From an optimization exercise on the open Yosys and OpenROAD flow, aimed at small area; shortcuts taken in it are not production practice.
Where RTL was checked, it was by simulation tests only, not by an equivalence proof against the original.
The series may have gaps, and a smaller design here may also do less where the tests do not look.
No functional check of the RTL was part of run 2.
In run 10 the design's own scripts or RTL, not TritonCTS, make the clock network.
The clock input has no modelled driver; a real chip could not lean on it and would need a root buffer or a full tree.

--- flow/config.mk ---
export PLATFORM = sky130hd
export DESIGN_NAME = matrix2
export DESIGN_NICKNAME = matrix2
export VERILOG_FILES = /design/flow/design.v
export SDC_FILE = /design/flow/constraint.sdc
export NUM_CORES = 4
export LEC_CHECK = 0
export CAP_MARGIN = 20
export CORE_MARGIN = 2
export CORE_UTILIZATION = 40
export SLEW_MARGIN = 20
--- flow/constraint.sdc ---
create_clock -name core_clock -period 10.0 [get_ports {clk}]
set_input_delay 2.0000 -clock core_clock [delete_from_list [all_inputs] [get_ports {clk}]]
set_output_delay 2.0000 -clock core_clock [all_outputs]
set_load 0.01 [all_outputs]
--- flow/design.v ---
module matrix2 (clk,reset,segout,scanout);
input clk,reset;
output reg[7:0] segout;
output reg[2:0] scanout;
localparam [12:0] DIV = 13'd6103;
reg[12:0] cnt_scan;
reg[6:0] i;
reg clk1;
reg [7:0] q[0:7] ;
wire step = (cnt_scan == DIV) && !clk1;
always@(posedge clk or negedge reset)
begin
	if(!reset) begin
		cnt_scan<=0;
		clk1<=1'b0;
	end
	else begin
		cnt_scan<=cnt_scan+1;
		if (cnt_scan == DIV) begin
			cnt_scan <=0;
			clk1 <= ~clk1;
		end
	end
end
always @(posedge clk or negedge reset)
begin
	if (reset == 0)
	begin
		i <= 7'd0;
		q[0] <= 8'b11111111;
		q[1] <= 8'b11111111;
		q[2] <= 8'b11111111;
		q[3] <= 8'b11111111;
		q[4] <= 8'b11111111;
		q[5] <= 8'b11111111;
		q[6] <= 8'b11111111;
		q[7] <= 8'b11111111;
	end
	else if (step) begin
		case(i)
		1:
		begin
		q[0] <= 8'b11101111;
		i <= i + 7'd1;
		end
		2:
		begin
		q[0] <= 8'b11011111;
		q[1] <= 8'b11011111;
		i <= i + 7'd1;
		end
		3:
		begin
		q[0] <= 8'b10111111;
		q[1] <= 8'b10111111;
		q[2] <= 8'b10111111;
		i <= i + 7'd1;
		end
		4:
		begin
		q[0] <= 8'b01111111;
		q[1] <= 8'b01111111;
		q[2] <= 8'b01111111;
		q[3] <= 8'b01111111;
		i <= i + 7'd1;
		end
		5:
		begin
		q[0] <= 8'b11111111;
		q[1] <= 8'b01111111;
		q[2] <= 8'b01111111;
		q[3] <= 8'b01111111;
		q[4] <= 8'b01111111;
		i <= i + 7'd1;
		end
		6:
		begin
		q[1] <= 8'b11111111;
		q[2] <= 8'b01111111;
		q[3] <= 8'b01111111;
		q[4] <= 8'b01111111;
		q[5] <= 8'b01111111;
		i <= i + 7'd1;
		end
		7:
		begin
		q[2] <= 8'b11111111;
		q[3] <= 8'b01111111;
		q[4] <= 8'b01111111;
		q[5] <= 8'b01111111;
		q[6] <= 8'b01111111;
		i <= i + 7'd1;
		end
		8:
		begin
		q[3] <= 8'b11111111;
		q[4] <= 8'b01111111;
		q[5] <= 8'b01111111;
		q[6] <= 8'b01111111;
		q[7] <= 8'b01111111;
		i <= i + 7'd1;
		end
		9:
		begin
		q[0] <= 8'b11101111;
		i <= i + 7'd1;
		end
		10:
		begin
		q[0] <= 8'b11100111;
		q[1] <= 8'b11101111;
		i <= i + 7'd1;
		end
		11:
		begin
		q[0] <= 8'b11101111;
		q[1] <= 8'b11100111;
		q[2] <= 8'b11101111;
		i <= i + 7'd1;
		end
		12:
		begin
		q[0] <= 8'b11011111;
		q[1] <= 8'b10001111;
		q[2] <= 8'b11111111;
		i <= i + 7'd1;
		end
		13:
		begin
		q[0] <= 8'b11111111;
		q[1] <= 8'b11011111;
		q[2] <= 8'b10001111;
		i <= i + 7'd1;
		end
		14:
		begin
		q[1] <= 8'b11111111;
		q[2] <= 8'b11011111;
		q[3] <= 8'b10001111;
		i <= i + 7'd1;
		end
		15:
		begin
		q[2] <= 8'b11111111;
		q[3] <= 8'b11011111;
		q[4] <= 8'b00001111;
		i <= i + 7'd1;
		end
		16:
		begin
		q[3] <= 8'b11111111;
		q[4] <= 8'b01011111;
		q[5] <= 8'b00001111;
		i <= i + 7'd1;
		end
		17:
		begin
		q[4] <= 8'b01111111;
		q[5] <= 8'b01011111;
		q[6] <= 8'b00001111;
		i <= i + 7'd1;
		end
		18:
		begin
		q[5] <= 8'b01111111;
		q[6] <= 8'b01011111;
		q[7] <= 8'b00001111;
		i <= i + 7'd1;
		end
		19:
		begin
		q[0] <= 8'b11101111;
		i <= i + 7'd1;
		end
		20:
		begin
		q[0] <= 8'b11101111;
		q[1] <= 8'b11101111;
		i <= i + 7'd1;
		end
		21:
		begin
		q[0] <= 8'b11100111;
		q[1] <= 8'b11110111;
		q[2] <= 8'b11110111;
		i <= i + 7'd1;
		end
		22:
		begin
		q[0] <= 8'b11111011;
		q[1] <= 8'b11100011;
		q[2] <= 8'b11111111;
		i <= i + 7'd1;
		end
		23:
		begin
		q[0] <= 8'b11111111;
		q[1] <= 8'b11111101;
		q[2] <= 8'b11110001;
		i <= i + 7'd1;
		end
		24:
		begin
		q[1] <= 8'b11111111;
		q[2] <= 8'b11111110;
		q[3] <= 8'b11111000;
		i <= i + 7'd1;
		end
		25:
		begin
		q[2] <= 8'b11111111;
		q[3] <= 8'b11111110;
		q[4] <= 8'b01111000;
		i <= i + 7'd1;
		end
		26:
		begin
		q[3] <= 8'b11111111;
		q[4] <= 8'b01111110;
		q[5] <= 8'b01111000;
		i <= i + 7'd1;
		end
		27:
		begin
		q[4] <= 8'b01111111;
		q[5] <= 8'b01111110;
		q[6] <= 8'b01011000;
		i <= i + 7'd1;
		end
		28:
		begin
		q[5] <= 8'b01111111;
		q[6] <= 8'b01011110;
		q[7] <= 8'b00001000;
		i <= i + 7'd1;
		end
		29:
		begin
		q[0] <= 8'b11101111;
		i <= i + 7'd1;
		end
		30:
		begin
		q[0] <= 8'b11100111;
		q[1] <= 8'b11101111;
		i <= i + 7'd1;
		end
		31:
		begin
		q[0] <= 8'b11101111;
		q[1] <= 8'b11100111;
		q[2] <= 8'b11101111;
		i <= i + 7'd1;
		end
		32:
		begin
		q[0] <= 8'b11111111;
		q[1] <= 8'b11110111;
		q[2] <= 8'b11110011;
		q[3] <= 8'b11110111;
		i <= i + 7'd1;
		end
		33:
		begin
		q[1] <= 8'b11111111;
		q[2] <= 8'b11110111;
		q[3] <= 8'b11110011;
		q[4] <= 8'b01110111;
		i <= i + 7'd1;
		end
		34:
		begin
		q[2] <= 8'b11111111;
		q[3] <= 8'b11110111;
		q[4] <= 8'b01110011;
		q[5] <= 8'b01110111;
		i <= i + 7'd1;
		end
		35:
		begin
		q[3] <= 8'b11111111;
		q[4] <= 8'b01110111;
		q[5] <= 8'b01110011;
		q[6] <= 8'b01010110;
		i <= i + 7'd1;
		end
		36:
		begin
		q[4] <= 8'b01111111;
		q[5] <= 8'b01110111;
		q[6] <= 8'b01010010;
		q[7] <= 8'b00000000;
		i <= i + 7'd1;
		end
		37:
		begin
		q[4] <= 8'b01111111;
		q[5] <= 8'b01110111;
		q[6] <= 8'b01010010;
		q[7] <= 8'b11111111;
		i <= i + 7'd1;
		end
		38:
		begin
		q[4] <= 8'b11111111;
		q[5] <= 8'b01111111;
		q[6] <= 8'b01110111;
		q[7] <= 8'b01010010;		
		i <= i + 7'd1;
		end
		39:
		begin
		q[0] <= 8'b11101111;
		i <= i + 7'd1;
		end
		40:
		begin
		q[0] <= 8'b11101111;
		q[1] <= 8'b11101111;
		i <= i + 7'd1;
		end
		41:
		begin
		q[0] <= 8'b11001111;
		q[1] <= 8'b11011111;
		q[2] <= 8'b11011111;
		i <= i + 7'd1;
		end
		42:
		begin
		q[0] <= 8'b11111111;
		q[1] <= 8'b11001111;
		q[2] <= 8'b11011111;
		q[3] <= 8'b11011111;
		i <= i + 7'd1;
		end
		43:
		begin
		q[1] <= 8'b11111111;
		q[2] <= 8'b10011111;
		q[3] <= 8'b10111111;
		q[4] <= 8'b10111111;
		i <= i + 7'd1;
		end
		44:
		begin
		q[2] <= 8'b11111111;
		q[3] <= 8'b10011111;
		q[4] <= 8'b10111111;
		q[5] <= 8'b00111111;
		i <= i + 7'd1;
		end
		45:
		begin
		q[3] <= 8'b11111111;
		q[4] <= 8'b10011111;
		q[5] <= 8'b00111111;
		q[6] <= 8'b00110111;
		i <= i + 7'd1;
		end
		46:
		begin
		q[4] <= 8'b11111111;
		q[5] <= 8'b00011111;
		q[6] <= 8'b00110111;
		q[7] <= 8'b00010010;
		i <= i + 7'd1;
		end
		47:
		begin
		q[0] <= 8'b11101111;
		i <= i + 7'd1;
		end
		48:
		begin
		q[0] <= 8'b11001111;
		q[1] <= 8'b11101111;
		i <= i + 7'd1;
		end
		49:
		begin
		q[0] <= 8'b11101111;
		q[1] <= 8'b11100111;
		q[2] <= 8'b11110111;
		i <= i + 7'd1;
		end
		50:
		begin
		q[0] <= 8'b11111111;
		q[1] <= 8'b11110111;
		q[2] <= 8'b11110011;
		q[3] <= 8'b11111011;
		i <= i + 7'd1;
		end
		51:
		begin
		q[1] <= 8'b11111111;
		q[2] <= 8'b11111011;
		q[3] <= 8'b11111001;
		q[4] <= 8'b11111101;
		i <= i + 7'd1;
		end
		52:
		begin
		q[2] <= 8'b11111111;
		q[3] <= 8'b11111011;
		q[4] <= 8'b11111001;
		q[5] <= 8'b00011101;
		i <= i + 7'd1;
		end
		53:
		begin
		q[3] <= 8'b11111111;
		q[4] <= 8'b11111011;
		q[5] <= 8'b00011001;
		q[6] <= 8'b00110101;
		i <= i + 7'd1;
		end
		54:
		begin
		q[4] <= 8'b11111111;
		q[5] <= 8'b00011011;
		q[6] <= 8'b00110001;
		q[7] <= 8'b00010000;
		i <= i + 7'd1;
		end
		55:
		begin
		q[0] <= 8'b10000111;
		i <= i + 7'd1;
		end
		56:
		begin
		q[0] <= 8'b11101111;
		q[1] <= 8'b11101111;
		i <= i + 7'd1;
		end
		57:
		begin
		q[0] <= 8'b11101111;
		q[1] <= 8'b11101111;
		q[2] <= 8'b11101111;
		i <= i + 7'd1;
		end
		58:
		begin
		q[0] <= 8'b11101111;
		q[1] <= 8'b11101111;
		q[2] <= 8'b11101111;
		q[3] <= 8'b11101111;
		i <= i + 7'd1;
		end
		59:
		begin
		q[0] <= 8'b11111111;
		q[1] <= 8'b11101111;
		q[2] <= 8'b11101111;
		q[3] <= 8'b11101111;
		q[4] <= 8'b11101111;
		i <= i + 7'd1;
		end
		60:
		begin
		q[1] <= 8'b11111111;
		q[2] <= 8'b11101111;
		q[3] <= 8'b11101111;
		q[4] <= 8'b11101111;
		q[5] <= 8'b00001011;
		i <= i + 7'd1;
		end
		61:
		begin
		q[2] <= 8'b11111111;
		q[3] <= 8'b11101111;
		q[4] <= 8'b11101111;
		q[5] <= 8'b00001011;
		q[6] <= 8'b00100001;
		i <= i + 7'd1;
		end
		62:
		begin
		q[3] <= 8'b11111111;
		q[4] <= 8'b11101111;
		q[5] <= 8'b00001011;
		q[6] <= 8'b00100001;
		q[7] <= 8'b00000000;
		i <= i + 7'd1;
		end
		63:
		begin
		q[7] <= 8'b11111111;
		i <= i + 7'd1;
		end
		64:
		begin
		q[4] <= 8'b11111111;
		q[5] <= 8'b11101111;
		q[6] <= 8'b00001011;
		q[7] <= 8'b00100001;
		i <= i + 7'd1;
		end
		65:
		begin
		q[4] <= 8'b11111111;
		q[5] <= 8'b11101111;
		q[6] <= 8'b00001011;
		q[7] <= 8'b00100001;
		i <= i + 7'd1;
		end
		default:
		begin
		q[0] <= 8'b11111111;
		q[1] <= 8'b11111111;
		q[2] <= 8'b11111111;
		q[3] <= 8'b11111111;
		q[4] <= 8'b11111111;
		q[5] <= 8'b11111111;
		q[6] <= 8'b11111111;
		q[7] <= 8'b11111111;
		i <= 7'd1;	
		end		
		endcase
	end
end
always@(*)
begin
	scanout = cnt_scan[5:3];
end
	always@(*) 
	begin
		case(scanout)
			0: segout=q[0];
			1: segout=q[1];
			2: segout=q[2];
			3: segout=q[3];
			4: segout=q[4];
			5: segout=q[5];
			6: segout=q[6];
			7: segout=q[7];
		default:
			segout=8'b11111111;
		endcase
	end
endmodule
--- flow/run.sh ---
#!/bin/bash
# synth_recipe.tcl (not shown) runs the flow's synth.tcl, then flattens the netlist and writes it again
# the make line also repeats each setting of config.mk as NAME=value (left out here)
make -C /OpenROAD-flow-scripts/flow DESIGN_CONFIG=/design/flow/config.mk WORK_HOME=/design/flow/orfs CLKGATE_MAP_FILE= SYNTH_SCRIPT=/design/flow/synth_recipe.tcl finish
**Run 1: M2 wires**

Drawn at 4 px/micron.
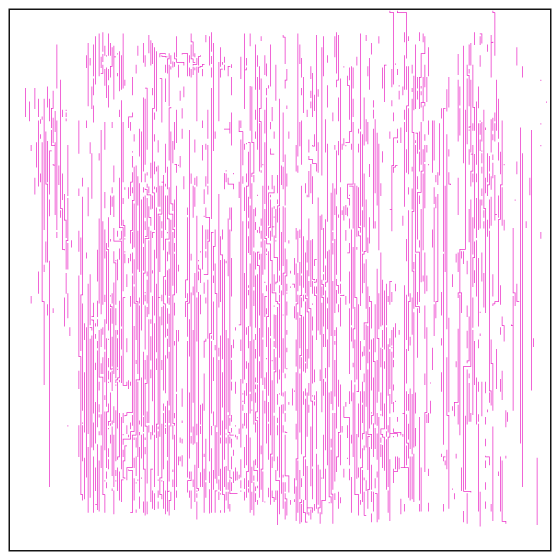
- wire length on this layer: 12500 microns
- share of all routed wire: 44%
- longest straight run: 83.3 microns
DR vias: 6706
final wirelength: 28.69 mm
grt met2 use: 48.28%

**Run 1: signal metal coverage by tile**

Drawn at 3 px/micron. 27 x 27 tiles, from dark purple (low) to yellow (high), scaled to the fullest tile. Values are wire area over tile area, all layers added.
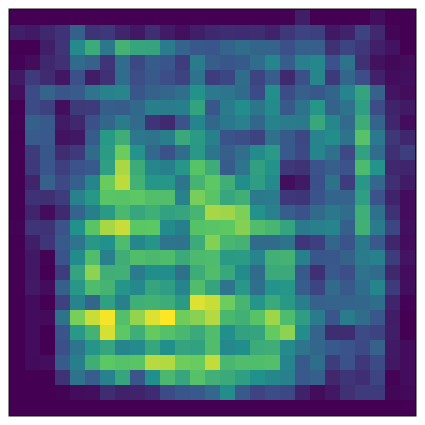
- fullest tile: 0.79
- mean over tiles: 0.26
- tiles over half the peak: 26%

==> results_dict.tcl, run 1 <==
set metrics [dict create \
    crit_buf_inv 2 \
    place_ws_ns 5.355 \
    synth_simple_gate_area_share_pct 29.77 \
    synthArstFlopShare_pct 100.0 \
    placed_cell_area_sq_um 7051 \
    period_minus_slack_ns 5.040 \
    cts.sinks 82 \
    wl_met2_mm 12.54 \
    viasPerCell 6.753 \
    syn-num-nets 799 \
    largest_class "multi-input gates" \
    drt_iter0_drc 641 \
    antenna_found_initial 0 \
    rows 47 \
    clockBufferCount 10 \
    top_layer_used "met4" \
    min_period_over_period_pct 50.40 \
    hold_ws_ns 0.4675 \
    cts_buffer_depth 2 \
    tap_cells 220 \
    nMultiInputCombCells 626 \
    seq_area_sq_um 2128 \
    dr.pass1.iters 6 \
    met1_usage_pct 44.66 \
    synthAdderAreaFrac_pct 0.9116 \
    grt_pass1_vias 6366 \
    worst_slew_pin_slew_ns 1.126 \
    stdcell_area_sq_um 7358 \
    top_usage_layer "met2" \
    final_antenna_net_count 0 \
    crit_type "reg2out" \
    worstPathRequired_ns 8.00 \
    status "timing/DRC/antenna clean" \
    cts_setup_buffers 0 \
    io-pin-count 13 \
    n_fill_cell 1695 \
    synth_edf_count 0 \
    setup_viol 0 \
    rsz0062_at_grt "false" \
    layout_setup_ws_ns 4.960 \
    synthCells 792 \
    multi_input_area_sq_um 4329 \
    fin_nets 775 \
    grt_pass1_wl_mm 42.84 \
    fmax_mhz 198.4 \
    met1Wirelength_mm 12.35 \
    grt_usage_pct 32.05 \
    io_buffers 12 \
    slew_violations 0 \
    clk_pin_slew_ns 0.06 \
    inverters_excl_clock 18 \
    max_slew_margin_pct 24.22 \
    seq-cell-share_pct 28.92 \
    drc 0 \
    seq_cell_count 82 \
    yosysUniqueCellTypes 85 \
    synth.area.top_cells "dfstp_2 (23%), mux2_2 (9.7%), dfrtp_1 (7.7%)" \
    hold_class "reg2reg" \
    multi_input_area_share_pct 58.83 \
    nNonClkBuffers 31 \
    clock_latency_ns 0.35 \
    htree_levels 3 \
    synthTopCellsByCount "nor2_1 (72), nand2_1 (65), dfstp_2 (61)" \
    crit_family "buffers and inverters" \
    synth_mux_area_share_pct 12.34 \
    die_w_microns 135.0 \
    wl_met3_mm 2.501 \
    cpMaxStageDelayCell "dfrtp_1" \
    gr-total-overflow 0 \
    drive_gt1_share_pct 24.58 \
    yosys_warnings 2 \
    synth_top_cell_by_area "dfstp_2" \
    crit_fanout 22 \
    crit_path_end_kind "output pin" \
    die_area_sq_um 18220 \
    cpMostUsedCell "o21ai_0" \
    clockRootBuffer "clkbuf_16" \
]
**Run 1: the worst timing path**

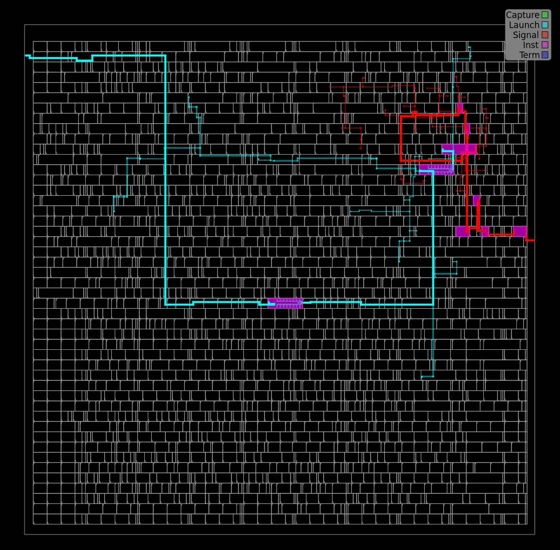
setup TNS: 0 ns
Final Core Density: 44.06%
Layout Cells excl Fill: 993

-- run 1: layout by cell type (no fill, tap or decap), types with 6 or more instances in the layout --
cell type        instances
mux2_2                  59
nand2b_1                14
nor4bb_1                 6
dfrtp_1                 21
o22ai_1                 15
a21oi_1                 26
dfstp_2                 61
inv_1                   18
mux2i_1                 16
nor2_1                  72
nand4b_1                 9
xnor2_1                  7
buf_4                   18
nor3_1                  28
nand3_1                 39
nand4_1                 13
nor2b_1                 20
a32oi_1                  6
and2_1                   9
o211ai_1                14
nor4_1                  13
o32ai_1                  6
nand2_1                 65
clkbuf_16                9
or2_2                    7
o21ai_0                 24
clkdlybuf4s50_1         11
a211oi_1                12
a31oi_1                  7
xor2_1                   6
-- run 1: worst paths after layout --
path | startpoint | end | slack [ns]
min in group asynchronous | reset | cnt_scan[10] | 1.67
max in group asynchronous | reset | q[5][5] | 7.66
max reg2reg | i[5] | q[1][2] | 5.65
min reg2reg | cnt_scan[0] | cnt_scan[0] | 0.47
max | cnt_scan[3] | segout[2] | 4.96
min | cnt_scan[0] | cnt_scan[0] | 0.47
-- run 1: registers in the layout (all words and copies together) (netlist names) --
signal and flops:
q 61, cnt_scan 13, i 7, clk1 1
**Run 1: I/O nets highlighted**

Drawn at 3 px/micron.
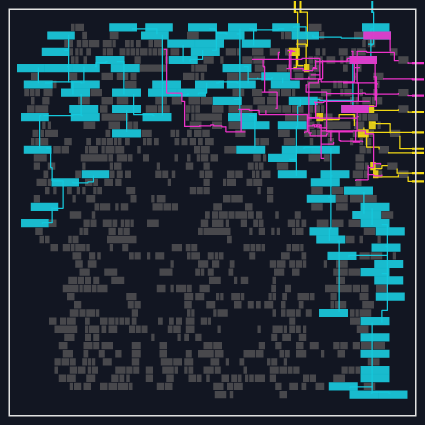

==> run 2: a larger rewrite; changed files in full <==
removed: flow/run.sh
==> flow/design.v <==
module matrix2 (clk,reset,segout,scanout);
input clk,reset;
output [7:0] segout;
output [2:0] scanout;
reg [2:0] a;
reg [2:0] s;
reg [6:0] u;
reg p;           
reg [2:0] k;
reg [3:0] t;
wire [7:0] seg;
wire [2:0] scan = s;
wire ta   = a[0] & a[1] & a[2];
wire last = u[6] & u[4] & u[3] & u[2] & u[1] & u[0];
wire wrap = ta & s[1] & last;
wire clr  = wrap | ~reset;
wire step = wrap & ~p;
wire ts = ta & s[0] & s[1] & s[2];
wire u1 = ts & u[0];
wire u2 = u1 & u[1];
wire u3 = u2 & u[2];
wire u4 = u3 & u[3];
wire u5 = u4 & u[4];
wire u6 = u5 & u[5];
reg kend;
reg [2:0] knext;
reg [3:0] tnext;
always @(*) begin
  kend = 1'b0; knext = 3'd0; tnext = 4'd0;
  case (k)
    3'd0: begin kend = (t == 4'd9); knext = 3'd1; tnext = 4'd0; end
    3'd1: begin kend = (t == 4'd9); knext = 3'd2; tnext = 4'd0; end
    3'd2: begin kend = (t == 4'd9); knext = 3'd3; tnext = 4'd0; end
    3'd3: begin kend = (t == 4'd9); knext = 3'd4; tnext = 4'd0; end
    3'd4: begin kend = (t == 4'd7); knext = 3'd5; tnext = 4'd0; end
    3'd5: begin kend = (t == 4'd7); knext = 3'd6; tnext = 4'd0; end
    3'd6: begin kend = (t == 4'd10); knext = 3'd0; tnext = 4'd1; end
    default: ;
  endcase
end
wire t1 = step & t[0];
wire t2 = t1 & t[1];
wire t3 = t2 & t[2];
always @(posedge clk) begin
  a <= {a[2] ^ (a[1] & a[0]), a[1] ^ a[0], ~a[0]} & {3{reset}};
  s <= {s[2] ^ (ta & s[1] & s[0]), s[1] ^ (ta & s[0]), s[0] ^ ta} & {3{~clr}};
  u <= (u ^ {u6, u5, u4, u3, u2, u1, ts}) & {7{~clr}};
  p <= (p ^ wrap) & reset;
  if (!reset) begin
    k <= 3'd0; t <= 4'd0;
  end else if (step & kend) begin
    k <= knext; t <= tnext;
  end else
    t <= t ^ {t3, t2, t1, step};
end
  wire n19, n20, n21, n22, n23, n24, n25,
    n26, n27, n28, n29, n30, n31, n32, n33,
    n34, n35, n36, n37, n38, n39, n40, n41,
    n42, n43, n44, n45, n46, n47, n48, n49,
    n50, n51, n52, n53, n54, n55, n56, n57,
    n58, n59, n60, n61, n62, n63, n64, n65,
    n66, n67, n68, n69, n70, n71, n72, n73,
    n74, n75, n76, n77, n78, n79, n80, n81,
    n82, n83, n84, n85, n86, n87, n88, n89,
    n90, n91, n92, n93, n95, n96, n97, n98,
    n99, n100, n101, n102, n103, n104, n105,
    n106, n107, n108, n109, n110, n111, n112,
    n113, n114, n115, n116, n117, n118, n119,
    n120, n121, n122, n123, n124, n125, n126,
    n127, n128, n129, n130, n131, n132, n133,
    n134, n135, n136, n137, n138, n139, n140,
    n141, n142, n143, n144, n145, n146, n147,
    n148, n149, n150, n151, n152, n153, n154,
    n155, n156, n157, n158, n159, n160, n161,
    n162, n163, n164, n165, n166, n167, n168,
    n169, n171, n172, n173, n174, n175, n176,
    n177, n178, n179, n180, n181, n182, n183,
    n184, n186, n187, n188, n189, n190, n191,
    n194, n195, n196, n197, n198, n199, n200,
    n201, n202, n204, n205, n206, n207, n208,
    n209, n211, n212, n213;
  assign n19 = ~t[0] & scan[0];
  assign n20 = scan[1] & n19;
  assign n21 = ~scan[1] & ~n19;
  assign n22 = ~n20 & ~n21;
  assign n23 = ~t[1] & n22;
  assign n24 = ~n20 & ~n23;
  assign n25 = ~scan[2] & n24;
  assign n26 = scan[2] & ~n24;
  assign n27 = t[2] & ~n26;
  assign n28 = ~n25 & n27;
  assign n29 = t[0] & ~scan[0];
  assign n30 = ~n19 & ~n29;
  assign n31 = t[1] & ~n22;
  assign n32 = ~n23 & ~n31;
  assign n33 = ~n30 & ~n32;
  assign n34 = ~t[2] & t[1];
  assign n35 = ~scan[2] & n34;
  assign n36 = n28 & ~n32;
  assign n37 = ~n35 & ~n36;
  assign n38 = ~n33 & ~n37;
  assign n39 = n28 & ~n33;
  assign n40 = t[0] & n35;
  assign n41 = scan[1] & n40;
  assign n42 = ~n39 & ~n41;
  assign n43 = ~n38 & ~n42;
  assign n44 = ~k[2] & ~n43;
  assign n45 = n28 & n44;
  assign n46 = t[3] & scan[2];
  assign n47 = n22 & n46;
  assign n48 = ~n45 & ~n47;
  assign n49 = t[3] & ~n19;
  assign n50 = ~k[1] & ~k[0];
  assign n51 = scan[2] & n50;
  assign n52 = ~n49 & n51;
  assign n53 = k[1] & k[0];
  assign n54 = t[3] & n53;
  assign n55 = ~n30 & n54;
  assign n56 = ~n52 & ~n55;
  assign n57 = n48 & ~n56;
  assign n58 = t[1] & n21;
  assign n59 = t[2] & n50;
  assign n60 = ~t[1] & ~t[0];
  assign n61 = n59 & ~n60;
  assign n62 = ~n58 & n61;
  assign n63 = ~k[1] & t[3];
  assign n64 = ~k[0] & n63;
  assign n65 = n20 & n64;
  assign n66 = ~scan[2] & ~n65;
  assign n67 = ~n62 & n66;
  assign n68 = ~k[2] & ~n67;
  assign n69 = ~n57 & n68;
  assign n70 = scan[2] & scan[1];
  assign n71 = k[2] & ~t[3];
  assign n72 = t[1] & n30;
  assign n73 = ~t[1] & ~n30;
  assign n74 = t[3] & ~n73;
  assign n75 = ~n72 & n74;
  assign n76 = ~n71 & ~n75;
  assign n77 = n70 & ~n76;
  assign n78 = k[2] & scan[2];
  assign n79 = ~t[3] & scan[0];
  assign n80 = scan[1] & ~scan[0];
  assign n81 = ~n79 & ~n80;
  assign n82 = ~n23 & n81;
  assign n83 = n78 & ~n82;
  assign n84 = ~n77 & ~n83;
  assign n85 = ~n53 & ~n63;
  assign n86 = k[2] & ~n85;
  assign n87 = t[1] & t[0];
  assign n88 = ~k[2] & t[1];
  assign n89 = ~t[2] & ~n88;
  assign n90 = ~n87 & n89;
  assign n91 = t[3] & ~n90;
  assign n92 = ~n86 & ~n91;
  assign n93 = n84 & n92;
  assign seg[7] = ~n69 & n93;
  assign n95 = ~k[1] & k[0];
  assign n96 = n30 & n95;
  assign n97 = n53 & n70;
  assign n98 = n79 & n97;
  assign n99 = n92 & ~n98;
  assign n100 = ~k[2] & ~k[1];
  assign n101 = k[0] & ~n100;
  assign n102 = n87 & n101;
  assign n103 = ~n19 & ~n100;
  assign n104 = ~k[0] & ~n103;
  assign n105 = ~t[3] & ~scan[1];
  assign n106 = ~n104 & n105;
  assign n107 = ~n102 & n106;
  assign n108 = n25 & n107;
  assign n109 = n75 & n78;
  assign n110 = ~k[0] & scan[1];
  assign n111 = ~scan[2] & ~scan[0];
  assign n112 = n88 & n111;
  assign n113 = ~n110 & n112;
  assign n114 = ~n109 & ~n113;
  assign n115 = ~n108 & n114;
  assign n116 = ~scan[0] & n87;
  assign n117 = ~t[2] & ~n116;
  assign n118 = ~n115 & n117;
  assign n119 = n99 & ~n118;
  assign n120 = n29 & ~n119;
  assign n121 = k[2] & n120;
  assign n122 = k[1] & ~k[0];
  assign n123 = ~k[2] & n122;
  assign n124 = n38 & n123;
  assign n125 = n42 & n124;
  assign n126 = ~scan[1] & scan[0];
  assign n127 = k[2] & n80;
  assign n128 = ~n126 & ~n127;
  assign n129 = n35 & ~n128;
  assign n130 = ~n120 & ~n129;
  assign n131 = k[1] & ~n84;
  assign n132 = ~scan[1] & n40;
  assign n133 = n100 & n132;
  assign n134 = ~n131 & ~n133;
  assign n135 = k[0] & n134;
  assign n136 = ~n130 & n135;
  assign n137 = k[2] & n77;
  assign n138 = n42 & ~n47;
  assign n139 = ~scan[2] & n60;
  assign n140 = ~scan[0] & n139;
  assign n141 = ~k[0] & ~n140;
  assign n142 = ~k[2] & k[1];
  assign n143 = ~n141 & n142;
  assign n144 = ~n138 & n143;
  assign n145 = ~n137 & ~n144;
  assign n146 = ~n136 & n145;
  assign n147 = ~n125 & n146;
  assign n148 = ~n121 & ~n147;
  assign n149 = n134 & n147;
  assign n150 = ~n148 & ~n149;
  assign n151 = ~n48 & n95;
  assign n152 = k[2] & n38;
  assign n153 = n50 & n152;
  assign n154 = k[1] & n71;
  assign n155 = n60 & n154;
  assign n156 = n92 & ~n155;
  assign n157 = ~n119 & ~n156;
  assign n158 = k[0] & scan[0];
  assign n159 = n78 & n158;
  assign n160 = ~n157 & ~n159;
  assign n161 = scan[0] & n70;
  assign n162 = n71 & n161;
  assign n163 = n56 & n97;
  assign n164 = ~n162 & ~n163;
  assign n165 = n70 & n123;
  assign n166 = n164 & ~n165;
  assign n167 = n160 & n166;
  assign n168 = ~n153 & n167;
  assign n169 = ~n151 & n168;
  assign seg[5] = ~n150 & n169;
  assign n171 = n96 & ~seg[5];
  assign n172 = k[2] & ~n42;
  assign n173 = n44 & n139;
  assign n174 = ~n172 & ~n173;
  assign n175 = n59 & ~n174;
  assign n176 = ~n83 & ~n137;
  assign n177 = ~n50 & ~n176;
  assign n178 = n99 & ~n177;
  assign n179 = ~n175 & n178;
  assign n180 = ~n171 & n179;
  assign n181 = n45 & n96;
  assign n182 = n123 & n161;
  assign n183 = ~n181 & ~n182;
  assign n184 = n160 & n183;
  assign seg[6] = n180 & n184;
  assign n186 = t[3] & ~n180;
  assign n187 = ~t[2] & n25;
  assign n188 = ~n28 & ~n187;
  assign n189 = n154 & ~n188;
  assign n190 = n119 & ~n189;
  assign n191 = n183 & n190;
  assign seg[4] = ~n186 & n191;
  assign seg[3] = ~n148 & ~n157;
  assign n194 = t[2] & n124;
  assign n195 = n99 & ~n194;
  assign n196 = n30 & ~n152;
  assign n197 = ~n42 & n101;
  assign n198 = ~n196 & n197;
  assign n199 = n123 & n132;
  assign n200 = ~n162 & ~n199;
  assign n201 = ~n131 & n200;
  assign n202 = ~n198 & n201;
  assign seg[2] = n195 & n202;
  assign n204 = n45 & n60;
  assign n205 = ~n77 & ~n204;
  assign n206 = n122 & ~n205;
  assign n207 = k[0] & ~n38;
  assign n208 = n172 & n207;
  assign n209 = n195 & ~n208;
  assign seg[1] = ~n206 & n209;
  assign n211 = n123 & ~n139;
  assign n212 = ~n48 & n211;
  assign n213 = n92 & n164;
  assign seg[0] = ~n212 & n213;
assign scanout = scan;
assign segout = seg;
endmodule
==> flow/flow/run.sh <==
#!/bin/bash
# Standard ORFS layout (standard.sh), with three changes to how it is made:
#  - synthesis maps logic with an area-oriented ABC script (flow/abc_area.script,
#    used through ABC_AREA=1 from a copy of the ORFS scripts folder);
#  - no half/full-adder cells are extracted before ABC (ADDER_MAP_FILE empty);
#  - port buffers use the smallest buffer, sky130_fd_sc_hd__buf_1.
# Registers, their names and cell types are those of the standard synthesis.
set -euo pipefail
W=$(pwd)
rm -rf "$W/scripts_own"
mkdir -p "$W/scripts_own"
cp -r "$FLOW_HOME/scripts/." "$W/scripts_own/"
cp "$W/flow/abc_area.script" "$W/scripts_own/abc_area.script"
export SCRIPTS_DIR="$W/scripts_own"
export ADDER_MAP_FILE=
export BUFFER_PORTS_ARGS="-buffer_cell sky130_fd_sc_hd__buf_1"
bash "$W/standard.sh" > "$W/standard_flow.log" 2>&1
==> flow/flow/abc_area.script <==
strash
dc2
&get -n
&dch -f
&nf -R 1000 -p -F 8 -A 4
&put
topo
stime -c
==> flow/standard.sh <==
#!/bin/bash
# synth_recipe.tcl (not shown) runs the flow's synth.tcl, then flattens the netlist and writes it again
# the make line also repeats each setting of config.mk as NAME=value (left out here)
make -C /OpenROAD-flow-scripts/flow DESIGN_CONFIG=/design/flow/config.mk WORK_HOME=/design/flow/orfs CLKGATE_MAP_FILE= SYNTH_SCRIPT=/design/flow/synth_recipe.tcl "${@:-finish}"
==> flow/config.mk <==
export PLATFORM = sky130hd
export DESIGN_NAME = matrix2
export DESIGN_NICKNAME = matrix2
export VERILOG_FILES = /design/flow/design.v
export SDC_FILE = /design/flow/constraint.sdc
export NUM_CORES = 4
export LEC_CHECK = 0
export ABC_AREA = 1
export CAP_MARGIN = 20
export CORE_MARGIN = 2
export CORE_UTILIZATION = 40
export CTS_BUF_LIST = sky130_fd_sc_hd__clkbuf_4
export CTS_CLUSTER_DIAMETER = 100
export CTS_CLUSTER_SIZE = 50
export SLEW_MARGIN = 20
**Run 2: I/O nets highlighted**

Drawn at 6 px/micron.
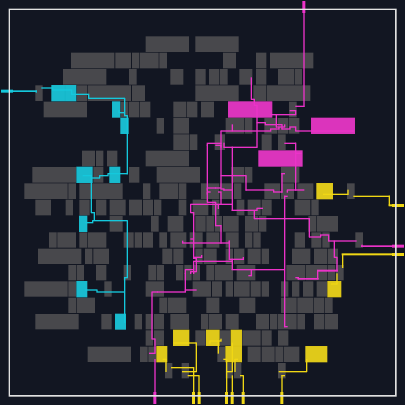
- yellow: segout (bits 8; direction output; edge 6 bottom, 2 right; end cells 8; buffers 8; wire 87.3 microns)
- cyan: reset (bits 1; direction input; edge left; end cells 9; buffers 1; wire 81.3 microns)
- magenta: scanout (bits 3; direction output; edge 1 top, 1 right, 1 bottom; end cells 3; buffers 3; wire 314 microns)
PortBufs: 12
# IOs: 13

==> run 2 against run 1 <==
Count of clock-buffer cells in the layout is 7 lower. Sequential share of layout area is 2.3 points lower. Utilization rose by 2.2 points. Via count shrank 75%. Maximum frequency fell by 21%. Synthesized cell count down 74%. Wire length is 86% lower. Highest routed layer unchanged.
==> results_dict.tcl, run 2 <==
set metrics [dict create \
    status "timing/DRC/antenna clean" \
    wl_met2_mm 1.626 \
    wl_met3_microns 436 \
    yosys_warnings 1 \
    crit_type "reg2out" \
    max_slew_margin_pct 55.13 \
    grt_usage_pct 20.77 \
    crit_path_end_kind "output pin" \
    max_flop_register "u" \
    grt_util_met2_pct 28.91 \
    timing.rr.start "s[2]" \
    seq-cell-share_pct 26.62 \
    dr.pass1.iters 5 \
    reg_top3 "u x7, t x4" \
    synthTopCellsByCount "nor2_1 (35), nand2_1 (29), dfxtp_1 (21)" \
    n_fill_cell 375 \
    cpMostUsedCell "nor2_1" \
    drt_iter0_drc 214 \
    cpMaxStageDelayCell "dfxtp_1" \
    worst_slew_pin_slew_ns 0.6721 \
    synth_mux_area_share_pct 0.6908 \
    nNonClkBuffers 12 \
    rr_worst_depth 8 \
    setup_viol 0 \
    seq_cell_count 21 \
    cts_setup_buffers 0 \
    seq_area_sq_um 420.4 \
    drt-total-wl_mm 3.979 \
    reg2reg_slack_ns 7.56 \
    crit_fanout 12 \
    min_from "a[0]" \
    grt_start_max_net_pins 21 \
    rows 21 \
    syn-num-nets 211 \
    r2r-end "u[6]" \
    viasPerCell 6.074 \
    met1_usage_pct 30.35 \
    stdcell_area_sq_um 1579 \
    fmax_mhz 157.6 \
    clockBufferCount 3 \
    fin_skew_ns 0.008660 \
    nMultiInputCombCells 184 \
    met1Wirelength_mm 1.832 \
    tap_cells 46 \
    synthCells 209 \
    slew_violations 0 \
    hold_class "reg2reg" \
    inverters_excl_clock 4 \
    placed_cell_area_sq_um 1551 \
    fin_nets 228 \
    fin_tns_setup_ns 0 \
    top_usage_layer "met1" \
    layout_commonest_cell "nor2_1" \
    period_minus_slack_ns 6.347 \
    synthArstFlopShare_pct 0 \
    drive_gt1_share_pct 1.778 \
    clockRootBuffer "clkbuf_4" \
    crit_buf_inv 2 \
    worstPathRequired_ns 8.00 \
    htree_levels 1 \
    grt_pass1_wl_mm 6.920 \
    largest_register_ffs 7 \
    largest_class "multi-input gates" \
    cts_buffer_depth 2 \
    synthAdderAreaFrac_pct 0 \
    synth_simple_gate_area_share_pct 36.70 \
    clk_pin_slew_ns 0.12 \
    min_period_over_period_pct 63.47 \
    n_antenna_cell 0 \
    synth.area.top_cells "dfxtp_1 (29%), nor2_1 (9.1%), nand2_1 (7.5%)" \
    hold_end "a[0]" \
    synth_edf_count 0 \
    crit_family "simple AND/OR/NAND/NOR gates" \
    gr-total-overflow 0 \
    multi_input_area_share_pct 64.18 \
    instances_no_fill 271 \
    die_w_microns 64.19 \
    yosysUniqueCellTypes 41 \
    clock_latency_ns 0.30 \
    final_cell_mix "nor2_1 (35), nand2_1 (29), dfxtp_1 (21)" \
    rsz0062_at_grt "false" \
    top_layer_used "met4" \
    antenna_found_initial 0 \
    drc 0 \
    die_area_sq_um 4120 \
    synth_top_cell_by_area "dfxtp_1" \
    grt_pass1_vias 1430 \
    syn_area_sq_um 1449 \
    wl_per_cell_microns 14.68 \
    cts.sinks 21 \
    via_count 1646 \
    final_antenna_net_count 0 \
]
**Run 2: gate families picked out**

Drawn at 8 px/micron.
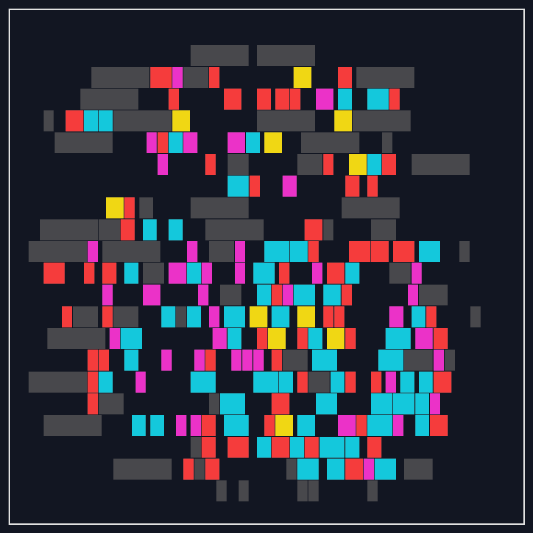
- magenta: nand cells (cells 39)
- red: nor cells (cells 63)
- yellow: and/or cells (cells 11)
- cyan: aoi and oai cells (cells 57)

## run 2: changes by cell type after synthesis, moves of 12 or more
cell      previous run  this run
mux2_2              59         0
nand2b_1            14         2
dfstp_2             61         0
nor3_1              28        13
nand2_1             65        29
clkbuf_1            33         0
nor2_1              72        35
nand3_1             39         4
buf_2               19         0
nor2b_1             20         6
mux2i_1             16         1
dfrtp_1             21         0
inv_1               18         0
dfxtp_1              0        21
## run 2: worst max-delay path by stage
| stage | startpoint | end | slack [ns] | depth (start not counted) |
|---|---|---|---|---|
| 5_1_grt | s[0] | segout[4] | 3.09 | 19 |
| 4_1_cts | s[0] | segout[4] | 3.67 | 19 |
| 3_5_place_dp | s[0] | segout[4] | 4.04 | 19 |
| 6_report | s[0] | segout[4] | 3.65 | 19 |
| 2_1_floorplan | s[0] | segout[4] | 4.20 | 16 |
| 3_3_place_gp | s[0] | segout[4] | 4.11 | 19 |
## run 2: through the flow
stage	hold WS (ns)	setup slack [ns]	utilization, %
3_3_place_gp	0.4750	4.112	45.42
5_1_grt	0.5456	3.094	46.23
2_1_floorplan	0.4497	4.201	-
6_report	0.5079	3.653	46.23
3_5_place_dp	0.4767	4.038	45.42
4_1_cts	0.5100	3.669	46.23
--- run 3 (changed files replaced; the others as in run 2) ---
==> flow/design.v <==
module matrix2 (clk,reset,segout,scanout);
input clk,reset;
output [7:0] segout;
output [2:0] scanout;
reg [2:0] a;
reg [2:0] s;
reg [6:0] u;
reg p;           
reg [6:0] i;     
wire [7:0] seg;
wire [2:0] scan = s;
wire ta   = a[0] & a[1] & a[2];
wire ts   = ta & s[0] & s[1] & s[2];
wire last = u[6] & u[4] & u[3] & u[2] & u[1] & u[0];
wire wrap = ta & s[1] & last;
wire clr  = wrap | ~reset;
wire step = wrap & ~p;
wire iend = i[6] & i[1];
wire u1 = ts & u[0];
wire u2 = u1 & u[1];
wire u3 = u2 & u[2];
wire u4 = u3 & u[3];
wire u5 = u4 & u[4];
wire u6 = u5 & u[5];
wire i1 = step & i[0];
wire i2 = i1 & i[1];
wire i3 = i2 & i[2];
wire i4 = i3 & i[3];
wire i5 = i4 & i[4];
wire i6 = i5 & i[5];
always @(posedge clk) begin
  a <= {a[2] ^ (a[1] & a[0]), a[1] ^ a[0], ~a[0]} & {3{reset}};
  s <= {s[2] ^ (ta & s[1] & s[0]), s[1] ^ (ta & s[0]), s[0] ^ ta} & {3{~clr}};
  u <= (u ^ {u6, u5, u4, u3, u2, u1, ts}) & {7{~clr}};
  p <= (p ^ wrap) & reset;
  if (!reset)
    i <= 7'd0;
  else if (step & iend)
    i <= 7'd1;
  else
    i <= i ^ {i6, i5, i4, i3, i2, i1, step};
end
  wire n19, n20, n21, n22, n23, n24, n25,
    n26, n27, n28, n29, n30, n31, n32, n33,
    n34, n35, n36, n37, n38, n39, n40, n41,
    n42, n43, n44, n45, n46, n47, n48, n49,
    n50, n51, n52, n53, n54, n55, n56, n57,
    n58, n59, n60, n61, n62, n63, n64, n66,
    n67, n68, n69, n70, n71, n72, n73, n74,
    n75, n76, n77, n78, n79, n80, n81, n82,
    n83, n84, n85, n86, n87, n88, n89, n90,
    n91, n92, n93, n94, n95, n96, n97, n98,
    n99, n100, n101, n102, n103, n104, n105,
    n106, n107, n108, n109, n110, n111, n112,
    n113, n114, n115, n116, n117, n118, n119,
    n120, n121, n122, n123, n124, n125, n126,
    n127, n128, n129, n130, n131, n132, n133,
    n134, n135, n136, n137, n138, n139, n140,
    n141, n142, n143, n144, n145, n146, n147,
    n148, n150, n151, n152, n153, n154, n155,
    n156, n157, n158, n159, n160, n162, n163,
    n164, n165, n166, n167, n168, n169, n170,
    n171, n172, n173, n174, n175, n176, n177,
    n178, n179, n180, n181, n182, n183, n184,
    n185, n186, n187, n188, n190, n191, n192,
    n193, n194, n195, n196, n197, n198, n199,
    n200, n201, n202, n203, n204, n205, n206,
    n207, n208, n209, n210, n211, n212, n213,
    n214, n215, n216, n217, n218, n219, n220,
    n221, n222, n224, n225, n226, n227, n228,
    n229, n230, n231, n232, n233, n234, n235,
    n236, n237, n238, n239, n240, n241, n242,
    n243, n244, n245, n246, n247, n248, n249,
    n250, n251, n252, n254, n255, n256, n257,
    n258, n259, n260, n261, n263, n264, n265,
    n266;
  assign n19 = i[6] & scan[2];
  assign n20 = ~i[1] & ~i[0];
  assign n21 = ~scan[0] & ~n20;
  assign n22 = scan[0] & n20;
  assign n23 = ~n21 & ~n22;
  assign n24 = n19 & n23;
  assign n25 = scan[1] & n24;
  assign n26 = ~i[4] & ~i[3];
  assign n27 = ~i[5] & n26;
  assign n28 = i[1] & i[0];
  assign n29 = ~i[2] & ~n28;
  assign n30 = n27 & n29;
  assign n31 = i[6] & ~n30;
  assign n32 = ~n25 & ~n31;
  assign n33 = ~scan[1] & ~scan[0];
  assign n34 = scan[1] & scan[0];
  assign n35 = ~n33 & ~n34;
  assign n36 = ~n23 & n35;
  assign n37 = n19 & n36;
  assign n38 = n32 & ~n37;
  assign n39 = i[2] & ~n20;
  assign n40 = n27 & ~n39;
  assign n41 = ~scan[0] & ~n26;
  assign n42 = ~i[0] & scan[0];
  assign n43 = i[0] & ~scan[0];
  assign n44 = ~n42 & ~n43;
  assign n45 = i[2] & i[1];
  assign n46 = n26 & n45;
  assign n47 = ~n44 & n46;
  assign n48 = ~n41 & ~n47;
  assign n49 = i[5] & ~n35;
  assign n50 = ~n48 & n49;
  assign n51 = ~n40 & ~n50;
  assign n52 = i[1] & ~scan[1];
  assign n53 = ~n42 & n52;
  assign n54 = n27 & ~n53;
  assign n55 = ~i[5] & ~i[2];
  assign n56 = ~i[4] & n55;
  assign n57 = ~i[1] & scan[1];
  assign n58 = n42 & n57;
  assign n59 = n56 & n58;
  assign n60 = ~n54 & ~n59;
  assign n61 = scan[2] & ~n60;
  assign n62 = ~scan[2] & n60;
  assign n63 = ~n61 & ~n62;
  assign n64 = n51 & n63;
  assign seg[7] = n38 & ~n64;
  assign n66 = ~i[3] & ~i[2];
  assign n67 = ~scan[0] & ~n66;
  assign n68 = i[4] & i[3];
  assign n69 = ~i[2] & ~scan[2];
  assign n70 = i[5] & n69;
  assign n71 = ~n26 & ~n33;
  assign n72 = n20 & ~n71;
  assign n73 = n70 & n72;
  assign n74 = n68 & n73;
  assign n75 = ~scan[2] & ~n57;
  assign n76 = ~n42 & ~n57;
  assign n77 = ~n52 & ~n76;
  assign n78 = ~n53 & ~n77;
  assign n79 = ~n20 & ~n44;
  assign n80 = ~n78 & n79;
  assign n81 = ~n75 & ~n80;
  assign n82 = ~n52 & ~n57;
  assign n83 = n44 & ~n82;
  assign n84 = i[4] & ~i[3];
  assign n85 = ~n83 & n84;
  assign n86 = n81 & n85;
  assign n87 = scan[2] & n22;
  assign n88 = n55 & ~n87;
  assign n89 = n86 & n88;
  assign n90 = n44 & n89;
  assign n91 = ~n74 & ~n90;
  assign n92 = scan[2] & scan[1];
  assign n93 = ~i[5] & n68;
  assign n94 = ~i[5] & i[2];
  assign n95 = i[4] & n94;
  assign n96 = ~n93 & ~n95;
  assign n97 = n92 & ~n96;
  assign n98 = ~n28 & ~n52;
  assign n99 = n84 & n98;
  assign n100 = i[0] & n33;
  assign n101 = n70 & n100;
  assign n102 = n99 & n101;
  assign n103 = i[5] & i[4];
  assign n104 = scan[2] & n103;
  assign n105 = scan[0] & n104;
  assign n106 = ~n102 & ~n105;
  assign n107 = ~n97 & n106;
  assign n108 = n91 & n107;
  assign n109 = ~n67 & ~n108;
  assign n110 = ~i[4] & i[3];
  assign n111 = i[2] & scan[2];
  assign n112 = ~n69 & ~n111;
  assign n113 = ~n77 & n112;
  assign n114 = i[2] & ~scan[2];
  assign n115 = n77 & ~n114;
  assign n116 = i[5] & ~n115;
  assign n117 = ~n113 & n116;
  assign n118 = n83 & n117;
  assign n119 = ~i[5] & n114;
  assign n120 = ~n70 & ~n119;
  assign n121 = i[1] & ~n120;
  assign n122 = n78 & n121;
  assign n123 = ~n118 & ~n122;
  assign n124 = n110 & ~n123;
  assign n125 = n44 & n124;
  assign n126 = ~n109 & ~n125;
  assign n127 = ~i[5] & ~n126;
  assign n128 = i[5] & n92;
  assign n129 = scan[0] & n26;
  assign n130 = ~n45 & n129;
  assign n131 = n128 & n130;
  assign n132 = n38 & ~n131;
  assign n133 = ~n127 & n132;
  assign n134 = n81 & n117;
  assign n135 = n110 & n134;
  assign n136 = n35 & n70;
  assign n137 = ~n34 & ~n43;
  assign n138 = n119 & n137;
  assign n139 = ~n136 & ~n138;
  assign n140 = ~i[1] & n110;
  assign n141 = n119 & n140;
  assign n142 = i[0] & n141;
  assign n143 = n51 & ~n142;
  assign n144 = ~n139 & ~n143;
  assign n145 = ~n33 & n104;
  assign n146 = ~n144 & ~n145;
  assign n147 = ~n135 & n146;
  assign n148 = n91 & n147;
  assign seg[6] = n133 & n148;
  assign n150 = n48 & n128;
  assign n151 = ~n31 & ~n150;
  assign n152 = ~scan[1] & n142;
  assign n153 = ~scan[2] & ~scan[1];
  assign n154 = n28 & n153;
  assign n155 = n40 & n154;
  assign n156 = ~n37 & ~n155;
  assign n157 = ~n152 & n156;
  assign n158 = n151 & n157;
  assign n159 = ~n89 & n158;
  assign n160 = ~n124 & n159;
  assign seg[5] = n108 & n160;
  assign n162 = n68 & n117;
  assign n163 = i[1] & n84;
  assign n164 = ~n26 & ~n42;
  assign n165 = ~n163 & ~n164;
  assign n166 = i[5] & ~i[2];
  assign n167 = ~n165 & n166;
  assign n168 = i[3] & ~i[1];
  assign n169 = ~n42 & ~n168;
  assign n170 = n95 & n169;
  assign n171 = ~i[6] & i[1];
  assign n172 = ~scan[0] & n171;
  assign n173 = n56 & n172;
  assign n174 = ~n170 & ~n173;
  assign n175 = ~n167 & n174;
  assign n176 = scan[0] & ~n66;
  assign n177 = n28 & ~n176;
  assign n178 = n153 & ~n177;
  assign n179 = ~n175 & n178;
  assign n180 = ~n73 & ~n141;
  assign n181 = n137 & ~n180;
  assign n182 = ~n56 & ~n95;
  assign n183 = i[3] & n154;
  assign n184 = ~n182 & n183;
  assign n185 = ~n24 & ~n184;
  assign n186 = ~n181 & n185;
  assign n187 = ~n179 & n186;
  assign n188 = ~n162 & n187;
  assign seg[4] = n133 & n188;
  assign n190 = n42 & n141;
  assign n191 = ~n163 & ~n190;
  assign n192 = ~n139 & ~n191;
  assign n193 = i[2] & ~n42;
  assign n194 = n26 & ~n193;
  assign n195 = n128 & ~n194;
  assign n196 = ~n74 & ~n195;
  assign n197 = n32 & n196;
  assign n198 = ~n192 & n197;
  assign n199 = ~n28 & n111;
  assign n200 = ~n21 & n199;
  assign n201 = ~i[1] & scan[0];
  assign n202 = n69 & n201;
  assign n203 = ~n200 & ~n202;
  assign n204 = ~scan[1] & ~n203;
  assign n205 = scan[2] & n52;
  assign n206 = ~i[2] & n205;
  assign n207 = ~n42 & n206;
  assign n208 = scan[1] & ~n20;
  assign n209 = n69 & n208;
  assign n210 = i[1] & n43;
  assign n211 = n209 & ~n210;
  assign n212 = ~n207 & ~n211;
  assign n213 = ~n204 & n212;
  assign n214 = i[5] & n26;
  assign n215 = ~n213 & n214;
  assign n216 = ~i[2] & n44;
  assign n217 = n93 & n216;
  assign n218 = ~scan[2] & n57;
  assign n219 = n217 & n218;
  assign n220 = ~n184 & ~n219;
  assign n221 = ~scan[0] & ~n220;
  assign n222 = ~n215 & ~n221;
  assign seg[3] = n198 & n222;
  assign n224 = scan[1] & ~n166;
  assign n225 = ~scan[1] & ~n94;
  assign n226 = n28 & ~n225;
  assign n227 = ~n224 & n226;
  assign n228 = ~n134 & ~n227;
  assign n229 = ~scan[2] & n84;
  assign n230 = ~n228 & n229;
  assign n231 = ~n44 & ~n137;
  assign n232 = n215 & n231;
  assign n233 = scan[0] & n150;
  assign n234 = n38 & ~n233;
  assign n235 = ~n66 & n145;
  assign n236 = i[5] & ~i[3];
  assign n237 = n199 & n236;
  assign n238 = ~n235 & ~n237;
  assign n239 = ~i[4] & ~n36;
  assign n240 = n99 & ~n100;
  assign n241 = ~n239 & ~n240;
  assign n242 = ~n238 & n241;
  assign n243 = i[2] & n23;
  assign n244 = ~i[5] & ~n243;
  assign n245 = n68 & n92;
  assign n246 = ~n244 & n245;
  assign n247 = n205 & n217;
  assign n248 = ~n219 & ~n247;
  assign n249 = ~n246 & n248;
  assign n250 = ~n242 & n249;
  assign n251 = n234 & n250;
  assign n252 = ~n232 & n251;
  assign seg[2] = ~n230 & n252;
  assign n254 = n86 & n117;
  assign n255 = ~n45 & n78;
  assign n256 = ~n58 & n93;
  assign n257 = ~n255 & n256;
  assign n258 = n202 & n257;
  assign n259 = n32 & ~n131;
  assign n260 = n249 & n259;
  assign n261 = ~n258 & n260;
  assign seg[1] = ~n254 & n261;
  assign n263 = ~n52 & n111;
  assign n264 = ~n206 & ~n263;
  assign n265 = ~n209 & n264;
  assign n266 = n257 & ~n265;
  assign seg[0] = n151 & ~n266;
assign scanout = scan;
assign segout = seg;
endmodule
==> flow/flow/run.sh <==
#!/bin/bash
# Standard ORFS layout, with two changes to how it is made:
#  - synthesis maps logic with an area-oriented ABC script (flow/abc_area.script,
#    used through ABC_AREA=1 from a copy of the ORFS scripts folder);
#  - port buffers use the smallest buffer, sky130_fd_sc_hd__buf_1.
set -euo pipefail
W=$(pwd)
rm -rf "$W/scripts_own"
mkdir -p "$W/scripts_own"
cp -r "$FLOW_HOME/scripts/." "$W/scripts_own/"
cp "$W/flow/abc_area.script" "$W/scripts_own/abc_area.script"
export SCRIPTS_DIR="$W/scripts_own"
export BUFFER_PORTS_ARGS="-buffer_cell sky130_fd_sc_hd__buf_1"
bash "$W/standard.sh" > "$W/standard_flow.log" 2>&1
==> flow/flow/abc_area.script <==
strash
&get -n
&dch -f
&nf -R 1000 -p -F 8 -A 4
&put
topo
stime -c
==> flow/config.mk <==
export PLATFORM = sky130hd
export DESIGN_NAME = matrix2
export DESIGN_NICKNAME = matrix2
export VERILOG_FILES = /design/flow/design.v
export SDC_FILE = /design/flow/constraint.sdc
export NUM_CORES = 4
export LEC_CHECK = 0
export ABC_AREA = 1
export CAP_MARGIN = 20
export CORE_MARGIN = 2
export CORE_UTILIZATION = 40
export CTS_BUF_LIST = sky130_fd_sc_hd__clkbuf_4 sky130_fd_sc_hd__clkbuf_8
export CTS_CLUSTER_SIZE = 30
export SLEW_MARGIN = 20
==> run 3 against run 2 <==
Clock skew shrank 0.0037 ns. Utilization shrank 1.6 points. Via count increased by 11%.
==> results_dict.tcl, run 3 <==
set metrics [dict create \
    status "timing/DRC/antenna clean" \
    io-pin-count 13 \
    cts_buffer_depth 2 \
    grt_pass1_vias 1727 \
    grt_pass1_wl_mm 8.224 \
    nMultiInputCombCells 191 \
    drt-total-wl_mm 4.827 \
    layout_commonest_cell "ha_1" \
    setup_viol 0 \
    final_core_util_pct 44.58 \
    clock_latency_ns 0.26 \
    hold_class "reg2reg" \
    hold_ws_ns 0.4227 \
    fin_nets 271 \
    inverters_excl_clock 11 \
    layout_setup_ws_ns 4.268 \
    final_antenna_net_count 0 \
    hold_end "a[0]" \
    io_buffers 12 \
    drt_iter0_drc 326 \
    worstPathRequired_ns 8.00 \
    clk_pin_slew_ns 0.07 \
    synthCells 223 \
    top_usage_layer "met2" \
    multi_input_area_sq_um 1296 \
    instances_no_fill 291 \
    nNonClkBuffers 12 \
    synth.area.top_cells "dfxtp_1 (24%), ha_1 (21%), nor2b_1 (4.6%)" \
    clockRootBuffer "clkbuf_8" \
    crit_path_end_kind "output pin" \
    min_period_over_period_pct 57.32 \
    grt_util_met2_pct 30.92 \
    stdcell_area_sq_um 1914 \
    reg_top3 "i x7, u x7" \
    fmax_mhz 174.5 \
    yosys_warnings 1 \
    timing.rr.start "a[0]" \
    antenna_found_initial 0 \
    min_from "a[0]" \
    final_cell_mix "ha_1 (29), dfxtp_1 (21), nor2_1 (20)" \
    die_w_microns 70.30 \
    worst_slew_pin_slew_ns 0.7309 \
    dr.pass1.iters 7 \
    fin_tns_setup_ns 0 \
    synthTopCellsByCount "ha_1 (29), dfxtp_1 (21), nor2_1 (20)" \
    htree_levels 1 \
    syn-num-nets 254 \
    met1_usage_pct 27.64 \
    period_minus_slack_ns 5.732 \
    drive_gt1_share_pct 1.674 \
    fin_skew_ns 0.004997 \
    seq_area_sq_um 420.4 \
    die_area_sq_um 4941 \
]
## run 3: logic make-up (layout without fill, tap and decap cells)
family	count (synthesis)	after routing	synth area share [%]
flops	21	21	23.91
mux	1	1	0.5694
xor+xnor	4	4	1.993
simple gates	106	106	31.25
fa+ha+maj	29	29	20.64
buf+inv	11	27	2.349
compound gates	51	51	19.29
## run 3: how the worst max path moves through the flow
stage                     from   endpoint
final                     s[1]  segout[6]
after global routing      s[1]  segout[6]
after CTS                 s[1]  segout[6]
after detailed placement  s[1]  segout[6]
after global placement    s[1]  segout[6]
after floorplan           s[1]  segout[4]
## run 3: layer usage
| metal | up-vias | wire length [microns] |
|---|---|---|
| met5 | - | 0 |
| met4 | 0 | 169 |
| met3 | 22 | 486 |
| met2 | 130 | 2083 |
| met1 | 818 | 2087 |
| li1 | 861 | - |
## run 3: critical path, stage by stage, from the launching register on
cell,delay (ns)
dfxtp_1,0.69
clkinv_1,0.30
ha_1,0.30
o31ai_1,0.33
o32a_1,0.24
nand2_1,0.06
a2111oi_0,0.55
a21oi_1,0.20
o211ai_1,0.15
o21ai_0,0.12
a21oi_1,0.16
nor3b_1,0.09
nor3b_1,0.15
buf_1,0.13
**Run 3: M2 wires**

Drawn at 6 px/micron.
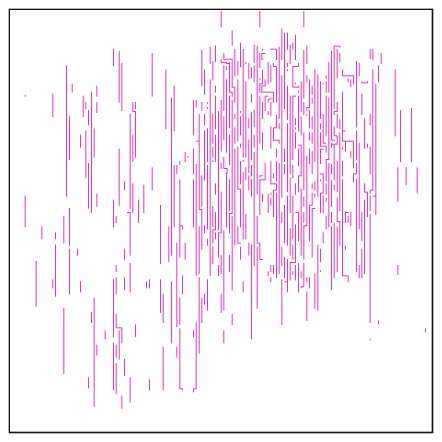
- longest straight run: 32.6 microns
- share of all routed wire: 43%

**Run 3: signal metal coverage by tile**

Drawn at 6 px/micron. 14 x 14 tiles, from dark purple (low) to yellow (high), scaled to the fullest tile. Values are wire area over tile area, all layers added.
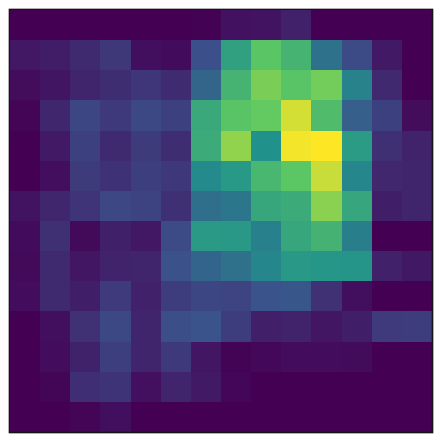
- emptiest ninth of the die: lower right
- fullest tile: 0.81
- tiles over half the peak: 16%
- mean over tiles: 0.17
Global Route Usage Sum: 20.53%
DR vias: 1831

==> run 3 -> run 4 <==
==> flow/run.sh (new file) <==
#!/bin/bash
# synth_recipe.tcl (not shown) runs the flow's synth.tcl, then flattens the netlist and writes it again
# the make line also repeats each setting of config.mk as NAME=value (left out here)
make -C /OpenROAD-flow-scripts/flow DESIGN_CONFIG=/design/flow/config.mk WORK_HOME=/design/flow/orfs CLKGATE_MAP_FILE= SYNTH_SCRIPT=/design/flow/synth_recipe.tcl finish
--- a/flow/config.mk
+++ b/flow/config.mk
@@ -7,3 +7,2 @@
 export LEC_CHECK = 0
-export ABC_AREA = 1
 export CAP_MARGIN = 20
removed: flow/flow/run.sh
removed: flow/flow/abc_area.script
removed: flow/standard.sh
**Run 4: I/O nets highlighted**

Drawn at 4 px/micron.
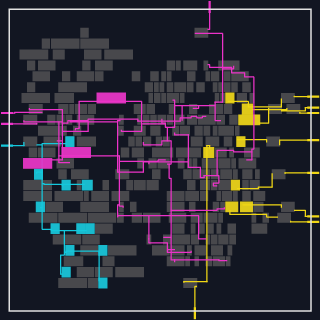
- magenta: scanout (bits 3; direction output; edge 2 left, 1 top; end cells 3; buffers 3; wire 518 microns)
- yellow: segout (bits 8; direction output; edge 7 right, 1 bottom; end cells 8; buffers 8; wire 162 microns)
- cyan: reset (bits 1; direction input; edge left; end cells 12; buffers 1; wire 86.1 microns)

**Run 4: signal metal coverage by tile**

Drawn at 4 px/micron. 15 x 15 tiles, from dark purple (low) to yellow (high), scaled to the fullest tile. Values are wire area over tile area, all layers added.
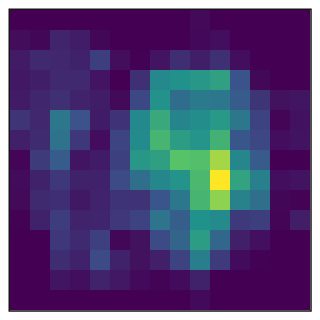
- mean over tiles: 0.17
- densest ninth of the die: center
- tiles over half the peak: 10%
- fullest tile: 1.0
- nearly empty tiles: 32%

==> run 4 against run 3 <==
Die area is 14% higher. Global-route usage is 0.68 points higher. Register-to-register slack got worse by 0.03 ns. Synthesized cell count is 12% higher. Non-clock buffer count up 1. Count of clock-buffer cells in the layout increased by 1. Sequential cell count unchanged. Clock skew is essentially flat.
==> results_dict.tcl, run 4 <==
set metrics [dict create \
    fin_nets 286 \
    grt_usage_pct 21.22 \
    clk_pin_slew_ns 0.07 \
    reg_top3 "i x7, u x7" \
    crit_fanout 18 \
    stdcell_area_sq_um 2220 \
    grt_start_max_net_pins 23 \
    drt_iter0_drc 394 \
    min_period_over_period_pct 55.11 \
    cpMaxStageDelayCell "dfxtp_1" \
    layout_setup_ws_ns 4.489 \
    placed_cell_area_sq_um 2171 \
    gr-total-overflow 0 \
    rsz0062_at_grt "false" \
    final_core_util_pct 46.38 \
    drt-total-wl_mm 5.619 \
    period_minus_slack_ns 5.511 \
    crit_path_end_kind "output pin" \
    clockRootBuffer "clkbuf_8" \
    status "timing/DRC/antenna clean" \
    cp_cell_sequence "inv_1 -> ha_1 -> and2_1 -> o221ai_1 -> o21ai_0 -> a311o_1 -> a2111oi_2 -> clkdlybuf4s50_1" \
    fin_skew_ns 0.005206 \
    grt_util_met2_pct 31.38 \
    die_w_microns 75.06 \
    grt_pass1_vias 1859 \
    dr.pass1.iters 7 \
    met1Wirelength_mm 2.416 \
    htree_levels 1 \
    hold_ws_ns 0.4253 \
    synth_top_cell_by_area "dfxtp_1" \
    syn_area_sq_um 2019 \
    wl_met3_microns 549 \
    die_area_sq_um 5633 \
    yosys_warnings 1 \
    io-pin-count 13 \
    wl_met2_mm 2.400 \
    wl_per_cell_microns 17.50 \
    drc 0 \
    fmax_mhz 181.5 \
    crit_buf_inv 2 \
    synthTopCellsByCount "ha_1 (29), dfxtp_1 (21), nor2_1 (16)" \
    worstPathRequired_ns 8.00 \
    fin_tns_setup_ns 0 \
    slew_violations 0 \
    place_ws_ns 4.820 \
    rows 25 \
    n_antenna_cell 0 \
    rr_worst_depth 13 \
    clock_latency_ns 0.26 \
    met1_usage_pct 28.58 \
    synthArstFlopShare_pct 0 \
]
==> run 4: cell count changes in the layout (fill, tap and decap cells not counted), moves of 4 or more <==
cell	change
a21oi_1	-5
and2_1	+15
buf_1	-12
clkdlybuf4s50_1	+12
clkinv_1	-10
inv_1	+8
nand2_1	-4
nand3_1	-9
nor2_1	-4
nor2b_1	-5
nor3b_1	-4
==> run 4: logic make-up (layout without fill, tap and decap cells) <==
logic type                 after synthesis  in the layout  synth area share (%)
adders and majority gates               29             29                 17.97
buffers and inverters                   25             29                 5.204
muxes                                    3              3                 1.487
AOI/OAI and AO/OA                       59             59                 21.38
xor gates and xnor gates                 5              5                 2.169
and+or+nand+nor                        108            108                 30.98
DFF                                     21             21                 20.82
==> run 4: final timing paths <==
check / slack [ns] / to / startpoint
max reg2reg: 7.30 / u[6] / a[0]
min: 0.43 / a[0] / a[0]
min reg2reg: 0.43 / a[0] / a[0]
max: 4.49 / segout[6] / s[2]
==> run 4: cell type report <==
cell class / instances / area, sq um
fill: 466 / 2566
multi-input combinational: 204 / 1494
sequential: 21 / 420.4
timing repair buffer: 13 / 127.6
tap: 67 / 83.83
clock buffer: 4 / 48.80
inverter: 12 / 45.04
==> run 5: a larger rewrite; changed files in full <==
removed: flow/run.sh
==> flow/design.v <==
module matrix2 (clk,reset,segout,scanout);
input clk,reset;
output [7:0] segout;
output [2:0] scanout;
reg [2:0] a;
reg [2:0] s;
reg [6:0] u;
reg p;           
reg [2:0] k;
reg [3:0] t;
wire [7:0] seg;
wire [2:0] scan = s;
wire ta   = a[0] & a[1] & a[2];
wire last = u[6] & u[4] & u[3] & u[2] & u[1] & u[0];
wire wrap = ta & s[1] & last;
wire clr  = wrap | ~reset;
wire step = wrap & ~p;
wire ts = ta & s[0] & s[1] & s[2];
wire u1 = ts & u[0];
wire u2 = u1 & u[1];
wire u3 = u2 & u[2];
wire u4 = u3 & u[3];
wire u5 = u4 & u[4];
wire u6 = u5 & u[5];
reg kend;
reg [2:0] knext;
reg [3:0] tnext;
always @(*) begin
  kend = 1'b0; knext = 3'd0; tnext = 4'd0;
  case (k)
    3'd7: begin kend = (t == 4'd15); knext = 3'd6; tnext = 4'd0; end
    3'd6: begin kend = (t == 4'd9); knext = 3'd2; tnext = 4'd0; end
    3'd2: begin kend = (t == 4'd9); knext = 3'd3; tnext = 4'd0; end
    3'd3: begin kend = (t == 4'd9); knext = 3'd1; tnext = 4'd0; end
    3'd1: begin kend = (t == 4'd7); knext = 3'd5; tnext = 4'd0; end
    3'd5: begin kend = (t == 4'd7); knext = 3'd0; tnext = 4'd0; end
    3'd0: begin kend = (t == 4'd10); knext = 3'd7; tnext = 4'd7; end
    default: ;
  endcase
end
wire t1 = step & t[0];
wire t2 = t1 & t[1];
wire t3 = t2 & t[2];
wire ld = step & kend;
wire [2:0] kn = ({3{ld}} & knext) | ({3{~ld}} & k);
wire [3:0] tn = ({4{ld}} & tnext) | ({4{~ld}} & (t ^ {t3, t2, t1, step}));
always @(posedge clk) begin
  a <= {a[2] ^ (a[1] & a[0]), a[1] ^ a[0], ~a[0]} & {3{reset}};
  s <= {s[2] ^ (ta & s[1] & s[0]), s[1] ^ (ta & s[0]), s[0] ^ ta} & {3{~clr}};
  u <= (u ^ {u6, u5, u4, u3, u2, u1, ts}) & {7{~clr}};
  p <= (p ^ wrap) & reset;
  k <= (kn & {3{reset}}) | (3'd7 & {3{~reset}});
  t <= (tn & {4{reset}}) | (4'd6 & {4{~reset}});
end
  wire n19, n20, n21, n22, n23, n24, n25,
    n26, n27, n28, n29, n30, n31, n32, n33,
    n34, n35, n36, n37, n38, n39, n40, n41,
    n42, n43, n44, n45, n46, n47, n48, n49,
    n50, n51, n52, n53, n54, n55, n56, n57,
    n58, n59, n60, n61, n62, n63, n65, n66,
    n67, n68, n69, n70, n71, n72, n73, n74,
    n75, n76, n77, n78, n79, n80, n81, n82,
    n83, n84, n85, n86, n87, n88, n89, n90,
    n91, n92, n93, n94, n95, n96, n97, n98,
    n99, n100, n101, n103, n104, n105, n106,
    n107, n108, n109, n110, n111, n112, n113,
    n114, n115, n116, n117, n118, n119, n120,
    n121, n122, n123, n124, n125, n126, n127,
    n128, n130, n131, n132, n133, n134, n135,
    n136, n137, n138, n139, n140, n141, n142,
    n143, n144, n145, n146, n147, n148, n150,
    n151, n152, n153, n154, n155, n156, n157,
    n158, n159, n160, n161, n162, n163, n164,
    n165, n166, n167, n168, n169, n170, n171,
    n172, n173, n174, n175, n176, n177, n179,
    n180, n181, n182, n183, n184, n185, n186,
    n187, n188, n189, n190, n192, n193, n194,
    n196, n197, n198;
  assign n19 = ~t[1] & scan[1];
  assign n20 = ~t[0] & scan[0];
  assign n21 = t[1] & ~scan[1];
  assign n22 = ~n19 & ~n21;
  assign n23 = n20 & n22;
  assign n24 = ~n19 & ~n23;
  assign n25 = scan[2] & ~n24;
  assign n26 = ~scan[2] & n24;
  assign n27 = t[2] & ~n26;
  assign n28 = ~n25 & n27;
  assign n29 = ~t[2] & ~scan[2];
  assign n30 = t[1] & n29;
  assign n31 = t[0] & n30;
  assign n32 = ~n28 & ~n31;
  assign n33 = t[3] & ~n32;
  assign n34 = t[2] & t[1];
  assign n35 = ~t[3] & ~n34;
  assign n36 = k[1] & k[0];
  assign n37 = k[2] & n36;
  assign n38 = ~n35 & n37;
  assign n39 = ~n33 & n38;
  assign n40 = ~k[1] & ~k[0];
  assign n41 = ~n36 & ~n40;
  assign n42 = k[2] & ~n41;
  assign n43 = k[1] & ~t[1];
  assign n44 = ~n40 & ~n43;
  assign n45 = t[1] & t[0];
  assign n46 = ~t[2] & ~n45;
  assign n47 = ~n44 & n46;
  assign n48 = t[3] & ~n47;
  assign n49 = ~n42 & ~n48;
  assign n50 = ~n20 & ~n22;
  assign n51 = ~n23 & ~n50;
  assign n52 = ~k[1] & scan[0];
  assign n53 = t[0] & ~scan[0];
  assign n54 = ~n20 & ~n53;
  assign n55 = k[0] & ~n54;
  assign n56 = ~n52 & ~n55;
  assign n57 = t[3] & ~n56;
  assign n58 = n51 & n57;
  assign n59 = ~scan[1] & ~scan[0];
  assign n60 = ~k[1] & n59;
  assign n61 = scan[2] & ~n60;
  assign n62 = ~n58 & n61;
  assign n63 = n49 & ~n62;
  assign seg[7] = n39 | n63;
  assign n65 = ~n38 & ~n49;
  assign n66 = ~t[3] & n40;
  assign n67 = ~scan[1] & n29;
  assign n68 = n32 & n67;
  assign n69 = ~t[1] & ~t[0];
  assign n70 = ~n45 & ~n69;
  assign n71 = ~scan[0] & ~n70;
  assign n72 = n68 & n71;
  assign n73 = n66 & n72;
  assign n74 = ~n65 & ~n73;
  assign n75 = k[2] & ~k[1];
  assign n76 = ~n40 & ~n75;
  assign n77 = ~seg[7] & ~n76;
  assign n78 = n74 & ~n77;
  assign n79 = k[0] & t[3];
  assign n80 = scan[2] & scan[1];
  assign n81 = ~k[2] & k[1];
  assign n82 = n80 & n81;
  assign n83 = ~n79 & n82;
  assign n84 = scan[0] & n83;
  assign n85 = t[3] & scan[2];
  assign n86 = n32 & ~n85;
  assign n87 = ~n51 & ~n86;
  assign n88 = k[2] & ~k[0];
  assign n89 = n87 & n88;
  assign n90 = n54 & n89;
  assign n91 = ~n84 & ~n90;
  assign n92 = scan[1] & scan[0];
  assign n93 = n30 & ~n92;
  assign n94 = n39 & n93;
  assign n95 = ~n51 & ~n54;
  assign n96 = ~k[2] & ~n36;
  assign n97 = k[0] & n96;
  assign n98 = ~n95 & n97;
  assign n99 = n28 & n98;
  assign n100 = ~n94 & ~n99;
  assign n101 = n91 & n100;
  assign seg[6] = n78 & n101;
  assign n103 = t[1] & scan[0];
  assign n104 = t[3] & ~n103;
  assign n105 = ~k[1] & ~n104;
  assign n106 = ~k[2] & t[3];
  assign n107 = ~t[1] & n106;
  assign n108 = n54 & n107;
  assign n109 = ~n105 & ~n108;
  assign n110 = n80 & ~n109;
  assign n111 = ~n78 & ~n110;
  assign n112 = ~n30 & ~n87;
  assign n113 = n98 & ~n112;
  assign n114 = k[2] & k[0];
  assign n115 = ~n52 & n114;
  assign n116 = t[0] & n115;
  assign n117 = n68 & n116;
  assign n118 = ~k[1] & ~scan[0];
  assign n119 = n110 & ~n118;
  assign n120 = n59 & n70;
  assign n121 = ~k[1] & n85;
  assign n122 = ~n120 & n121;
  assign n123 = n119 & ~n122;
  assign n124 = ~n65 & ~n123;
  assign n125 = ~n83 & n124;
  assign n126 = ~n117 & n125;
  assign n127 = ~n89 & n126;
  assign n128 = ~n113 & n127;
  assign seg[5] = ~n111 & n128;
  assign n130 = n72 & n114;
  assign n131 = ~t[3] & ~n20;
  assign n132 = n68 & n131;
  assign n133 = ~n32 & n40;
  assign n134 = ~n93 & ~n122;
  assign n135 = t[0] & scan[0];
  assign n136 = ~n66 & ~n135;
  assign n137 = n96 & ~n136;
  assign n138 = ~t[0] & ~n96;
  assign n139 = ~n115 & n138;
  assign n140 = ~n137 & ~n139;
  assign n141 = ~n134 & ~n140;
  assign n142 = ~t[1] & n92;
  assign n143 = n122 & ~n142;
  assign n144 = ~n65 & ~n143;
  assign n145 = ~n141 & n144;
  assign n146 = ~n133 & n145;
  assign n147 = ~n132 & n146;
  assign n148 = ~n130 & n147;
  assign seg[4] = n91 & n148;
  assign n150 = ~k[0] & n81;
  assign n151 = k[1] & ~n54;
  assign n152 = n132 & n151;
  assign n153 = ~n32 & ~n95;
  assign n154 = n85 & n95;
  assign n155 = ~n153 & ~n154;
  assign n156 = n81 & ~n155;
  assign n157 = ~n110 & ~n156;
  assign n158 = ~n152 & n157;
  assign n159 = ~n150 & ~n158;
  assign n160 = ~n75 & ~n81;
  assign n161 = ~n139 & n160;
  assign n162 = scan[0] & ~n161;
  assign n163 = ~scan[2] & ~n70;
  assign n164 = n150 & ~n163;
  assign n165 = ~n51 & ~n150;
  assign n166 = n51 & ~n75;
  assign n167 = ~n165 & ~n166;
  assign n168 = ~n164 & n167;
  assign n169 = n28 & n168;
  assign n170 = ~n162 & n169;
  assign n171 = ~n93 & ~n170;
  assign n172 = scan[1] & n75;
  assign n173 = ~t[0] & n150;
  assign n174 = ~n172 & ~n173;
  assign n175 = ~n162 & n174;
  assign n176 = ~n171 & ~n175;
  assign n177 = n74 & ~n176;
  assign seg[3] = ~n159 & n177;
  assign n179 = ~n40 & ~n119;
  assign n180 = ~seg[7] & ~n179;
  assign n181 = t[2] & ~n36;
  assign n182 = ~n51 & n181;
  assign n183 = ~n55 & ~n182;
  assign n184 = ~n160 & ~n183;
  assign n185 = n153 & n184;
  assign n186 = k[0] & n84;
  assign n187 = ~n65 & ~n186;
  assign n188 = n31 & n167;
  assign n189 = n187 & ~n188;
  assign n190 = ~n185 & n189;
  assign seg[2] = ~n180 & n190;
  assign n192 = ~n110 & ~n185;
  assign n193 = ~k[0] & ~n192;
  assign n194 = ~n169 & n187;
  assign seg[1] = ~n193 & n194;
  assign n196 = n87 & n164;
  assign n197 = n83 & ~n164;
  assign n198 = n124 & ~n197;
  assign seg[0] = ~n196 & n198;
assign scanout = scan;
assign segout = seg;
endmodule
==> flow/flow/run.sh <==
#!/bin/bash
# Standard ORFS layout (standard.sh), with three changes to how it is made:
#  - synthesis maps logic with an area-oriented ABC script (flow/abc_area.script,
#    used through ABC_AREA=1 from a copy of the ORFS scripts folder);
#  - no half/full-adder cells are extracted before ABC (ADDER_MAP_FILE empty);
#  - port buffers use the smallest buffer, sky130_fd_sc_hd__buf_1.
# Registers, their names and cell types are those of the standard synthesis.
set -euo pipefail
W=$(pwd)
rm -rf "$W/scripts_own"
mkdir -p "$W/scripts_own"
cp -r "$FLOW_HOME/scripts/." "$W/scripts_own/"
cp "$W/flow/abc_area.script" "$W/scripts_own/abc_area.script"
export SCRIPTS_DIR="$W/scripts_own"
export ADDER_MAP_FILE=
export BUFFER_PORTS_ARGS="-buffer_cell sky130_fd_sc_hd__buf_1"
bash "$W/standard.sh" > "$W/standard_flow.log" 2>&1
==> flow/flow/abc_area.script <==
strash
&get -n
&dc2
&dch -f
&nf -R 1000 -p -F 8 -A 4
&put
topo
stime -c
==> flow/standard.sh <==
#!/bin/bash
# synth_recipe.tcl (not shown) runs the flow's synth.tcl, then flattens the netlist and writes it again
# the make line also repeats each setting of config.mk as NAME=value (left out here)
make -C /OpenROAD-flow-scripts/flow DESIGN_CONFIG=/design/flow/config.mk WORK_HOME=/design/flow/orfs CLKGATE_MAP_FILE= SYNTH_SCRIPT=/design/flow/synth_recipe.tcl "${@:-finish}"
==> flow/config.mk <==
export PLATFORM = sky130hd
export DESIGN_NAME = matrix2
export DESIGN_NICKNAME = matrix2
export VERILOG_FILES = /design/flow/design.v
export SDC_FILE = /design/flow/constraint.sdc
export NUM_CORES = 4
export LEC_CHECK = 0
export ABC_AREA = 1
export CAP_MARGIN = 20
export CORE_MARGIN = 2
export CORE_UTILIZATION = 40
export CTS_BUF_LIST = sky130_fd_sc_hd__clkbuf_4
export CTS_CLUSTER_DIAMETER = 100
export CTS_CLUSTER_SIZE = 10
export SLEW_MARGIN = 20
**Run 5: the worst timing path**

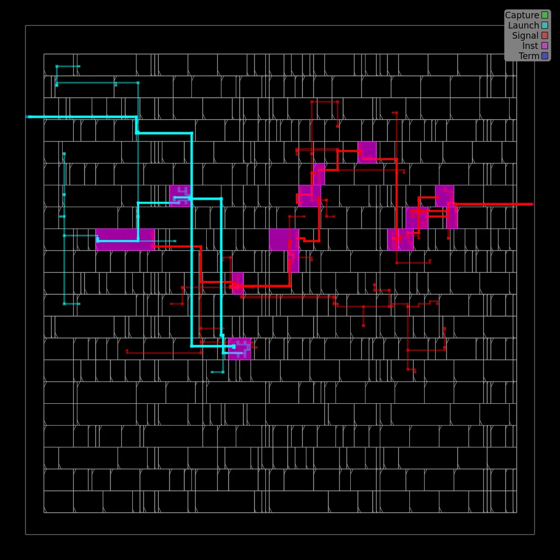
setup slack after layout: 4.684 ns
Layout Cells excl Fill: 264
Final Core Density: 45.91%

**Run 5: signal metal coverage by tile**

Drawn at 6 px/micron. 13 x 13 tiles, from dark purple (low) to yellow (high), scaled to the fullest tile. Values are wire area over tile area, all layers added.
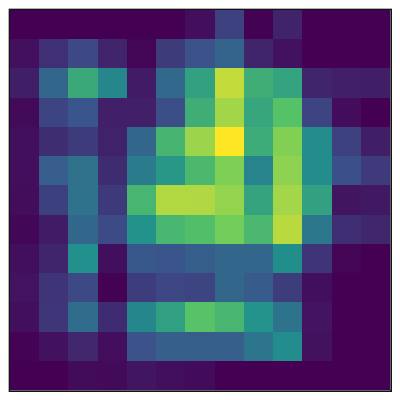
- densest ninth of the die: center
- fullest tile: 0.65
- nearly empty tiles: 20%
- mean over tiles: 0.17
- tiles over half the peak: 21%

==> run 5 against run 4 <==
Count of clock-buffer cells in the layout unchanged. Setup slack improved by 0.19 ns. Die area decreased by 29%. First-iteration DRC count decreased by 52%. Global-route usage increased by 0.37 points. Cell area decreased by 30%. Hold slack improved by 0.072 ns. Clock skew increased by 0.0046 ns. Critical endpoint is now segout[5]. Largest cell class unchanged.
==> results_dict.tcl, run 5 <==
set metrics [dict create \
    grt_pass1_wl_mm 6.900 \
    hold_ws_ns 0.4975 \
    worstPathRequired_ns 8.00 \
    met1Wirelength_mm 1.693 \
    grt_util_met2_pct 38.03 \
    crit_buf_inv 2 \
    crit_fanout 14 \
    grt_pass1_vias 1528 \
    cp_slowest_stage_delay_ns 0.65 \
    drt_iter0_drc 189 \
    synth_edf_count 0 \
    drive_gt1_share_pct 1.835 \
    rows 21 \
    synth_top_cell_by_area "dfxtp_1" \
    placed_cell_area_sq_um 1514 \
    syn_area_sq_um 1411 \
    max_flop_register "u" \
    top_usage_layer "met2" \
    setup_viol 0 \
    die_area_sq_um 4020 \
    final_antenna_net_count 0 \
    clock_latency_ns 0.30 \
    final_cell_mix "nand2_1 (28), a21oi_1 (24), nor2_1 (23)" \
    met1_usage_pct 25.08 \
    crit_family "simple AND/OR/NAND/NOR gates" \
    die_w_microns 63.40 \
    yosysUniqueCellTypes 37 \
    reg_top3 "u x7, t x4" \
    status "timing/DRC/antenna clean" \
    clockRootBuffer "clkbuf_4" \
    synthTopCellsByCount "nand2_1 (28), a21oi_1 (24), nor2_1 (23)" \
    stdcell_area_sq_um 1544 \
    yosys_warnings 1 \
    worst_slew_pin_slew_ns 0.7075 \
    hold_class "reg2reg" \
    crit_path_end_kind "output pin" \
    cts_buffer_depth 2 \
    clk_pin_slew_ns 0.10 \
    io-pin-count 13 \
    max_slew_margin_pct 52.77 \
    crit_type "reg2out" \
    cp_cell_sequence "clkinv_1 -> nor2_1 -> maj3_1 -> a21o_1 -> nand2_1 -> nor4_1 -> nand2_1 -> o21ai_0 -> nand2b_1 -> a211oi_1 -> buf_1" \
]
## run 5: changes by cell type after synthesis, moves of 7 or more
cell / before / now
inv_1: 8 / 0
nor2_1: 16 / 23
buf_2: 9 / 0
nand2_1: 15 / 28
and2_1: 15 / 0
ha_1: 29 / 0
a21oi_1: 7 / 24
## run 5: cells by family after synthesis
| group | Yosys count |
|---|---|
| buf+inv | 5 |
| xor+xnor | 8 |
| compound gates | 71 |
| fa+ha+maj | 1 |
| flops | 21 |
| simple gates | 96 |
## run 5: area by class of cell
class / count / area (sq um) / share of cell area (%)
Tap cell: 46 / 57.56 / 3.728
Timing Repair Buffer: 12 / 45.04 / 2.917
Multi-Input combinational cell: 176 / 972.2 / 62.97
Clock buffer: 4 / 30.03 / 1.945
Inverter: 5 / 18.77 / 1.216
Sequential cell: 21 / 420.4 / 27.23
## run 5: worst paths after layout
| check | cells after the start | to | slack, ns | from |
|---|---|---|---|---|
| worst min-delay path | 2 | u[6] | 0.50 | u[6] |
| worst max-delay path | 11 | segout[5] | 4.68 | s[0] |
| worst min register to register | 2 | u[6] | 0.50 | u[6] |
| worst max register to register | 8 | t[1] | 7.18 | k[1] |
## Run 6: files that changed since run 5, shown whole
==> flow/design.v <==
module matrix2 (clk,reset,segout,scanout);
input clk,reset;
output [7:0] segout;
output [2:0] scanout;
reg [2:0] a;
reg [2:0] s;
reg [6:0] u;
reg p;
reg [2:0] k;
reg [3:0] t;
wire [2:0] an, sn, kn2;
wire [6:0] un;
wire pn;
wire [3:0] tn2;
  wire c45, c46, c47, c49, c50, c51, c53,
    c54, c55, c56, c57, c58, c59, c60, c61,
    c62, c63, c65, c66, c67, c69, c70, c71,
    c73, c74, c75, c77, c78, c79, c81, c82,
    c83, c85, c86, c87, c89, c90, c91, c93,
    c94, c95, c97, c99, c100, c101, c103,
    c104, c105, c106, c107, c108, c109, c110,
    c111, c112, c113, c114, c115, c116, c117,
    c118, c119, c120, c121, c122, c123, c124,
    c125, c126, c128, c129, c130, c132, c133,
    c135, c136, c137, c139, c140, c142, c143,
    c144, c146, c147, c148, c149, c150;
  assign an[0] = reset & ~a[0];
  assign c45 = ~a[0] & ~a[1];
  assign c46 = a[0] & a[1];
  assign c47 = reset & ~c46;
  assign an[1] = ~c45 & c47;
  assign c49 = ~a[2] & ~c46;
  assign c50 = a[2] & c46;
  assign c51 = reset & ~c50;
  assign an[2] = ~c49 & c51;
  assign c53 = u[1] & u[2];
  assign c54 = u[6] & c53;
  assign c55 = u[3] & u[4];
  assign c56 = s[1] & u[0];
  assign c57 = c55 & c56;
  assign c58 = c54 & c57;
  assign c59 = c50 & c58;
  assign c60 = reset & ~c59;
  assign c61 = s[0] & c50;
  assign c62 = ~s[0] & ~c50;
  assign c63 = ~c61 & ~c62;
  assign sn[0] = c60 & c63;
  assign c65 = s[1] & c61;
  assign c66 = ~s[1] & ~c61;
  assign c67 = ~c65 & ~c66;
  assign sn[1] = c60 & c67;
  assign c69 = ~s[2] & ~c65;
  assign c70 = s[2] & c65;
  assign c71 = c60 & ~c70;
  assign sn[2] = ~c69 & c71;
  assign c73 = ~u[0] & ~c70;
  assign c74 = u[0] & c70;
  assign c75 = c60 & ~c74;
  assign un[0] = ~c73 & c75;
  assign c77 = ~u[1] & ~c74;
  assign c78 = u[1] & c74;
  assign c79 = c60 & ~c78;
  assign un[1] = ~c77 & c79;
  assign c81 = u[2] & c78;
  assign c82 = ~u[2] & ~c78;
  assign c83 = c60 & ~c82;
  assign un[2] = ~c81 & c83;
  assign c85 = ~u[3] & ~c81;
  assign c86 = u[3] & c81;
  assign c87 = c60 & ~c86;
  assign un[3] = ~c85 & c87;
  assign c89 = ~u[4] & ~c86;
  assign c90 = c55 & c81;
  assign c91 = c60 & ~c90;
  assign un[4] = ~c89 & c91;
  assign c93 = ~u[5] & ~c90;
  assign c94 = u[5] & c90;
  assign c95 = c60 & ~c94;
  assign un[5] = ~c93 & c95;
  assign c97 = ~u[6] & ~c94;
  assign un[6] = c60 & ~c97;
  assign c99 = ~p & c59;
  assign c100 = reset & c99;
  assign c101 = p & c60;
  assign pn = c100 | c101;
  assign c103 = k[0] & k[2];
  assign c104 = k[1] & ~t[2];
  assign c105 = t[3] & c104;
  assign c106 = ~c103 & c105;
  assign c107 = ~t[1] & ~c106;
  assign c108 = c100 & ~c107;
  assign c109 = ~k[1] & k[2];
  assign c110 = ~c104 & ~c109;
  assign c111 = ~k[0] & ~t[2];
  assign c112 = c110 & c111;
  assign c113 = ~t[0] & ~c112;
  assign c114 = k[0] & ~k[1];
  assign c115 = ~t[3] & ~c114;
  assign c116 = k[1] & k[2];
  assign c117 = t[3] & ~c116;
  assign c118 = t[2] & ~c117;
  assign c119 = t[0] & ~c118;
  assign c120 = ~c115 & ~c119;
  assign c121 = t[1] & ~c120;
  assign c122 = ~c113 & ~c121;
  assign c123 = c108 & c122;
  assign c124 = k[2] & c123;
  assign c125 = reset & ~c123;
  assign c126 = ~k[0] & c125;
  assign kn2[0] = ~c124 & ~c126;
  assign c128 = ~k[1] & c125;
  assign c129 = k[0] & ~c116;
  assign c130 = c123 & c129;
  assign kn2[1] = ~c128 & ~c130;
  assign c132 = ~c110 & c123;
  assign c133 = ~k[2] & c125;
  assign kn2[2] = ~c132 & ~c133;
  assign c135 = ~t[0] & ~c99;
  assign c136 = t[0] & c99;
  assign c137 = reset & ~c136;
  assign tn2[0] = ~c135 & c137;
  assign c139 = t[0] & c108;
  assign c140 = ~t[1] & c137;
  assign tn2[1] = ~c139 & ~c140;
  assign c142 = ~t[2] & c125;
  assign c143 = c139 & ~c142;
  assign c144 = ~c139 & c142;
  assign tn2[2] = ~c143 & ~c144;
  assign c146 = t[1] & t[2];
  assign c147 = c136 & c146;
  assign c148 = t[3] & c147;
  assign c149 = ~t[3] & ~c147;
  assign c150 = ~c148 & ~c149;
  assign tn2[3] = c125 & c150;
always @(posedge clk) begin
  a <= an;
  s <= sn;
  u <= un;
  p <= pn;
  k <= kn2;
  t <= tn2;
end
wire [7:0] seg;
  wire r19, r20, r21, r22, r23, r24, r25,
    r26, r27, r28, r29, r30, r31, r32, r33,
    r34, r35, r36, r37, r38, r39, r40, r41,
    r42, r43, r44, r45, r46, r47, r48, r49,
    r50, r51, r52, r53, r54, r55, r56, r57,
    r58, r59, r60, r61, r62, r63, r65, r66,
    r67, r68, r69, r70, r71, r72, r73, r74,
    r75, r76, r77, r78, r79, r80, r81, r82,
    r83, r84, r85, r86, r87, r88, r89, r90,
    r91, r92, r93, r94, r95, r96, r97, r98,
    r99, r100, r101, r103, r104, r105, r106,
    r107, r108, r109, r110, r111, r112, r113,
    r114, r115, r116, r117, r118, r119, r120,
    r121, r122, r123, r124, r125, r126, r127,
    r128, r130, r131, r132, r133, r134, r135,
    r136, r137, r138, r139, r140, r141, r142,
    r143, r144, r145, r146, r147, r148, r150,
    r151, r152, r153, r154, r155, r156, r157,
    r158, r159, r160, r161, r162, r163, r164,
    r165, r166, r167, r168, r169, r170, r171,
    r172, r173, r174, r175, r176, r177, r179,
    r180, r181, r182, r183, r184, r185, r186,
    r187, r188, r189, r190, r192, r193, r194,
    r196, r197, r198;
  assign r19 = ~t[1] & s[1];
  assign r20 = ~t[0] & s[0];
  assign r21 = t[1] & ~s[1];
  assign r22 = ~r19 & ~r21;
  assign r23 = r20 & r22;
  assign r24 = ~r19 & ~r23;
  assign r25 = s[2] & ~r24;
  assign r26 = ~s[2] & r24;
  assign r27 = t[2] & ~r26;
  assign r28 = ~r25 & r27;
  assign r29 = ~t[2] & ~s[2];
  assign r30 = t[1] & r29;
  assign r31 = t[0] & r30;
  assign r32 = ~r28 & ~r31;
  assign r33 = t[3] & ~r32;
  assign r34 = t[2] & t[1];
  assign r35 = ~t[3] & ~r34;
  assign r36 = k[1] & k[0];
  assign r37 = k[2] & r36;
  assign r38 = ~r35 & r37;
  assign r39 = ~r33 & r38;
  assign r40 = ~k[1] & ~k[0];
  assign r41 = ~r36 & ~r40;
  assign r42 = k[2] & ~r41;
  assign r43 = k[1] & ~t[1];
  assign r44 = ~r40 & ~r43;
  assign r45 = t[1] & t[0];
  assign r46 = ~t[2] & ~r45;
  assign r47 = ~r44 & r46;
  assign r48 = t[3] & ~r47;
  assign r49 = ~r42 & ~r48;
  assign r50 = ~r20 & ~r22;
  assign r51 = ~r23 & ~r50;
  assign r52 = ~k[1] & s[0];
  assign r53 = t[0] & ~s[0];
  assign r54 = ~r20 & ~r53;
  assign r55 = k[0] & ~r54;
  assign r56 = ~r52 & ~r55;
  assign r57 = t[3] & ~r56;
  assign r58 = r51 & r57;
  assign r59 = ~s[1] & ~s[0];
  assign r60 = ~k[1] & r59;
  assign r61 = s[2] & ~r60;
  assign r62 = ~r58 & r61;
  assign r63 = r49 & ~r62;
  assign seg[7] = r39 | r63;
  assign r65 = ~r38 & ~r49;
  assign r66 = ~t[3] & r40;
  assign r67 = ~s[1] & r29;
  assign r68 = r32 & r67;
  assign r69 = ~t[1] & ~t[0];
  assign r70 = ~r45 & ~r69;
  assign r71 = ~s[0] & ~r70;
  assign r72 = r68 & r71;
  assign r73 = r66 & r72;
  assign r74 = ~r65 & ~r73;
  assign r75 = k[2] & ~k[1];
  assign r76 = ~r40 & ~r75;
  assign r77 = ~seg[7] & ~r76;
  assign r78 = r74 & ~r77;
  assign r79 = k[0] & t[3];
  assign r80 = s[2] & s[1];
  assign r81 = ~k[2] & k[1];
  assign r82 = r80 & r81;
  assign r83 = ~r79 & r82;
  assign r84 = s[0] & r83;
  assign r85 = t[3] & s[2];
  assign r86 = r32 & ~r85;
  assign r87 = ~r51 & ~r86;
  assign r88 = k[2] & ~k[0];
  assign r89 = r87 & r88;
  assign r90 = r54 & r89;
  assign r91 = ~r84 & ~r90;
  assign r92 = s[1] & s[0];
  assign r93 = r30 & ~r92;
  assign r94 = r39 & r93;
  assign r95 = ~r51 & ~r54;
  assign r96 = ~k[2] & ~r36;
  assign r97 = k[0] & r96;
  assign r98 = ~r95 & r97;
  assign r99 = r28 & r98;
  assign r100 = ~r94 & ~r99;
  assign r101 = r91 & r100;
  assign seg[6] = r78 & r101;
  assign r103 = t[1] & s[0];
  assign r104 = t[3] & ~r103;
  assign r105 = ~k[1] & ~r104;
  assign r106 = ~k[2] & t[3];
  assign r107 = ~t[1] & r106;
  assign r108 = r54 & r107;
  assign r109 = ~r105 & ~r108;
  assign r110 = r80 & ~r109;
  assign r111 = ~r78 & ~r110;
  assign r112 = ~r30 & ~r87;
  assign r113 = r98 & ~r112;
  assign r114 = k[2] & k[0];
  assign r115 = ~r52 & r114;
  assign r116 = t[0] & r115;
  assign r117 = r68 & r116;
  assign r118 = ~k[1] & ~s[0];
  assign r119 = r110 & ~r118;
  assign r120 = r59 & r70;
  assign r121 = ~k[1] & r85;
  assign r122 = ~r120 & r121;
  assign r123 = r119 & ~r122;
  assign r124 = ~r65 & ~r123;
  assign r125 = ~r83 & r124;
  assign r126 = ~r117 & r125;
  assign r127 = ~r89 & r126;
  assign r128 = ~r113 & r127;
  assign seg[5] = ~r111 & r128;
  assign r130 = r72 & r114;
  assign r131 = ~t[3] & ~r20;
  assign r132 = r68 & r131;
  assign r133 = ~r32 & r40;
  assign r134 = ~r93 & ~r122;
  assign r135 = t[0] & s[0];
  assign r136 = ~r66 & ~r135;
  assign r137 = r96 & ~r136;
  assign r138 = ~t[0] & ~r96;
  assign r139 = ~r115 & r138;
  assign r140 = ~r137 & ~r139;
  assign r141 = ~r134 & ~r140;
  assign r142 = ~t[1] & r92;
  assign r143 = r122 & ~r142;
  assign r144 = ~r65 & ~r143;
  assign r145 = ~r141 & r144;
  assign r146 = ~r133 & r145;
  assign r147 = ~r132 & r146;
  assign r148 = ~r130 & r147;
  assign seg[4] = r91 & r148;
  assign r150 = ~k[0] & r81;
  assign r151 = k[1] & ~r54;
  assign r152 = r132 & r151;
  assign r153 = ~r32 & ~r95;
  assign r154 = r85 & r95;
  assign r155 = ~r153 & ~r154;
  assign r156 = r81 & ~r155;
  assign r157 = ~r110 & ~r156;
  assign r158 = ~r152 & r157;
  assign r159 = ~r150 & ~r158;
  assign r160 = ~r75 & ~r81;
  assign r161 = ~r139 & r160;
  assign r162 = s[0] & ~r161;
  assign r163 = ~s[2] & ~r70;
  assign r164 = r150 & ~r163;
  assign r165 = ~r51 & ~r150;
  assign r166 = r51 & ~r75;
  assign r167 = ~r165 & ~r166;
  assign r168 = ~r164 & r167;
  assign r169 = r28 & r168;
  assign r170 = ~r162 & r169;
  assign r171 = ~r93 & ~r170;
  assign r172 = s[1] & r75;
  assign r173 = ~t[0] & r150;
  assign r174 = ~r172 & ~r173;
  assign r175 = ~r162 & r174;
  assign r176 = ~r171 & ~r175;
  assign r177 = r74 & ~r176;
  assign seg[3] = ~r159 & r177;
  assign r179 = ~r40 & ~r119;
  assign r180 = ~seg[7] & ~r179;
  assign r181 = t[2] & ~r36;
  assign r182 = ~r51 & r181;
  assign r183 = ~r55 & ~r182;
  assign r184 = ~r160 & ~r183;
  assign r185 = r153 & r184;
  assign r186 = k[0] & r84;
  assign r187 = ~r65 & ~r186;
  assign r188 = r31 & r167;
  assign r189 = r187 & ~r188;
  assign r190 = ~r185 & r189;
  assign seg[2] = ~r180 & r190;
  assign r192 = ~r110 & ~r185;
  assign r193 = ~k[0] & ~r192;
  assign r194 = ~r169 & r187;
  assign seg[1] = ~r193 & r194;
  assign r196 = r87 & r164;
  assign r197 = r83 & ~r164;
  assign r198 = r124 & ~r197;
  assign seg[0] = ~r196 & r198;
assign scanout = s;
assign segout = seg;
endmodule
==> flow/flow/run.sh <==
#!/bin/bash
# Standard ORFS layout (standard.sh), with three changes to how it is made:
#  - synthesis maps logic with an area-oriented ABC script (flow/abc_area.script,
#    used through ABC_AREA=1 from a copy of the ORFS scripts folder);
#  - no half/full-adder cells are extracted before ABC (ADDER_MAP_FILE empty);
#  - port buffers use the smallest buffer, sky130_fd_sc_hd__buf_1.
# Registers, their names and cell types are those of the standard synthesis.
set -euo pipefail
W=$(pwd)
rm -rf "$W/scripts_own"
mkdir -p "$W/scripts_own"
cp -r "$FLOW_HOME/scripts/." "$W/scripts_own/"
cp "$W/flow/abc_area.script" "$W/scripts_own/abc_area.script"
export SCRIPTS_DIR="$W/scripts_own"
export ADDER_MAP_FILE=
export CTS_ARGS="-sink_clustering_enable -sink_clustering_size 30 -sink_clustering_max_diameter 500 -buf_list sky130_fd_sc_hd__clkbuf_4 -root_buf sky130_fd_sc_hd__clkbuf_4 -dont_use_dummy_load -repair_clock_nets"
export BUFFER_PORTS_ARGS="-buffer_cell sky130_fd_sc_hd__buf_1"
bash "$W/standard.sh" > "$W/standard_flow.log" 2>&1
**Run 6: I/O nets highlighted**

Drawn at 6 px/micron.
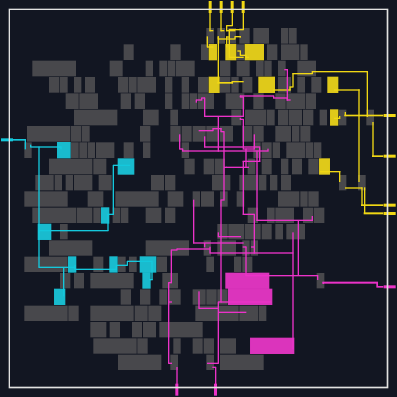
- yellow: segout (bits 8; direction output; edge 4 right, 4 top; end cells 8; buffers 8; wire 131 microns)
- cyan: reset (bits 1; direction input; edge left; end cells 9; buffers 1; wire 85.0 microns)
- magenta: scanout (bits 3; direction output; edge 2 bottom, 1 right; end cells 3; buffers 3; wire 316 microns)

==> run 6 against run 5 <==
Synthesized cell count grew 0.50%. First-iteration DRC count shrank 12%. Die area shrank 1.9%. Count of clock-buffer cells in the layout shrank 1. Cell count is the same. Utilization shrank 0.73 points. Critical path depth grew 1. Maximum frequency shrank 5.2%. Setup slack lost 0.29 ns. Critical endpoint unchanged. Wire length shrank 3.9%. Critical path type unchanged. Area after synthesis shrank 2.0%.
==> results_dict.tcl, run 6 <==
set metrics [dict create \
    met1_usage_pct 29.51 \
    n_antenna_cell 0 \
    grt_pass1_vias 1440 \
    final_cell_mix "nand2_1 (34), a21oi_1 (27), nor2_1 (26)" \
    io_buffers 12 \
    syn-num-nets 205 \
    viasPerCell 6.091 \
    min_period_over_period_pct 56.09 \
    n_fill_cell 389 \
    wl_per_cell_microns 15.06 \
    clockNetworkAreaShare_pct 1.494 \
    layout_setup_ws_ns 4.391 \
    grt_pass1_wl_mm 6.782 \
    nMultiInputCombCells 176 \
    dr.pass1.iters 6 \
    multi_input_area_share_pct 62.32 \
    placed_cell_area_sq_um 1485 \
    via_count 1608 \
    final_antenna_net_count 0 \
    grt_start_max_net_pins 19 \
    grt_usage_pct 21.26 \
    crit_fanout 13 \
    fin_nets 222 \
    seq-cell-share_pct 27.88 \
    rows 21 \
    multi_input_area_sq_um 939.7 \
    crit_path_end_kind "output pin" \
    max_flop_register "u" \
    reg_top3 "u x7, t x4" \
    final_core_util_pct 45.18 \
    tap_cells 46 \
    clockRootBuffer "clkbuf_4" \
    fmax_mhz 178.3 \
    grt_util_met2_pct 33.60 \
    crit_family "simple AND/OR/NAND/NOR gates" \
    hold_ws_ns 0.4765 \
    synth_top_cell_by_area "dfxtp_1" \
    top_usage_layer "met2" \
    yosys_warnings 1 \
    seq_area_sq_um 420.4 \
    clockBufferCount 3 \
    cts.sinks 21 \
    cp_slowest_stage_delay_ns 0.65 \
    synth_edf_count 0 \
    setup_viol 0 \
    drive_gt1_share_pct 1.376 \
    syn_area_sq_um 1383 \
    period_minus_slack_ns 5.609 \
    largest_class "multi-input gates" \
    cpMostUsedCell "nand2_1" \
    nNonClkBuffers 12 \
    antenna_found_initial 0 \
    status "timing/DRC/antenna clean" \
]
**Run 6: M2 wires**

Drawn at 8 px/micron.
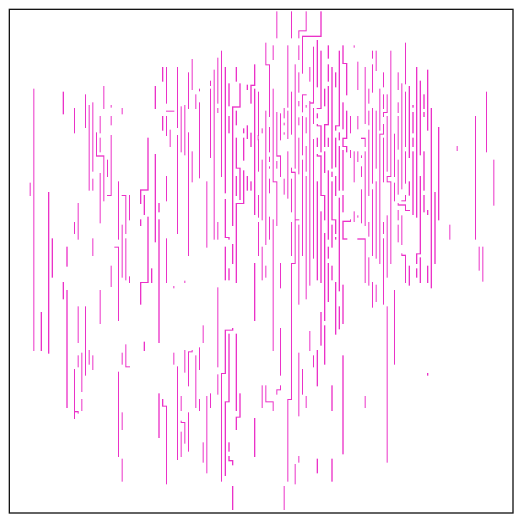
- main direction: vertical
- longest straight run: 32.6 microns
- nets with wire on the layer: 180
- share of all routed wire: 45%

run 6: worst min-delay path, stage by stage, from the launching register on:
cell and delay [ns]:
dfxtp_1 0.33, clkinv_1 0.04, o21ai_0 0.07
run 6: kinds of logic after synthesis:
| logic type | after synthesis | synth area share (%) |
|---|---|---|
| XOR/XNOR | 8 | 5.067 |
| AO/OA/AOI/OAI | 71 | 31.31 |
| flip-flops | 21 | 30.41 |
| AND/OR/NAND/NOR | 97 | 31.58 |
| buffers and inverters | 6 | 1.629 |
run 6: worst paths after layout:
kind,startpoint,end,slack [ns],cells past startpoint
worst max-delay path,s[0],segout[5],4.39,12
worst min-delay path,p,p,0.48,2
worst max register to register,a[1],t[2],7.58,9
worst min register to register,p,p,0.48,2
==> run 6 -> run 7 <==
--- a/flow/flow/run.sh
+++ b/flow/flow/run.sh
@@ -5,3 +5,4 @@
 #  - no half/full-adder cells are extracted before ABC (ADDER_MAP_FILE empty);
-#  - port buffers use the smallest buffer, sky130_fd_sc_hd__buf_1.
+#  - port buffers use the smallest buffer, sky130_fd_sc_hd__buf_1;
+#  - clock tree synthesis uses clkbuf_4 buffers and no dummy loads (CTS_ARGS).
 # Registers, their names and cell types are those of the standard synthesis.
**Run 7: the worst timing path**

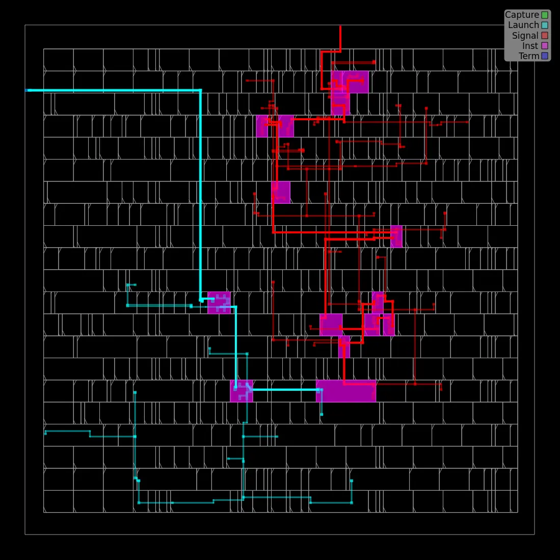
setup slack after layout: 4.391 ns
Period minus WS final: 5.609 ns
Final Core Density: 45.18%

==> run 7 against run 6 <==
Still clean on timing, DRC and antenna. Clock skew unchanged. Wire length did not move. Utilization stayed put. Setup slack unchanged. First-iteration DRC count stayed put. Largest cell class unchanged.
==> results_dict.tcl, run 7 <==
set metrics [dict create \
    n_fill_cell 389 \
    synthTopCellsByCount "nand2_1 (34), a21oi_1 (27), nor2_1 (26)" \
    dpl.cell_count 261 \
    synthMostInstantiatedCell "nand2_1" \
    seq-cell-share_pct 27.88 \
    cts_buffer_depth 2 \
    cts_buffers 3 \
    grt_start_max_net_pins 19 \
    final_antenna_net_count 0 \
    worst_slew_pin_slew_ns 0.7376 \
    status "timing/DRC/antenna clean" \
    placed_cell_area_sq_um 1485 \
    synth_top_cell_by_area "dfxtp_1" \
    io_buffers 12 \
    yosysUniqueCellTypes 36 \
    die_w_microns 62.79 \
    multi_input_area_sq_um 939.7 \
    crit_fanout 13 \
    place.gp.congestion 0.9234 \
    reg_top3 "u x7, t x4" \
    viasPerCell 6.091 \
    syn_avg_cell_area_sq_um 6.811 \
    cp_cell_sequence "clkinv_1 -> nor2_1 -> nand2_1 -> o21ai_0 -> a21o_1 -> nand2_1 -> nor4_1 -> nand2_1 -> o21ai_0 -> or2_0 -> a2111oi_0 -> buf_1" \
    drive_gt1_share_pct 1.376 \
    crit_type "reg2out" \
    largest_class "multi-input gates" \
    cpMostUsedCell "nand2_1" \
    place_ws_ns 4.868 \
    hold_buffers 0 \
    hold_ws_ns 0.4765 \
    clock_latency_ns 0.30 \
    seq_cell_count 21 \
    clockNetworkAreaShare_pct 1.494 \
    synth_edf_count 0 \
    setup_viol 0 \
    grt_pass1_wl_mm 6.782 \
    yosys_warnings 1 \
    max_flop_register "u" \
    antenna_found_initial 0 \
    io-pin-count 13 \
    clockRootBuffer "clkbuf_4" \
    rsz0062_at_grt "false" \
    synthArstFlopShare_pct 0 \
    tap_cells 46 \
    syn-num-nets 205 \
    slew_violations 0 \
    die_area_sq_um 3943 \
    detailed_place_hpwl_mm 2.868 \
    hold_class "reg2reg" \
    buf_share_pct 2.988 \
    max_slew_margin_pct 50.37 \
    drt-total-wl_mm 3.976 \
    n_antenna_cell 0 \
    stdcell_area_sq_um 1508 \
    dr.pass1.iters 6 \
    crit_buf_inv 2 \
    min_period_over_period_pct 56.09 \
    synth.area.top_cells "dfxtp_1 (30%), a21oi_1 (9.8%), nand2_1 (9.2%)" \
    synthCells 203 \
    crit_path_end_kind "output pin" \
    cts.sinks 21 \
    via_count 1608 \
    largest_register_ffs 7 \
    grt_pass1_vias 1440 \
    instances_no_fill 264 \
    drc 0 \
    worstPathRequired_ns 8.00 \
    wl_per_cell_microns 15.06 \
    seq_area_sq_um 420.4 \
    gr-total-overflow 0 \
    fin_skew_ns 0.02554 \
    htree_levels 1 \
    fin_tns_setup_ns 0 \
    grt_usage_pct 21.26 \
    fmax_mhz 178.3 \
    nMultiInputCombCells 176 \
    clockBufferCount 3 \
    cp_slowest_stage_delay_ns 0.65 \
    inverters_excl_clock 6 \
    cpMaxStageDelayCell "dfxtp_1" \
    synthFlopType "dfxtp_1" \
    nNonClkBuffers 12 \
    drt_iter0_drc 166 \
    maxCapViolations 0 \
    hold_viol 0 \
    rows 21 \
    syn_area_sq_um 1383 \
    cts_setup_buffers 0 \
    clk_pin_slew_ns 0.12 \
    synth-seq-cells 21 \
    fin_nets 222 \
    crit_path_start_kind "flip-flop" \
    final_cell_mix "nand2_1 (34), a21oi_1 (27), nor2_1 (26)" \
    crit_family "simple AND/OR/NAND/NOR gates" \
]
**Run 7: gate families picked out**

Drawn at 8 px/micron.
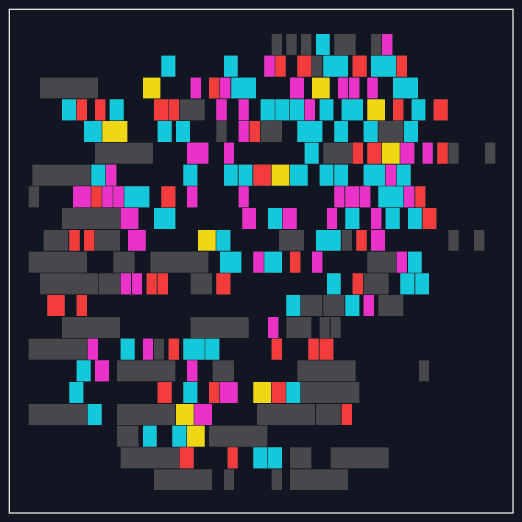
- red: nor cells (cells 40; where widely spread)
- magenta: nand cells (cells 47)
- cyan: aoi and oai cells (cells 61)
- yellow: and/or cells (cells 10)
multi-input gate share of total cell area: 62.32%
most common cell after layout, fill and taps aside: nand2_1

## run 7: cell counts after synthesis
No cell type changed its count.
## run 7: final timing paths
path / start / endpoint / depth (start not counted) / slack, ns
max: s[0] / segout[5] / 12 / 4.39
min: p / p / 2 / 0.48
max reg2reg: a[1] / t[2] / 9 / 7.58
min reg2reg: p / p / 2 / 0.48
## run 7: cells by family (layout without fill, tap and decap cells)
family / after synthesis / count (layout) / share of synthesized area [%]
AND/OR/NAND/NOR: 97 / 97 / 31.58
AO/OA/AOI/OAI: 71 / 71 / 31.31
flip-flops: 21 / 21 / 30.41
XOR/XNOR: 8 / 8 / 5.067
buffers and inverters: 6 / 21 / 1.629
## run 7: routing by layer
layer	up-vias	global-route usage (%)	part of all wire, %
met2	88	33.60	45
li1	777	-	-
met1	729	29.51	47
met5	-	0	0
met4	0	5.833	1.7
met3	14	4.144	7.1
## run 7: worst min-delay path: cells and delay by family (launching register included)
kind | cells | cell delay (ns)
buffers and inverters | 1 | 0.04
flip-flops | 1 | 0.33
AO/OA/AOI/OAI | 1 | 0.07
==> run 7 -> run 8 <==
--- a/flow/flow/run.sh
+++ b/flow/flow/run.sh
@@ -5,4 +5,3 @@
 #  - no half/full-adder cells are extracted before ABC (ADDER_MAP_FILE empty);
-#  - port buffers use the smallest buffer, sky130_fd_sc_hd__buf_1;
-#  - clock tree synthesis uses clkbuf_4 buffers and no dummy loads (CTS_ARGS).
+#  - port buffers use the smallest buffer, sky130_fd_sc_hd__buf_1.
 # Registers, their names and cell types are those of the standard synthesis.
@@ -16,3 +15,3 @@
 export ADDER_MAP_FILE=
-export CTS_ARGS="-sink_clustering_enable -sink_clustering_size 30 -sink_clustering_max_diameter 500 -buf_list sky130_fd_sc_hd__clkbuf_4 -root_buf sky130_fd_sc_hd__clkbuf_4 -dont_use_dummy_load -repair_clock_nets"
+export CTS_ARGS="-buf_list sky130_fd_sc_hd__clkbuf_8 -root_buf sky130_fd_sc_hd__clkbuf_8 -dont_use_dummy_load -repair_clock_nets"
 export BUFFER_PORTS_ARGS="-buffer_cell sky130_fd_sc_hd__buf_1"
==> run 8 against run 7 <==
Via count decreased by 1.7%. Cell area rose by 1.2%. Setup slack better by 0.065 ns. Register-to-register slack hardly changed. Synthesized cell count stayed put.
==> results_dict.tcl, run 8 <==
set metrics [dict create \
    status "timing/DRC/antenna clean" \
    rows 21 \
    clockRootBuffer "clkbuf_8" \
    yosysUniqueCellTypes 36 \
    dr.pass1.iters 4 \
    io_buffers 12 \
    wl_per_cell_microns 15.11 \
    cpMostUsedCell "nand2_1" \
    syn-num-nets 205 \
    hold_viol 0 \
    inverters_excl_clock 6 \
    seq_area_sq_um 420.4 \
    cts_setup_buffers 0 \
    crit_path_end_kind "output pin" \
    grt_pass1_wl_mm 6.837 \
    ys_seq_area_share_pct 30.41 \
    buf_share_pct 2.951 \
    instances_no_fill 264 \
    seq-cell-share_pct 27.54 \
    tap_cells 46 \
    fin_nets 222 \
    hold_class "reg2reg" \
    antenna_found_initial 0 \
    placed_cell_area_sq_um 1485 \
    clockNetworkAreaShare_pct 2.705 \
    worstPathRequired_ns 8.00 \
    gr-total-overflow 0 \
    n_fill_cell 386 \
    worst_slew_pin_slew_ns 0.7443 \
    drt-total-wl_mm 3.988 \
    fmax_mhz 180.4 \
    syn_avg_cell_area_sq_um 6.811 \
    die_area_sq_um 3943 \
    htree_levels 1 \
    hold_ws_ns 0.4766 \
    synth.area.top_cells "dfxtp_1 (30%), a21oi_1 (9.8%), nand2_1 (9.2%)" \
    final_cell_mix "nand2_1 (34), a21oi_1 (27), nor2_1 (26)" \
    max_flop_register "u" \
    cts.sinks 21 \
    clock_latency_ns 0.26 \
    crit_family "simple AND/OR/NAND/NOR gates" \
    grt_usage_pct 21.41 \
    cp_cell_sequence "clkinv_1 -> nor2_1 -> nand2_1 -> o21ai_0 -> a21o_1 -> nand2_1 -> nor4_1 -> nand2_1 -> o21ai_0 -> or2_0 -> a2111oi_0 -> buf_1" \
    fin_tns_setup_ns 0 \
    drt_iter0_drc 151 \
    place_ws_ns 4.868 \
    cts_buffer_depth 2 \
    synth_top_cell_by_area "dfxtp_1" \
    reg_top3 "u x7, t x4" \
    nNonClkBuffers 12 \
    setup_viol 0 \
    cts_buffers 3 \
    fin_skew_ns 0.01584 \
    via_count 1581 \
    multi_input_area_share_pct 61.56 \
    multi_input_area_sq_um 939.7 \
    die_w_microns 62.79 \
    dpl.cell_count 261 \
    clk_pin_slew_ns 0.08 \
    detailed_place_hpwl_mm 2.868 \
    synth_edf_count 0 \
    slew_violations 0 \
    maxCapViolations 0 \
    drc 0 \
    synthCells 203 \
    crit_buf_inv 2 \
    synthTopCellsByCount "nand2_1 (34), a21oi_1 (27), nor2_1 (26)" \
    synth-seq-cells 21 \
    final_antenna_net_count 0 \
    seq_cell_count 21 \
    max_slew_margin_pct 49.92 \
    viasPerCell 5.989 \
    yosys_warnings 1 \
    min_period_over_period_pct 55.44 \
    cpMaxStageDelayCell "dfxtp_1" \
    hold_buffers 0 \
    grt_pass1_vias 1450 \
    layout_commonest_cell "nand2_1" \
    nMultiInputCombCells 176 \
    n_antenna_cell 0 \
    largest_register_ffs 7 \
    io-pin-count 13 \
    grt_start_max_net_pins 19 \
    synthMostInstantiatedCell "nand2_1" \
    cp_slowest_stage_delay_ns 0.64 \
]
run 8: per-layer routing:
layer,vias to the layer above,global-route usage [%],part of all wire (%)
met4,0,5.833,1.5
met3,13,4.144,7.6
met2,67,34.14,46
met5,-,0,0
li1,780,-,-
met1,721,29.51,45
run 8: worst paths after layout:
path,startpoint,endpoint,slack (ns),cells after the start
worst max-delay path,s[0],segout[5],4.46,12
worst min-delay path,p,p,0.48,2
worst max register to register,a[0],t[2],7.58,9
worst min register to register,p,p,0.48,2
run 8: logic make-up (layout without fill, tap and decap cells):
| group | count (synthesis) | after routing | synth area share [%] |
|---|---|---|---|
| DFF | 21 | 21 | 30.41 |
| and+or+nand+nor | 97 | 97 | 31.58 |
| buffers and inverters | 6 | 21 | 1.629 |
| xor gates and xnor gates | 8 | 8 | 5.067 |
| AOI/OAI and AO/OA | 71 | 71 | 31.31 |
**Run 8: M2 wires**

Drawn at 8 px/micron.
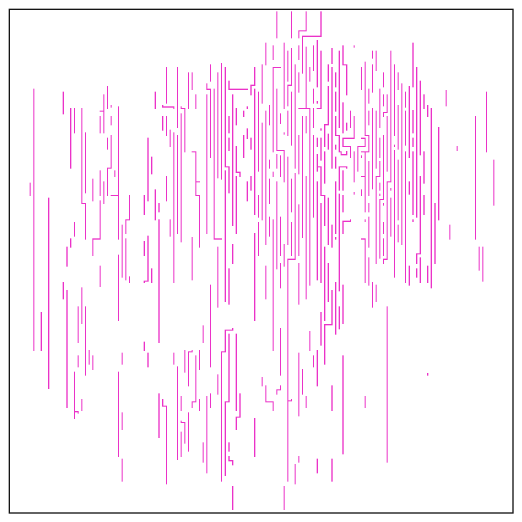
- main direction: vertical
- share of all routed wire: 46%

**Run 8: the worst timing path**

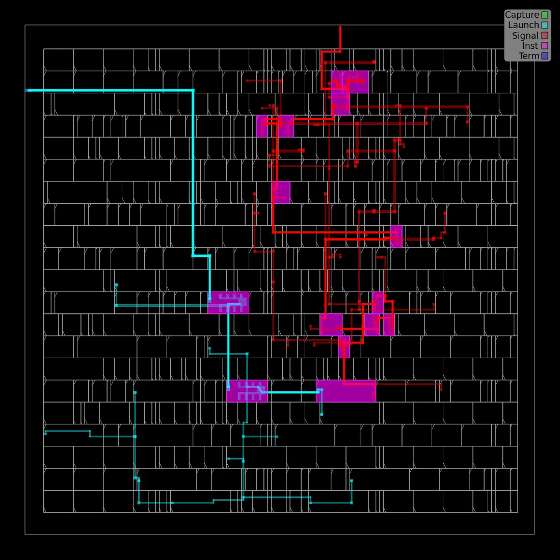
Period minus WS final: 5.544 ns
setup slack after layout: 4.456 ns
Final Core Density: 45.74%

==> run 8 -> run 9 <==
==> flow/flow/run.sh (replaced) <==
#!/bin/bash
# Standard ORFS layout (standard.sh), with four changes to how it is made:
#  - synthesis maps logic with an area-oriented ABC script (flow/abc_area.script,
#    used through ABC_AREA=1 from a copy of the ORFS scripts folder);
#  - no half/full-adder cells are extracted before ABC (ADDER_MAP_FILE empty);
#  - port buffers use the smallest buffer, sky130_fd_sc_hd__buf_1;
#  - the clock tree is one clkbuf_8 at the centre of the registers.
# Registers, their names and cell types are those of the standard synthesis.
set -euo pipefail
W=$(pwd)
rm -rf "$W/scripts_own"
mkdir -p "$W/scripts_own"
cp -r "$FLOW_HOME/scripts/." "$W/scripts_own/"
cp "$W/flow/abc_area.script" "$W/scripts_own/abc_area.script"
export SCRIPTS_DIR="$W/scripts_own"
export ADDER_MAP_FILE=
# one clock buffer instead of TritonCTS (flow/cts_one_buffer.tcl)
sed -i 's|^log_cmd clock_tree_synthesis {\*}\$cts_args|source $::env(ONE_CLOCK_TCL)|' "$W/scripts_own/cts.tcl"
grep -q ONE_CLOCK_TCL "$W/scripts_own/cts.tcl"
export ONE_CLOCK_TCL="$W/flow/cts_one_buffer.tcl"
export ONE_CLOCK_BUFFER=sky130_fd_sc_hd__clkbuf_8
export CTS_ARGS="-sink_clustering_enable -sink_clustering_size 30 -sink_clustering_max_diameter 500 -buf_list sky130_fd_sc_hd__clkbuf_4 -root_buf sky130_fd_sc_hd__clkbuf_4 -dont_use_dummy_load -repair_clock_nets"
export BUFFER_PORTS_ARGS="-buffer_cell sky130_fd_sc_hd__buf_1"
bash "$W/standard.sh" > "$W/standard_flow.log" 2>&1
==> flow/flow/cts_one_buffer.tcl (new file) <==
# Clock tree for a small design: one clock buffer between the clock port and
# every register, placed at the centre of the registers it drives. Used in
# place of clock_tree_synthesis (sourced from cts.tcl).
set block [ord::get_db_block]
set clk_net [$block findNet clk]
set xs 0
set ys 0
set n 0
foreach it [$clk_net getITerms] {
  set inst [$it getInst]
  set box [$inst getBBox]
  set xs [expr {$xs + ([$box xMin] + [$box xMax]) / 2}]
  set ys [expr {$ys + ([$box yMin] + [$box yMax]) / 2}]
  incr n
}
set dbu [$block getDbUnitsPerMicron]
set x [expr {double($xs) / $n / $dbu}]
set y [expr {double($ys) / $n / $dbu}]
puts "Clock buffer for $n sinks at $x $y"
insert_buffer -buffer_cell $::env(ONE_CLOCK_BUFFER) -net clk -location [list $x $y] \
  -buffer_name clkbuf_root -net_name clk_root
foreach net [list [$block findNet clk] [$block findNet clk_root]] {
  $net setSigType CLOCK
}
==> run 9 against run 8 <==
The flow now stops in clock tree synthesis (4_1_cts). Area after synthesis unchanged. Synthesized cell count unchanged.
==> results_dict.tcl, run 9 <==
set metrics [dict create \
    synth.area.top_cells "dfxtp_1 (30%), a21oi_1 (9.8%), nand2_1 (9.2%)" \
    status "aborted with a tool error" \
    placed_cell_area_sq_um 1485 \
    synth_top_area_share_pct 30.41 \
    place_ws_ns 4.868 \
    io-pin-count 13 \
    die_h_microns 62.79 \
    io_buffers 12 \
    syn_avg_cell_area_sq_um 6.811 \
    ys_seq_area_share_pct 30.41 \
    error_line "Error: cts.tcl, 36 invalid command name \"NULL\"" \
    place.gp.congestion 0.9234 \
    synth_top_cell_by_area "dfxtp_1" \
    synthCells 203 \
    detailed_place_hpwl_mm 2.868 \
    initial_core_util_pct 41.43 \
    die_w_microns 62.79 \
    failing_step "clock tree synthesis (4_1_cts)" \
    syn-num-nets 205 \
    synth_edf_count 0 \
    synthMostInstantiatedCell "nand2_1" \
    yosys_warnings 1 \
    synthFlopType "dfxtp_1" \
    synthTopCellsByCount "nand2_1 (34), a21oi_1 (27), nor2_1 (26)" \
    rows 21 \
    yosysUniqueCellTypes 36 \
    synth-seq-cells 21 \
    syn_area_sq_um 1383 \
    synthArstFlopShare_pct 0 \
    dpl.cell_count 261 \
]
## run 9: kinds of logic after synthesis
| group | Yosys count | share of synthesized area (%) |
|---|---|---|
| DFF | 21 | 30.41 |
| AOI/OAI and AO/OA | 71 | 31.31 |
| buffers and inverters | 6 | 1.629 |
| xor gates and xnor gates | 8 | 5.067 |
| and+or+nand+nor | 97 | 31.58 |
## run 9: metrics by stage
step	utilization (%)
after floorplan	-
after global placement	44.51
after detailed placement	44.51
## run 9: how the worst min path moves through the flow
stage / start / end / slack (ns) / cells past startpoint
floorplan: u[6] / u[6] / 0.44 / 2
global placement: p / p / 0.45 / 2
detailed placement: p / p / 0.46 / 2
==> run 9 -> run 10 <==
--- a/flow/flow/cts_one_buffer.tcl
+++ b/flow/flow/cts_one_buffer.tcl
@@ -21,4 +21 @@
   -buffer_name clkbuf_root -net_name clk_root
-foreach net [list [$block findNet clk] [$block findNet clk_root]] {
-  $net setSigType CLOCK
-}
==> run 10 against run 9 <==
Now clean on timing, DRC and antenna. Synthesized cell count unchanged. Area after synthesis unchanged.
==> results_dict.tcl, run 10 <==
set metrics [dict create \
    die_h_microns 62.79 \
    gr-total-overflow 0 \
    cts_setup_buffers 0 \
    synthMostInstantiatedCell "nand2_1" \
    dpl.cell_count 261 \
    die_area_sq_um 3943 \
    yosysUniqueCellTypes 36 \
    synth_top_area_share_pct 30.41 \
    hold_viol 0 \
    syn_area_sq_um 1383 \
    cpMostUsedCell "nand2_1" \
    fin_tns_setup_ns 0 \
    crit_path_end_kind "output pin" \
    max_flop_register "u" \
    synthFlopType "dfxtp_1" \
    grt_usage_pct 20.35 \
    via_count 1573 \
    die_w_microns 62.79 \
    crit_type "reg2out" \
    io_buffers 12 \
    hold_end "p" \
    synthTopCellsByCount "nand2_1 (34), a21oi_1 (27), nor2_1 (26)" \
    largest_register_ffs 7 \
    status "timing/DRC/antenna clean" \
    cp_cell_sequence "clkinv_1 -> nor2_1 -> nand2_1 -> o21ai_0 -> a21o_1 -> nand2_1 -> nor4_1 -> nand2_1 -> o21ai_0 -> or2_0 -> a2111oi_0 -> buf_1" \
    initial_core_util_pct 41.43 \
    rows 21 \
    synth_edf_count 0 \
    timing.rr.start "a[0]" \
    maxCapViolations 0 \
    grt_pass1_vias 1430 \
    io-pin-count 13 \
    place_ws_ns 4.868 \
    syn-num-nets 205 \
    synth.area.top_cells "dfxtp_1 (30%), a21oi_1 (9.8%), nand2_1 (9.2%)" \
    syn_avg_cell_area_sq_um 6.811 \
    viasPerCell 6.004 \
    n_antenna_cell 0 \
    clock_latency_ns 0.18 \
    ys_seq_area_share_pct 30.41 \
    fin_skew_ns 0.003265 \
    synth-seq-cells 21 \
    setup_viol 0 \
    drc 0 \
    hold_ws_ns 0.4796 \
    detailed_place_hpwl_mm 2.868 \
    hold_buffers 0 \
    reg_top3 "u x7, t x4" \
    synthArstFlopShare_pct 0 \
    fmax_mhz 180.2 \
    holdPathStages 2 \
    grt_start_max_net_pins 22 \
    grt_pass1_wl_mm 6.775 \
    worstPathRequired_ns 8.00 \
    drive_gt1_share_pct 0.4630 \
    final_antenna_net_count 0 \
    final_cell_mix "nand2_1 (34), a21oi_1 (27), nor2_1 (26)" \
    reg2reg_slack_ns 7.56 \
    synth_top_cell_by_area "dfxtp_1" \
    clk_pin_slew_ns 0.12 \
    drt-total-wl_mm 4.009 \
]
## run 10: cell counts after synthesis
Identical to the previous run, type by type.
## run 10: final cells by class, without the clock buffers
cell class | count | area, sq um
fillers | 389 | 1838
multi-input cells | 176 | 939.7
flip-flops and latches | 21 | 420.4
well taps | 46 | 57.56
repair buffers | 12 | 45.04
inverters | 6 | 22.52
## run 10: cell families (layout without fill, tap and decap cells)
group | count (synthesis) | in the layout | share of synthesized area, %
DFF | 21 | 21 | 30.41
xor gates and xnor gates | 8 | 8 | 5.067
buffers and inverters | 6 | 19 | 1.629
and+or+nand+nor | 97 | 97 | 31.58
AOI/OAI and AO/OA | 71 | 71 | 31.31
## run 10: routing by layer
metal,routed length (microns),vias up,track usage (%)
li1,-,772,-
met1,1824,724,29.40
met2,1802,67,33.74
met3,319,10,1.802
met4,62,0,2.778
met5,0,-,0
## run 10: worst max-delay path, delay by kind of cell (launching register included)
| kind | cells | cell delay (ns) |
|---|---|---|
| compound gates | 4 | 0.77 |
| simple gates | 6 | 1.46 |
| flops | 1 | 0.65 |
| buf+inv | 2 | 0.49 |
**Run 10: the worst timing path**

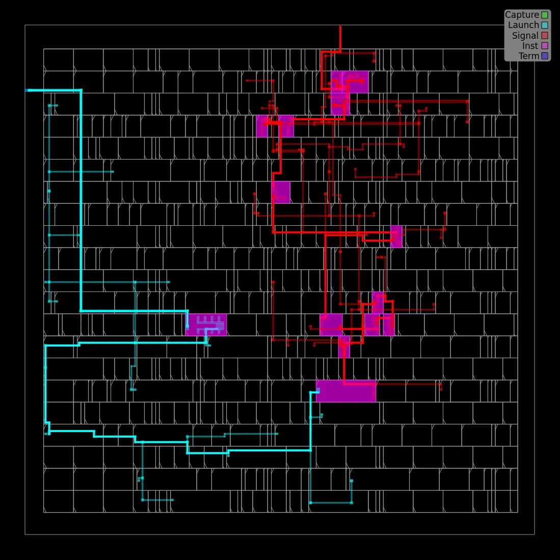
Final Core Density: 44.92%
Period minus WS final: 5.548 ns
setup slack after layout: 4.452 ns

**Run 10: I/O nets highlighted**

Drawn at 6 px/micron.
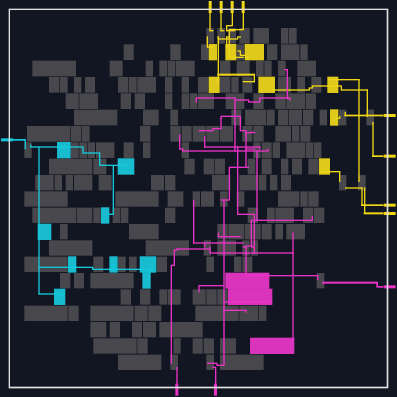
- cyan: reset (bits 1; direction input; edge left; end cells 9; buffers 1; wire 85.0 microns)
- yellow: segout (bits 8; direction output; edge 4 right, 4 top; end cells 8; buffers 8; wire 134 microns)
- magenta: scanout (bits 3; direction output; edge 2 bottom, 1 right; end cells 3; buffers 3; wire 302 microns)

re-timing with driven ports:
The results above use ideal ports. As a check the final layouts listed here were re-extracted and re-timed, cells and wires unchanged.
Step 1: set_driving_cell puts a clkbuf_16 on clk and a buf_2 on each other input, an assumption about the parent block.
Step 2 times the ports against the registers' clock, not the clock port: input delays grow and output delays shrink by t, the midpoint of the rising clock arrivals with the driver on.
Slacks: ideal ports / drivers / drivers and shift; pairs: ideal ports / drivers.
run | shift t [ns] | setup WS [ns] | worst setup path at the end | clock arrival spread, ns | worst register clock-pin slew, ns
run 1 | 0.393 | 4.960 / 4.912 / 5.305 | register to output | 0.010 / 0.010 | 0.07 / 0.07
run 2 | 0.322 | 3.653 / 3.630 / 3.951 | register to output | 0.009 / 0.009 | 0.12 / 0.12
run 3 | 0.277 | 4.268 / 4.244 / 4.520 | register to output | 0.005 / 0.005 | 0.07 / 0.07
run 4 | 0.282 | 4.489 / 4.467 / 4.750 | register to output | 0.006 / 0.005 | 0.07 / 0.07
run 5 | 0.320 | 4.684 / 4.660 / 4.980 | register to output | 0.009 / 0.010 | 0.11 / 0.11
run 6 | 0.309 | 4.391 / 4.368 / 4.677 | register to output | 0.025 / 0.025 | 0.12 / 0.12
run 7 | 0.309 | 4.391 / 4.368 / 4.677 | register to output | 0.025 / 0.025 | 0.12 / 0.12
run 8 | 0.273 | 4.456 / 4.431 / 4.703 | register to output | 0.016 / 0.015 | 0.08 / 0.08
run 10 | 0.198 | 4.452 / 4.427 / 4.625 | register to output | 0.003 / 0.004 | 0.12 / 0.12
After both steps every run listed still meets setup and hold.
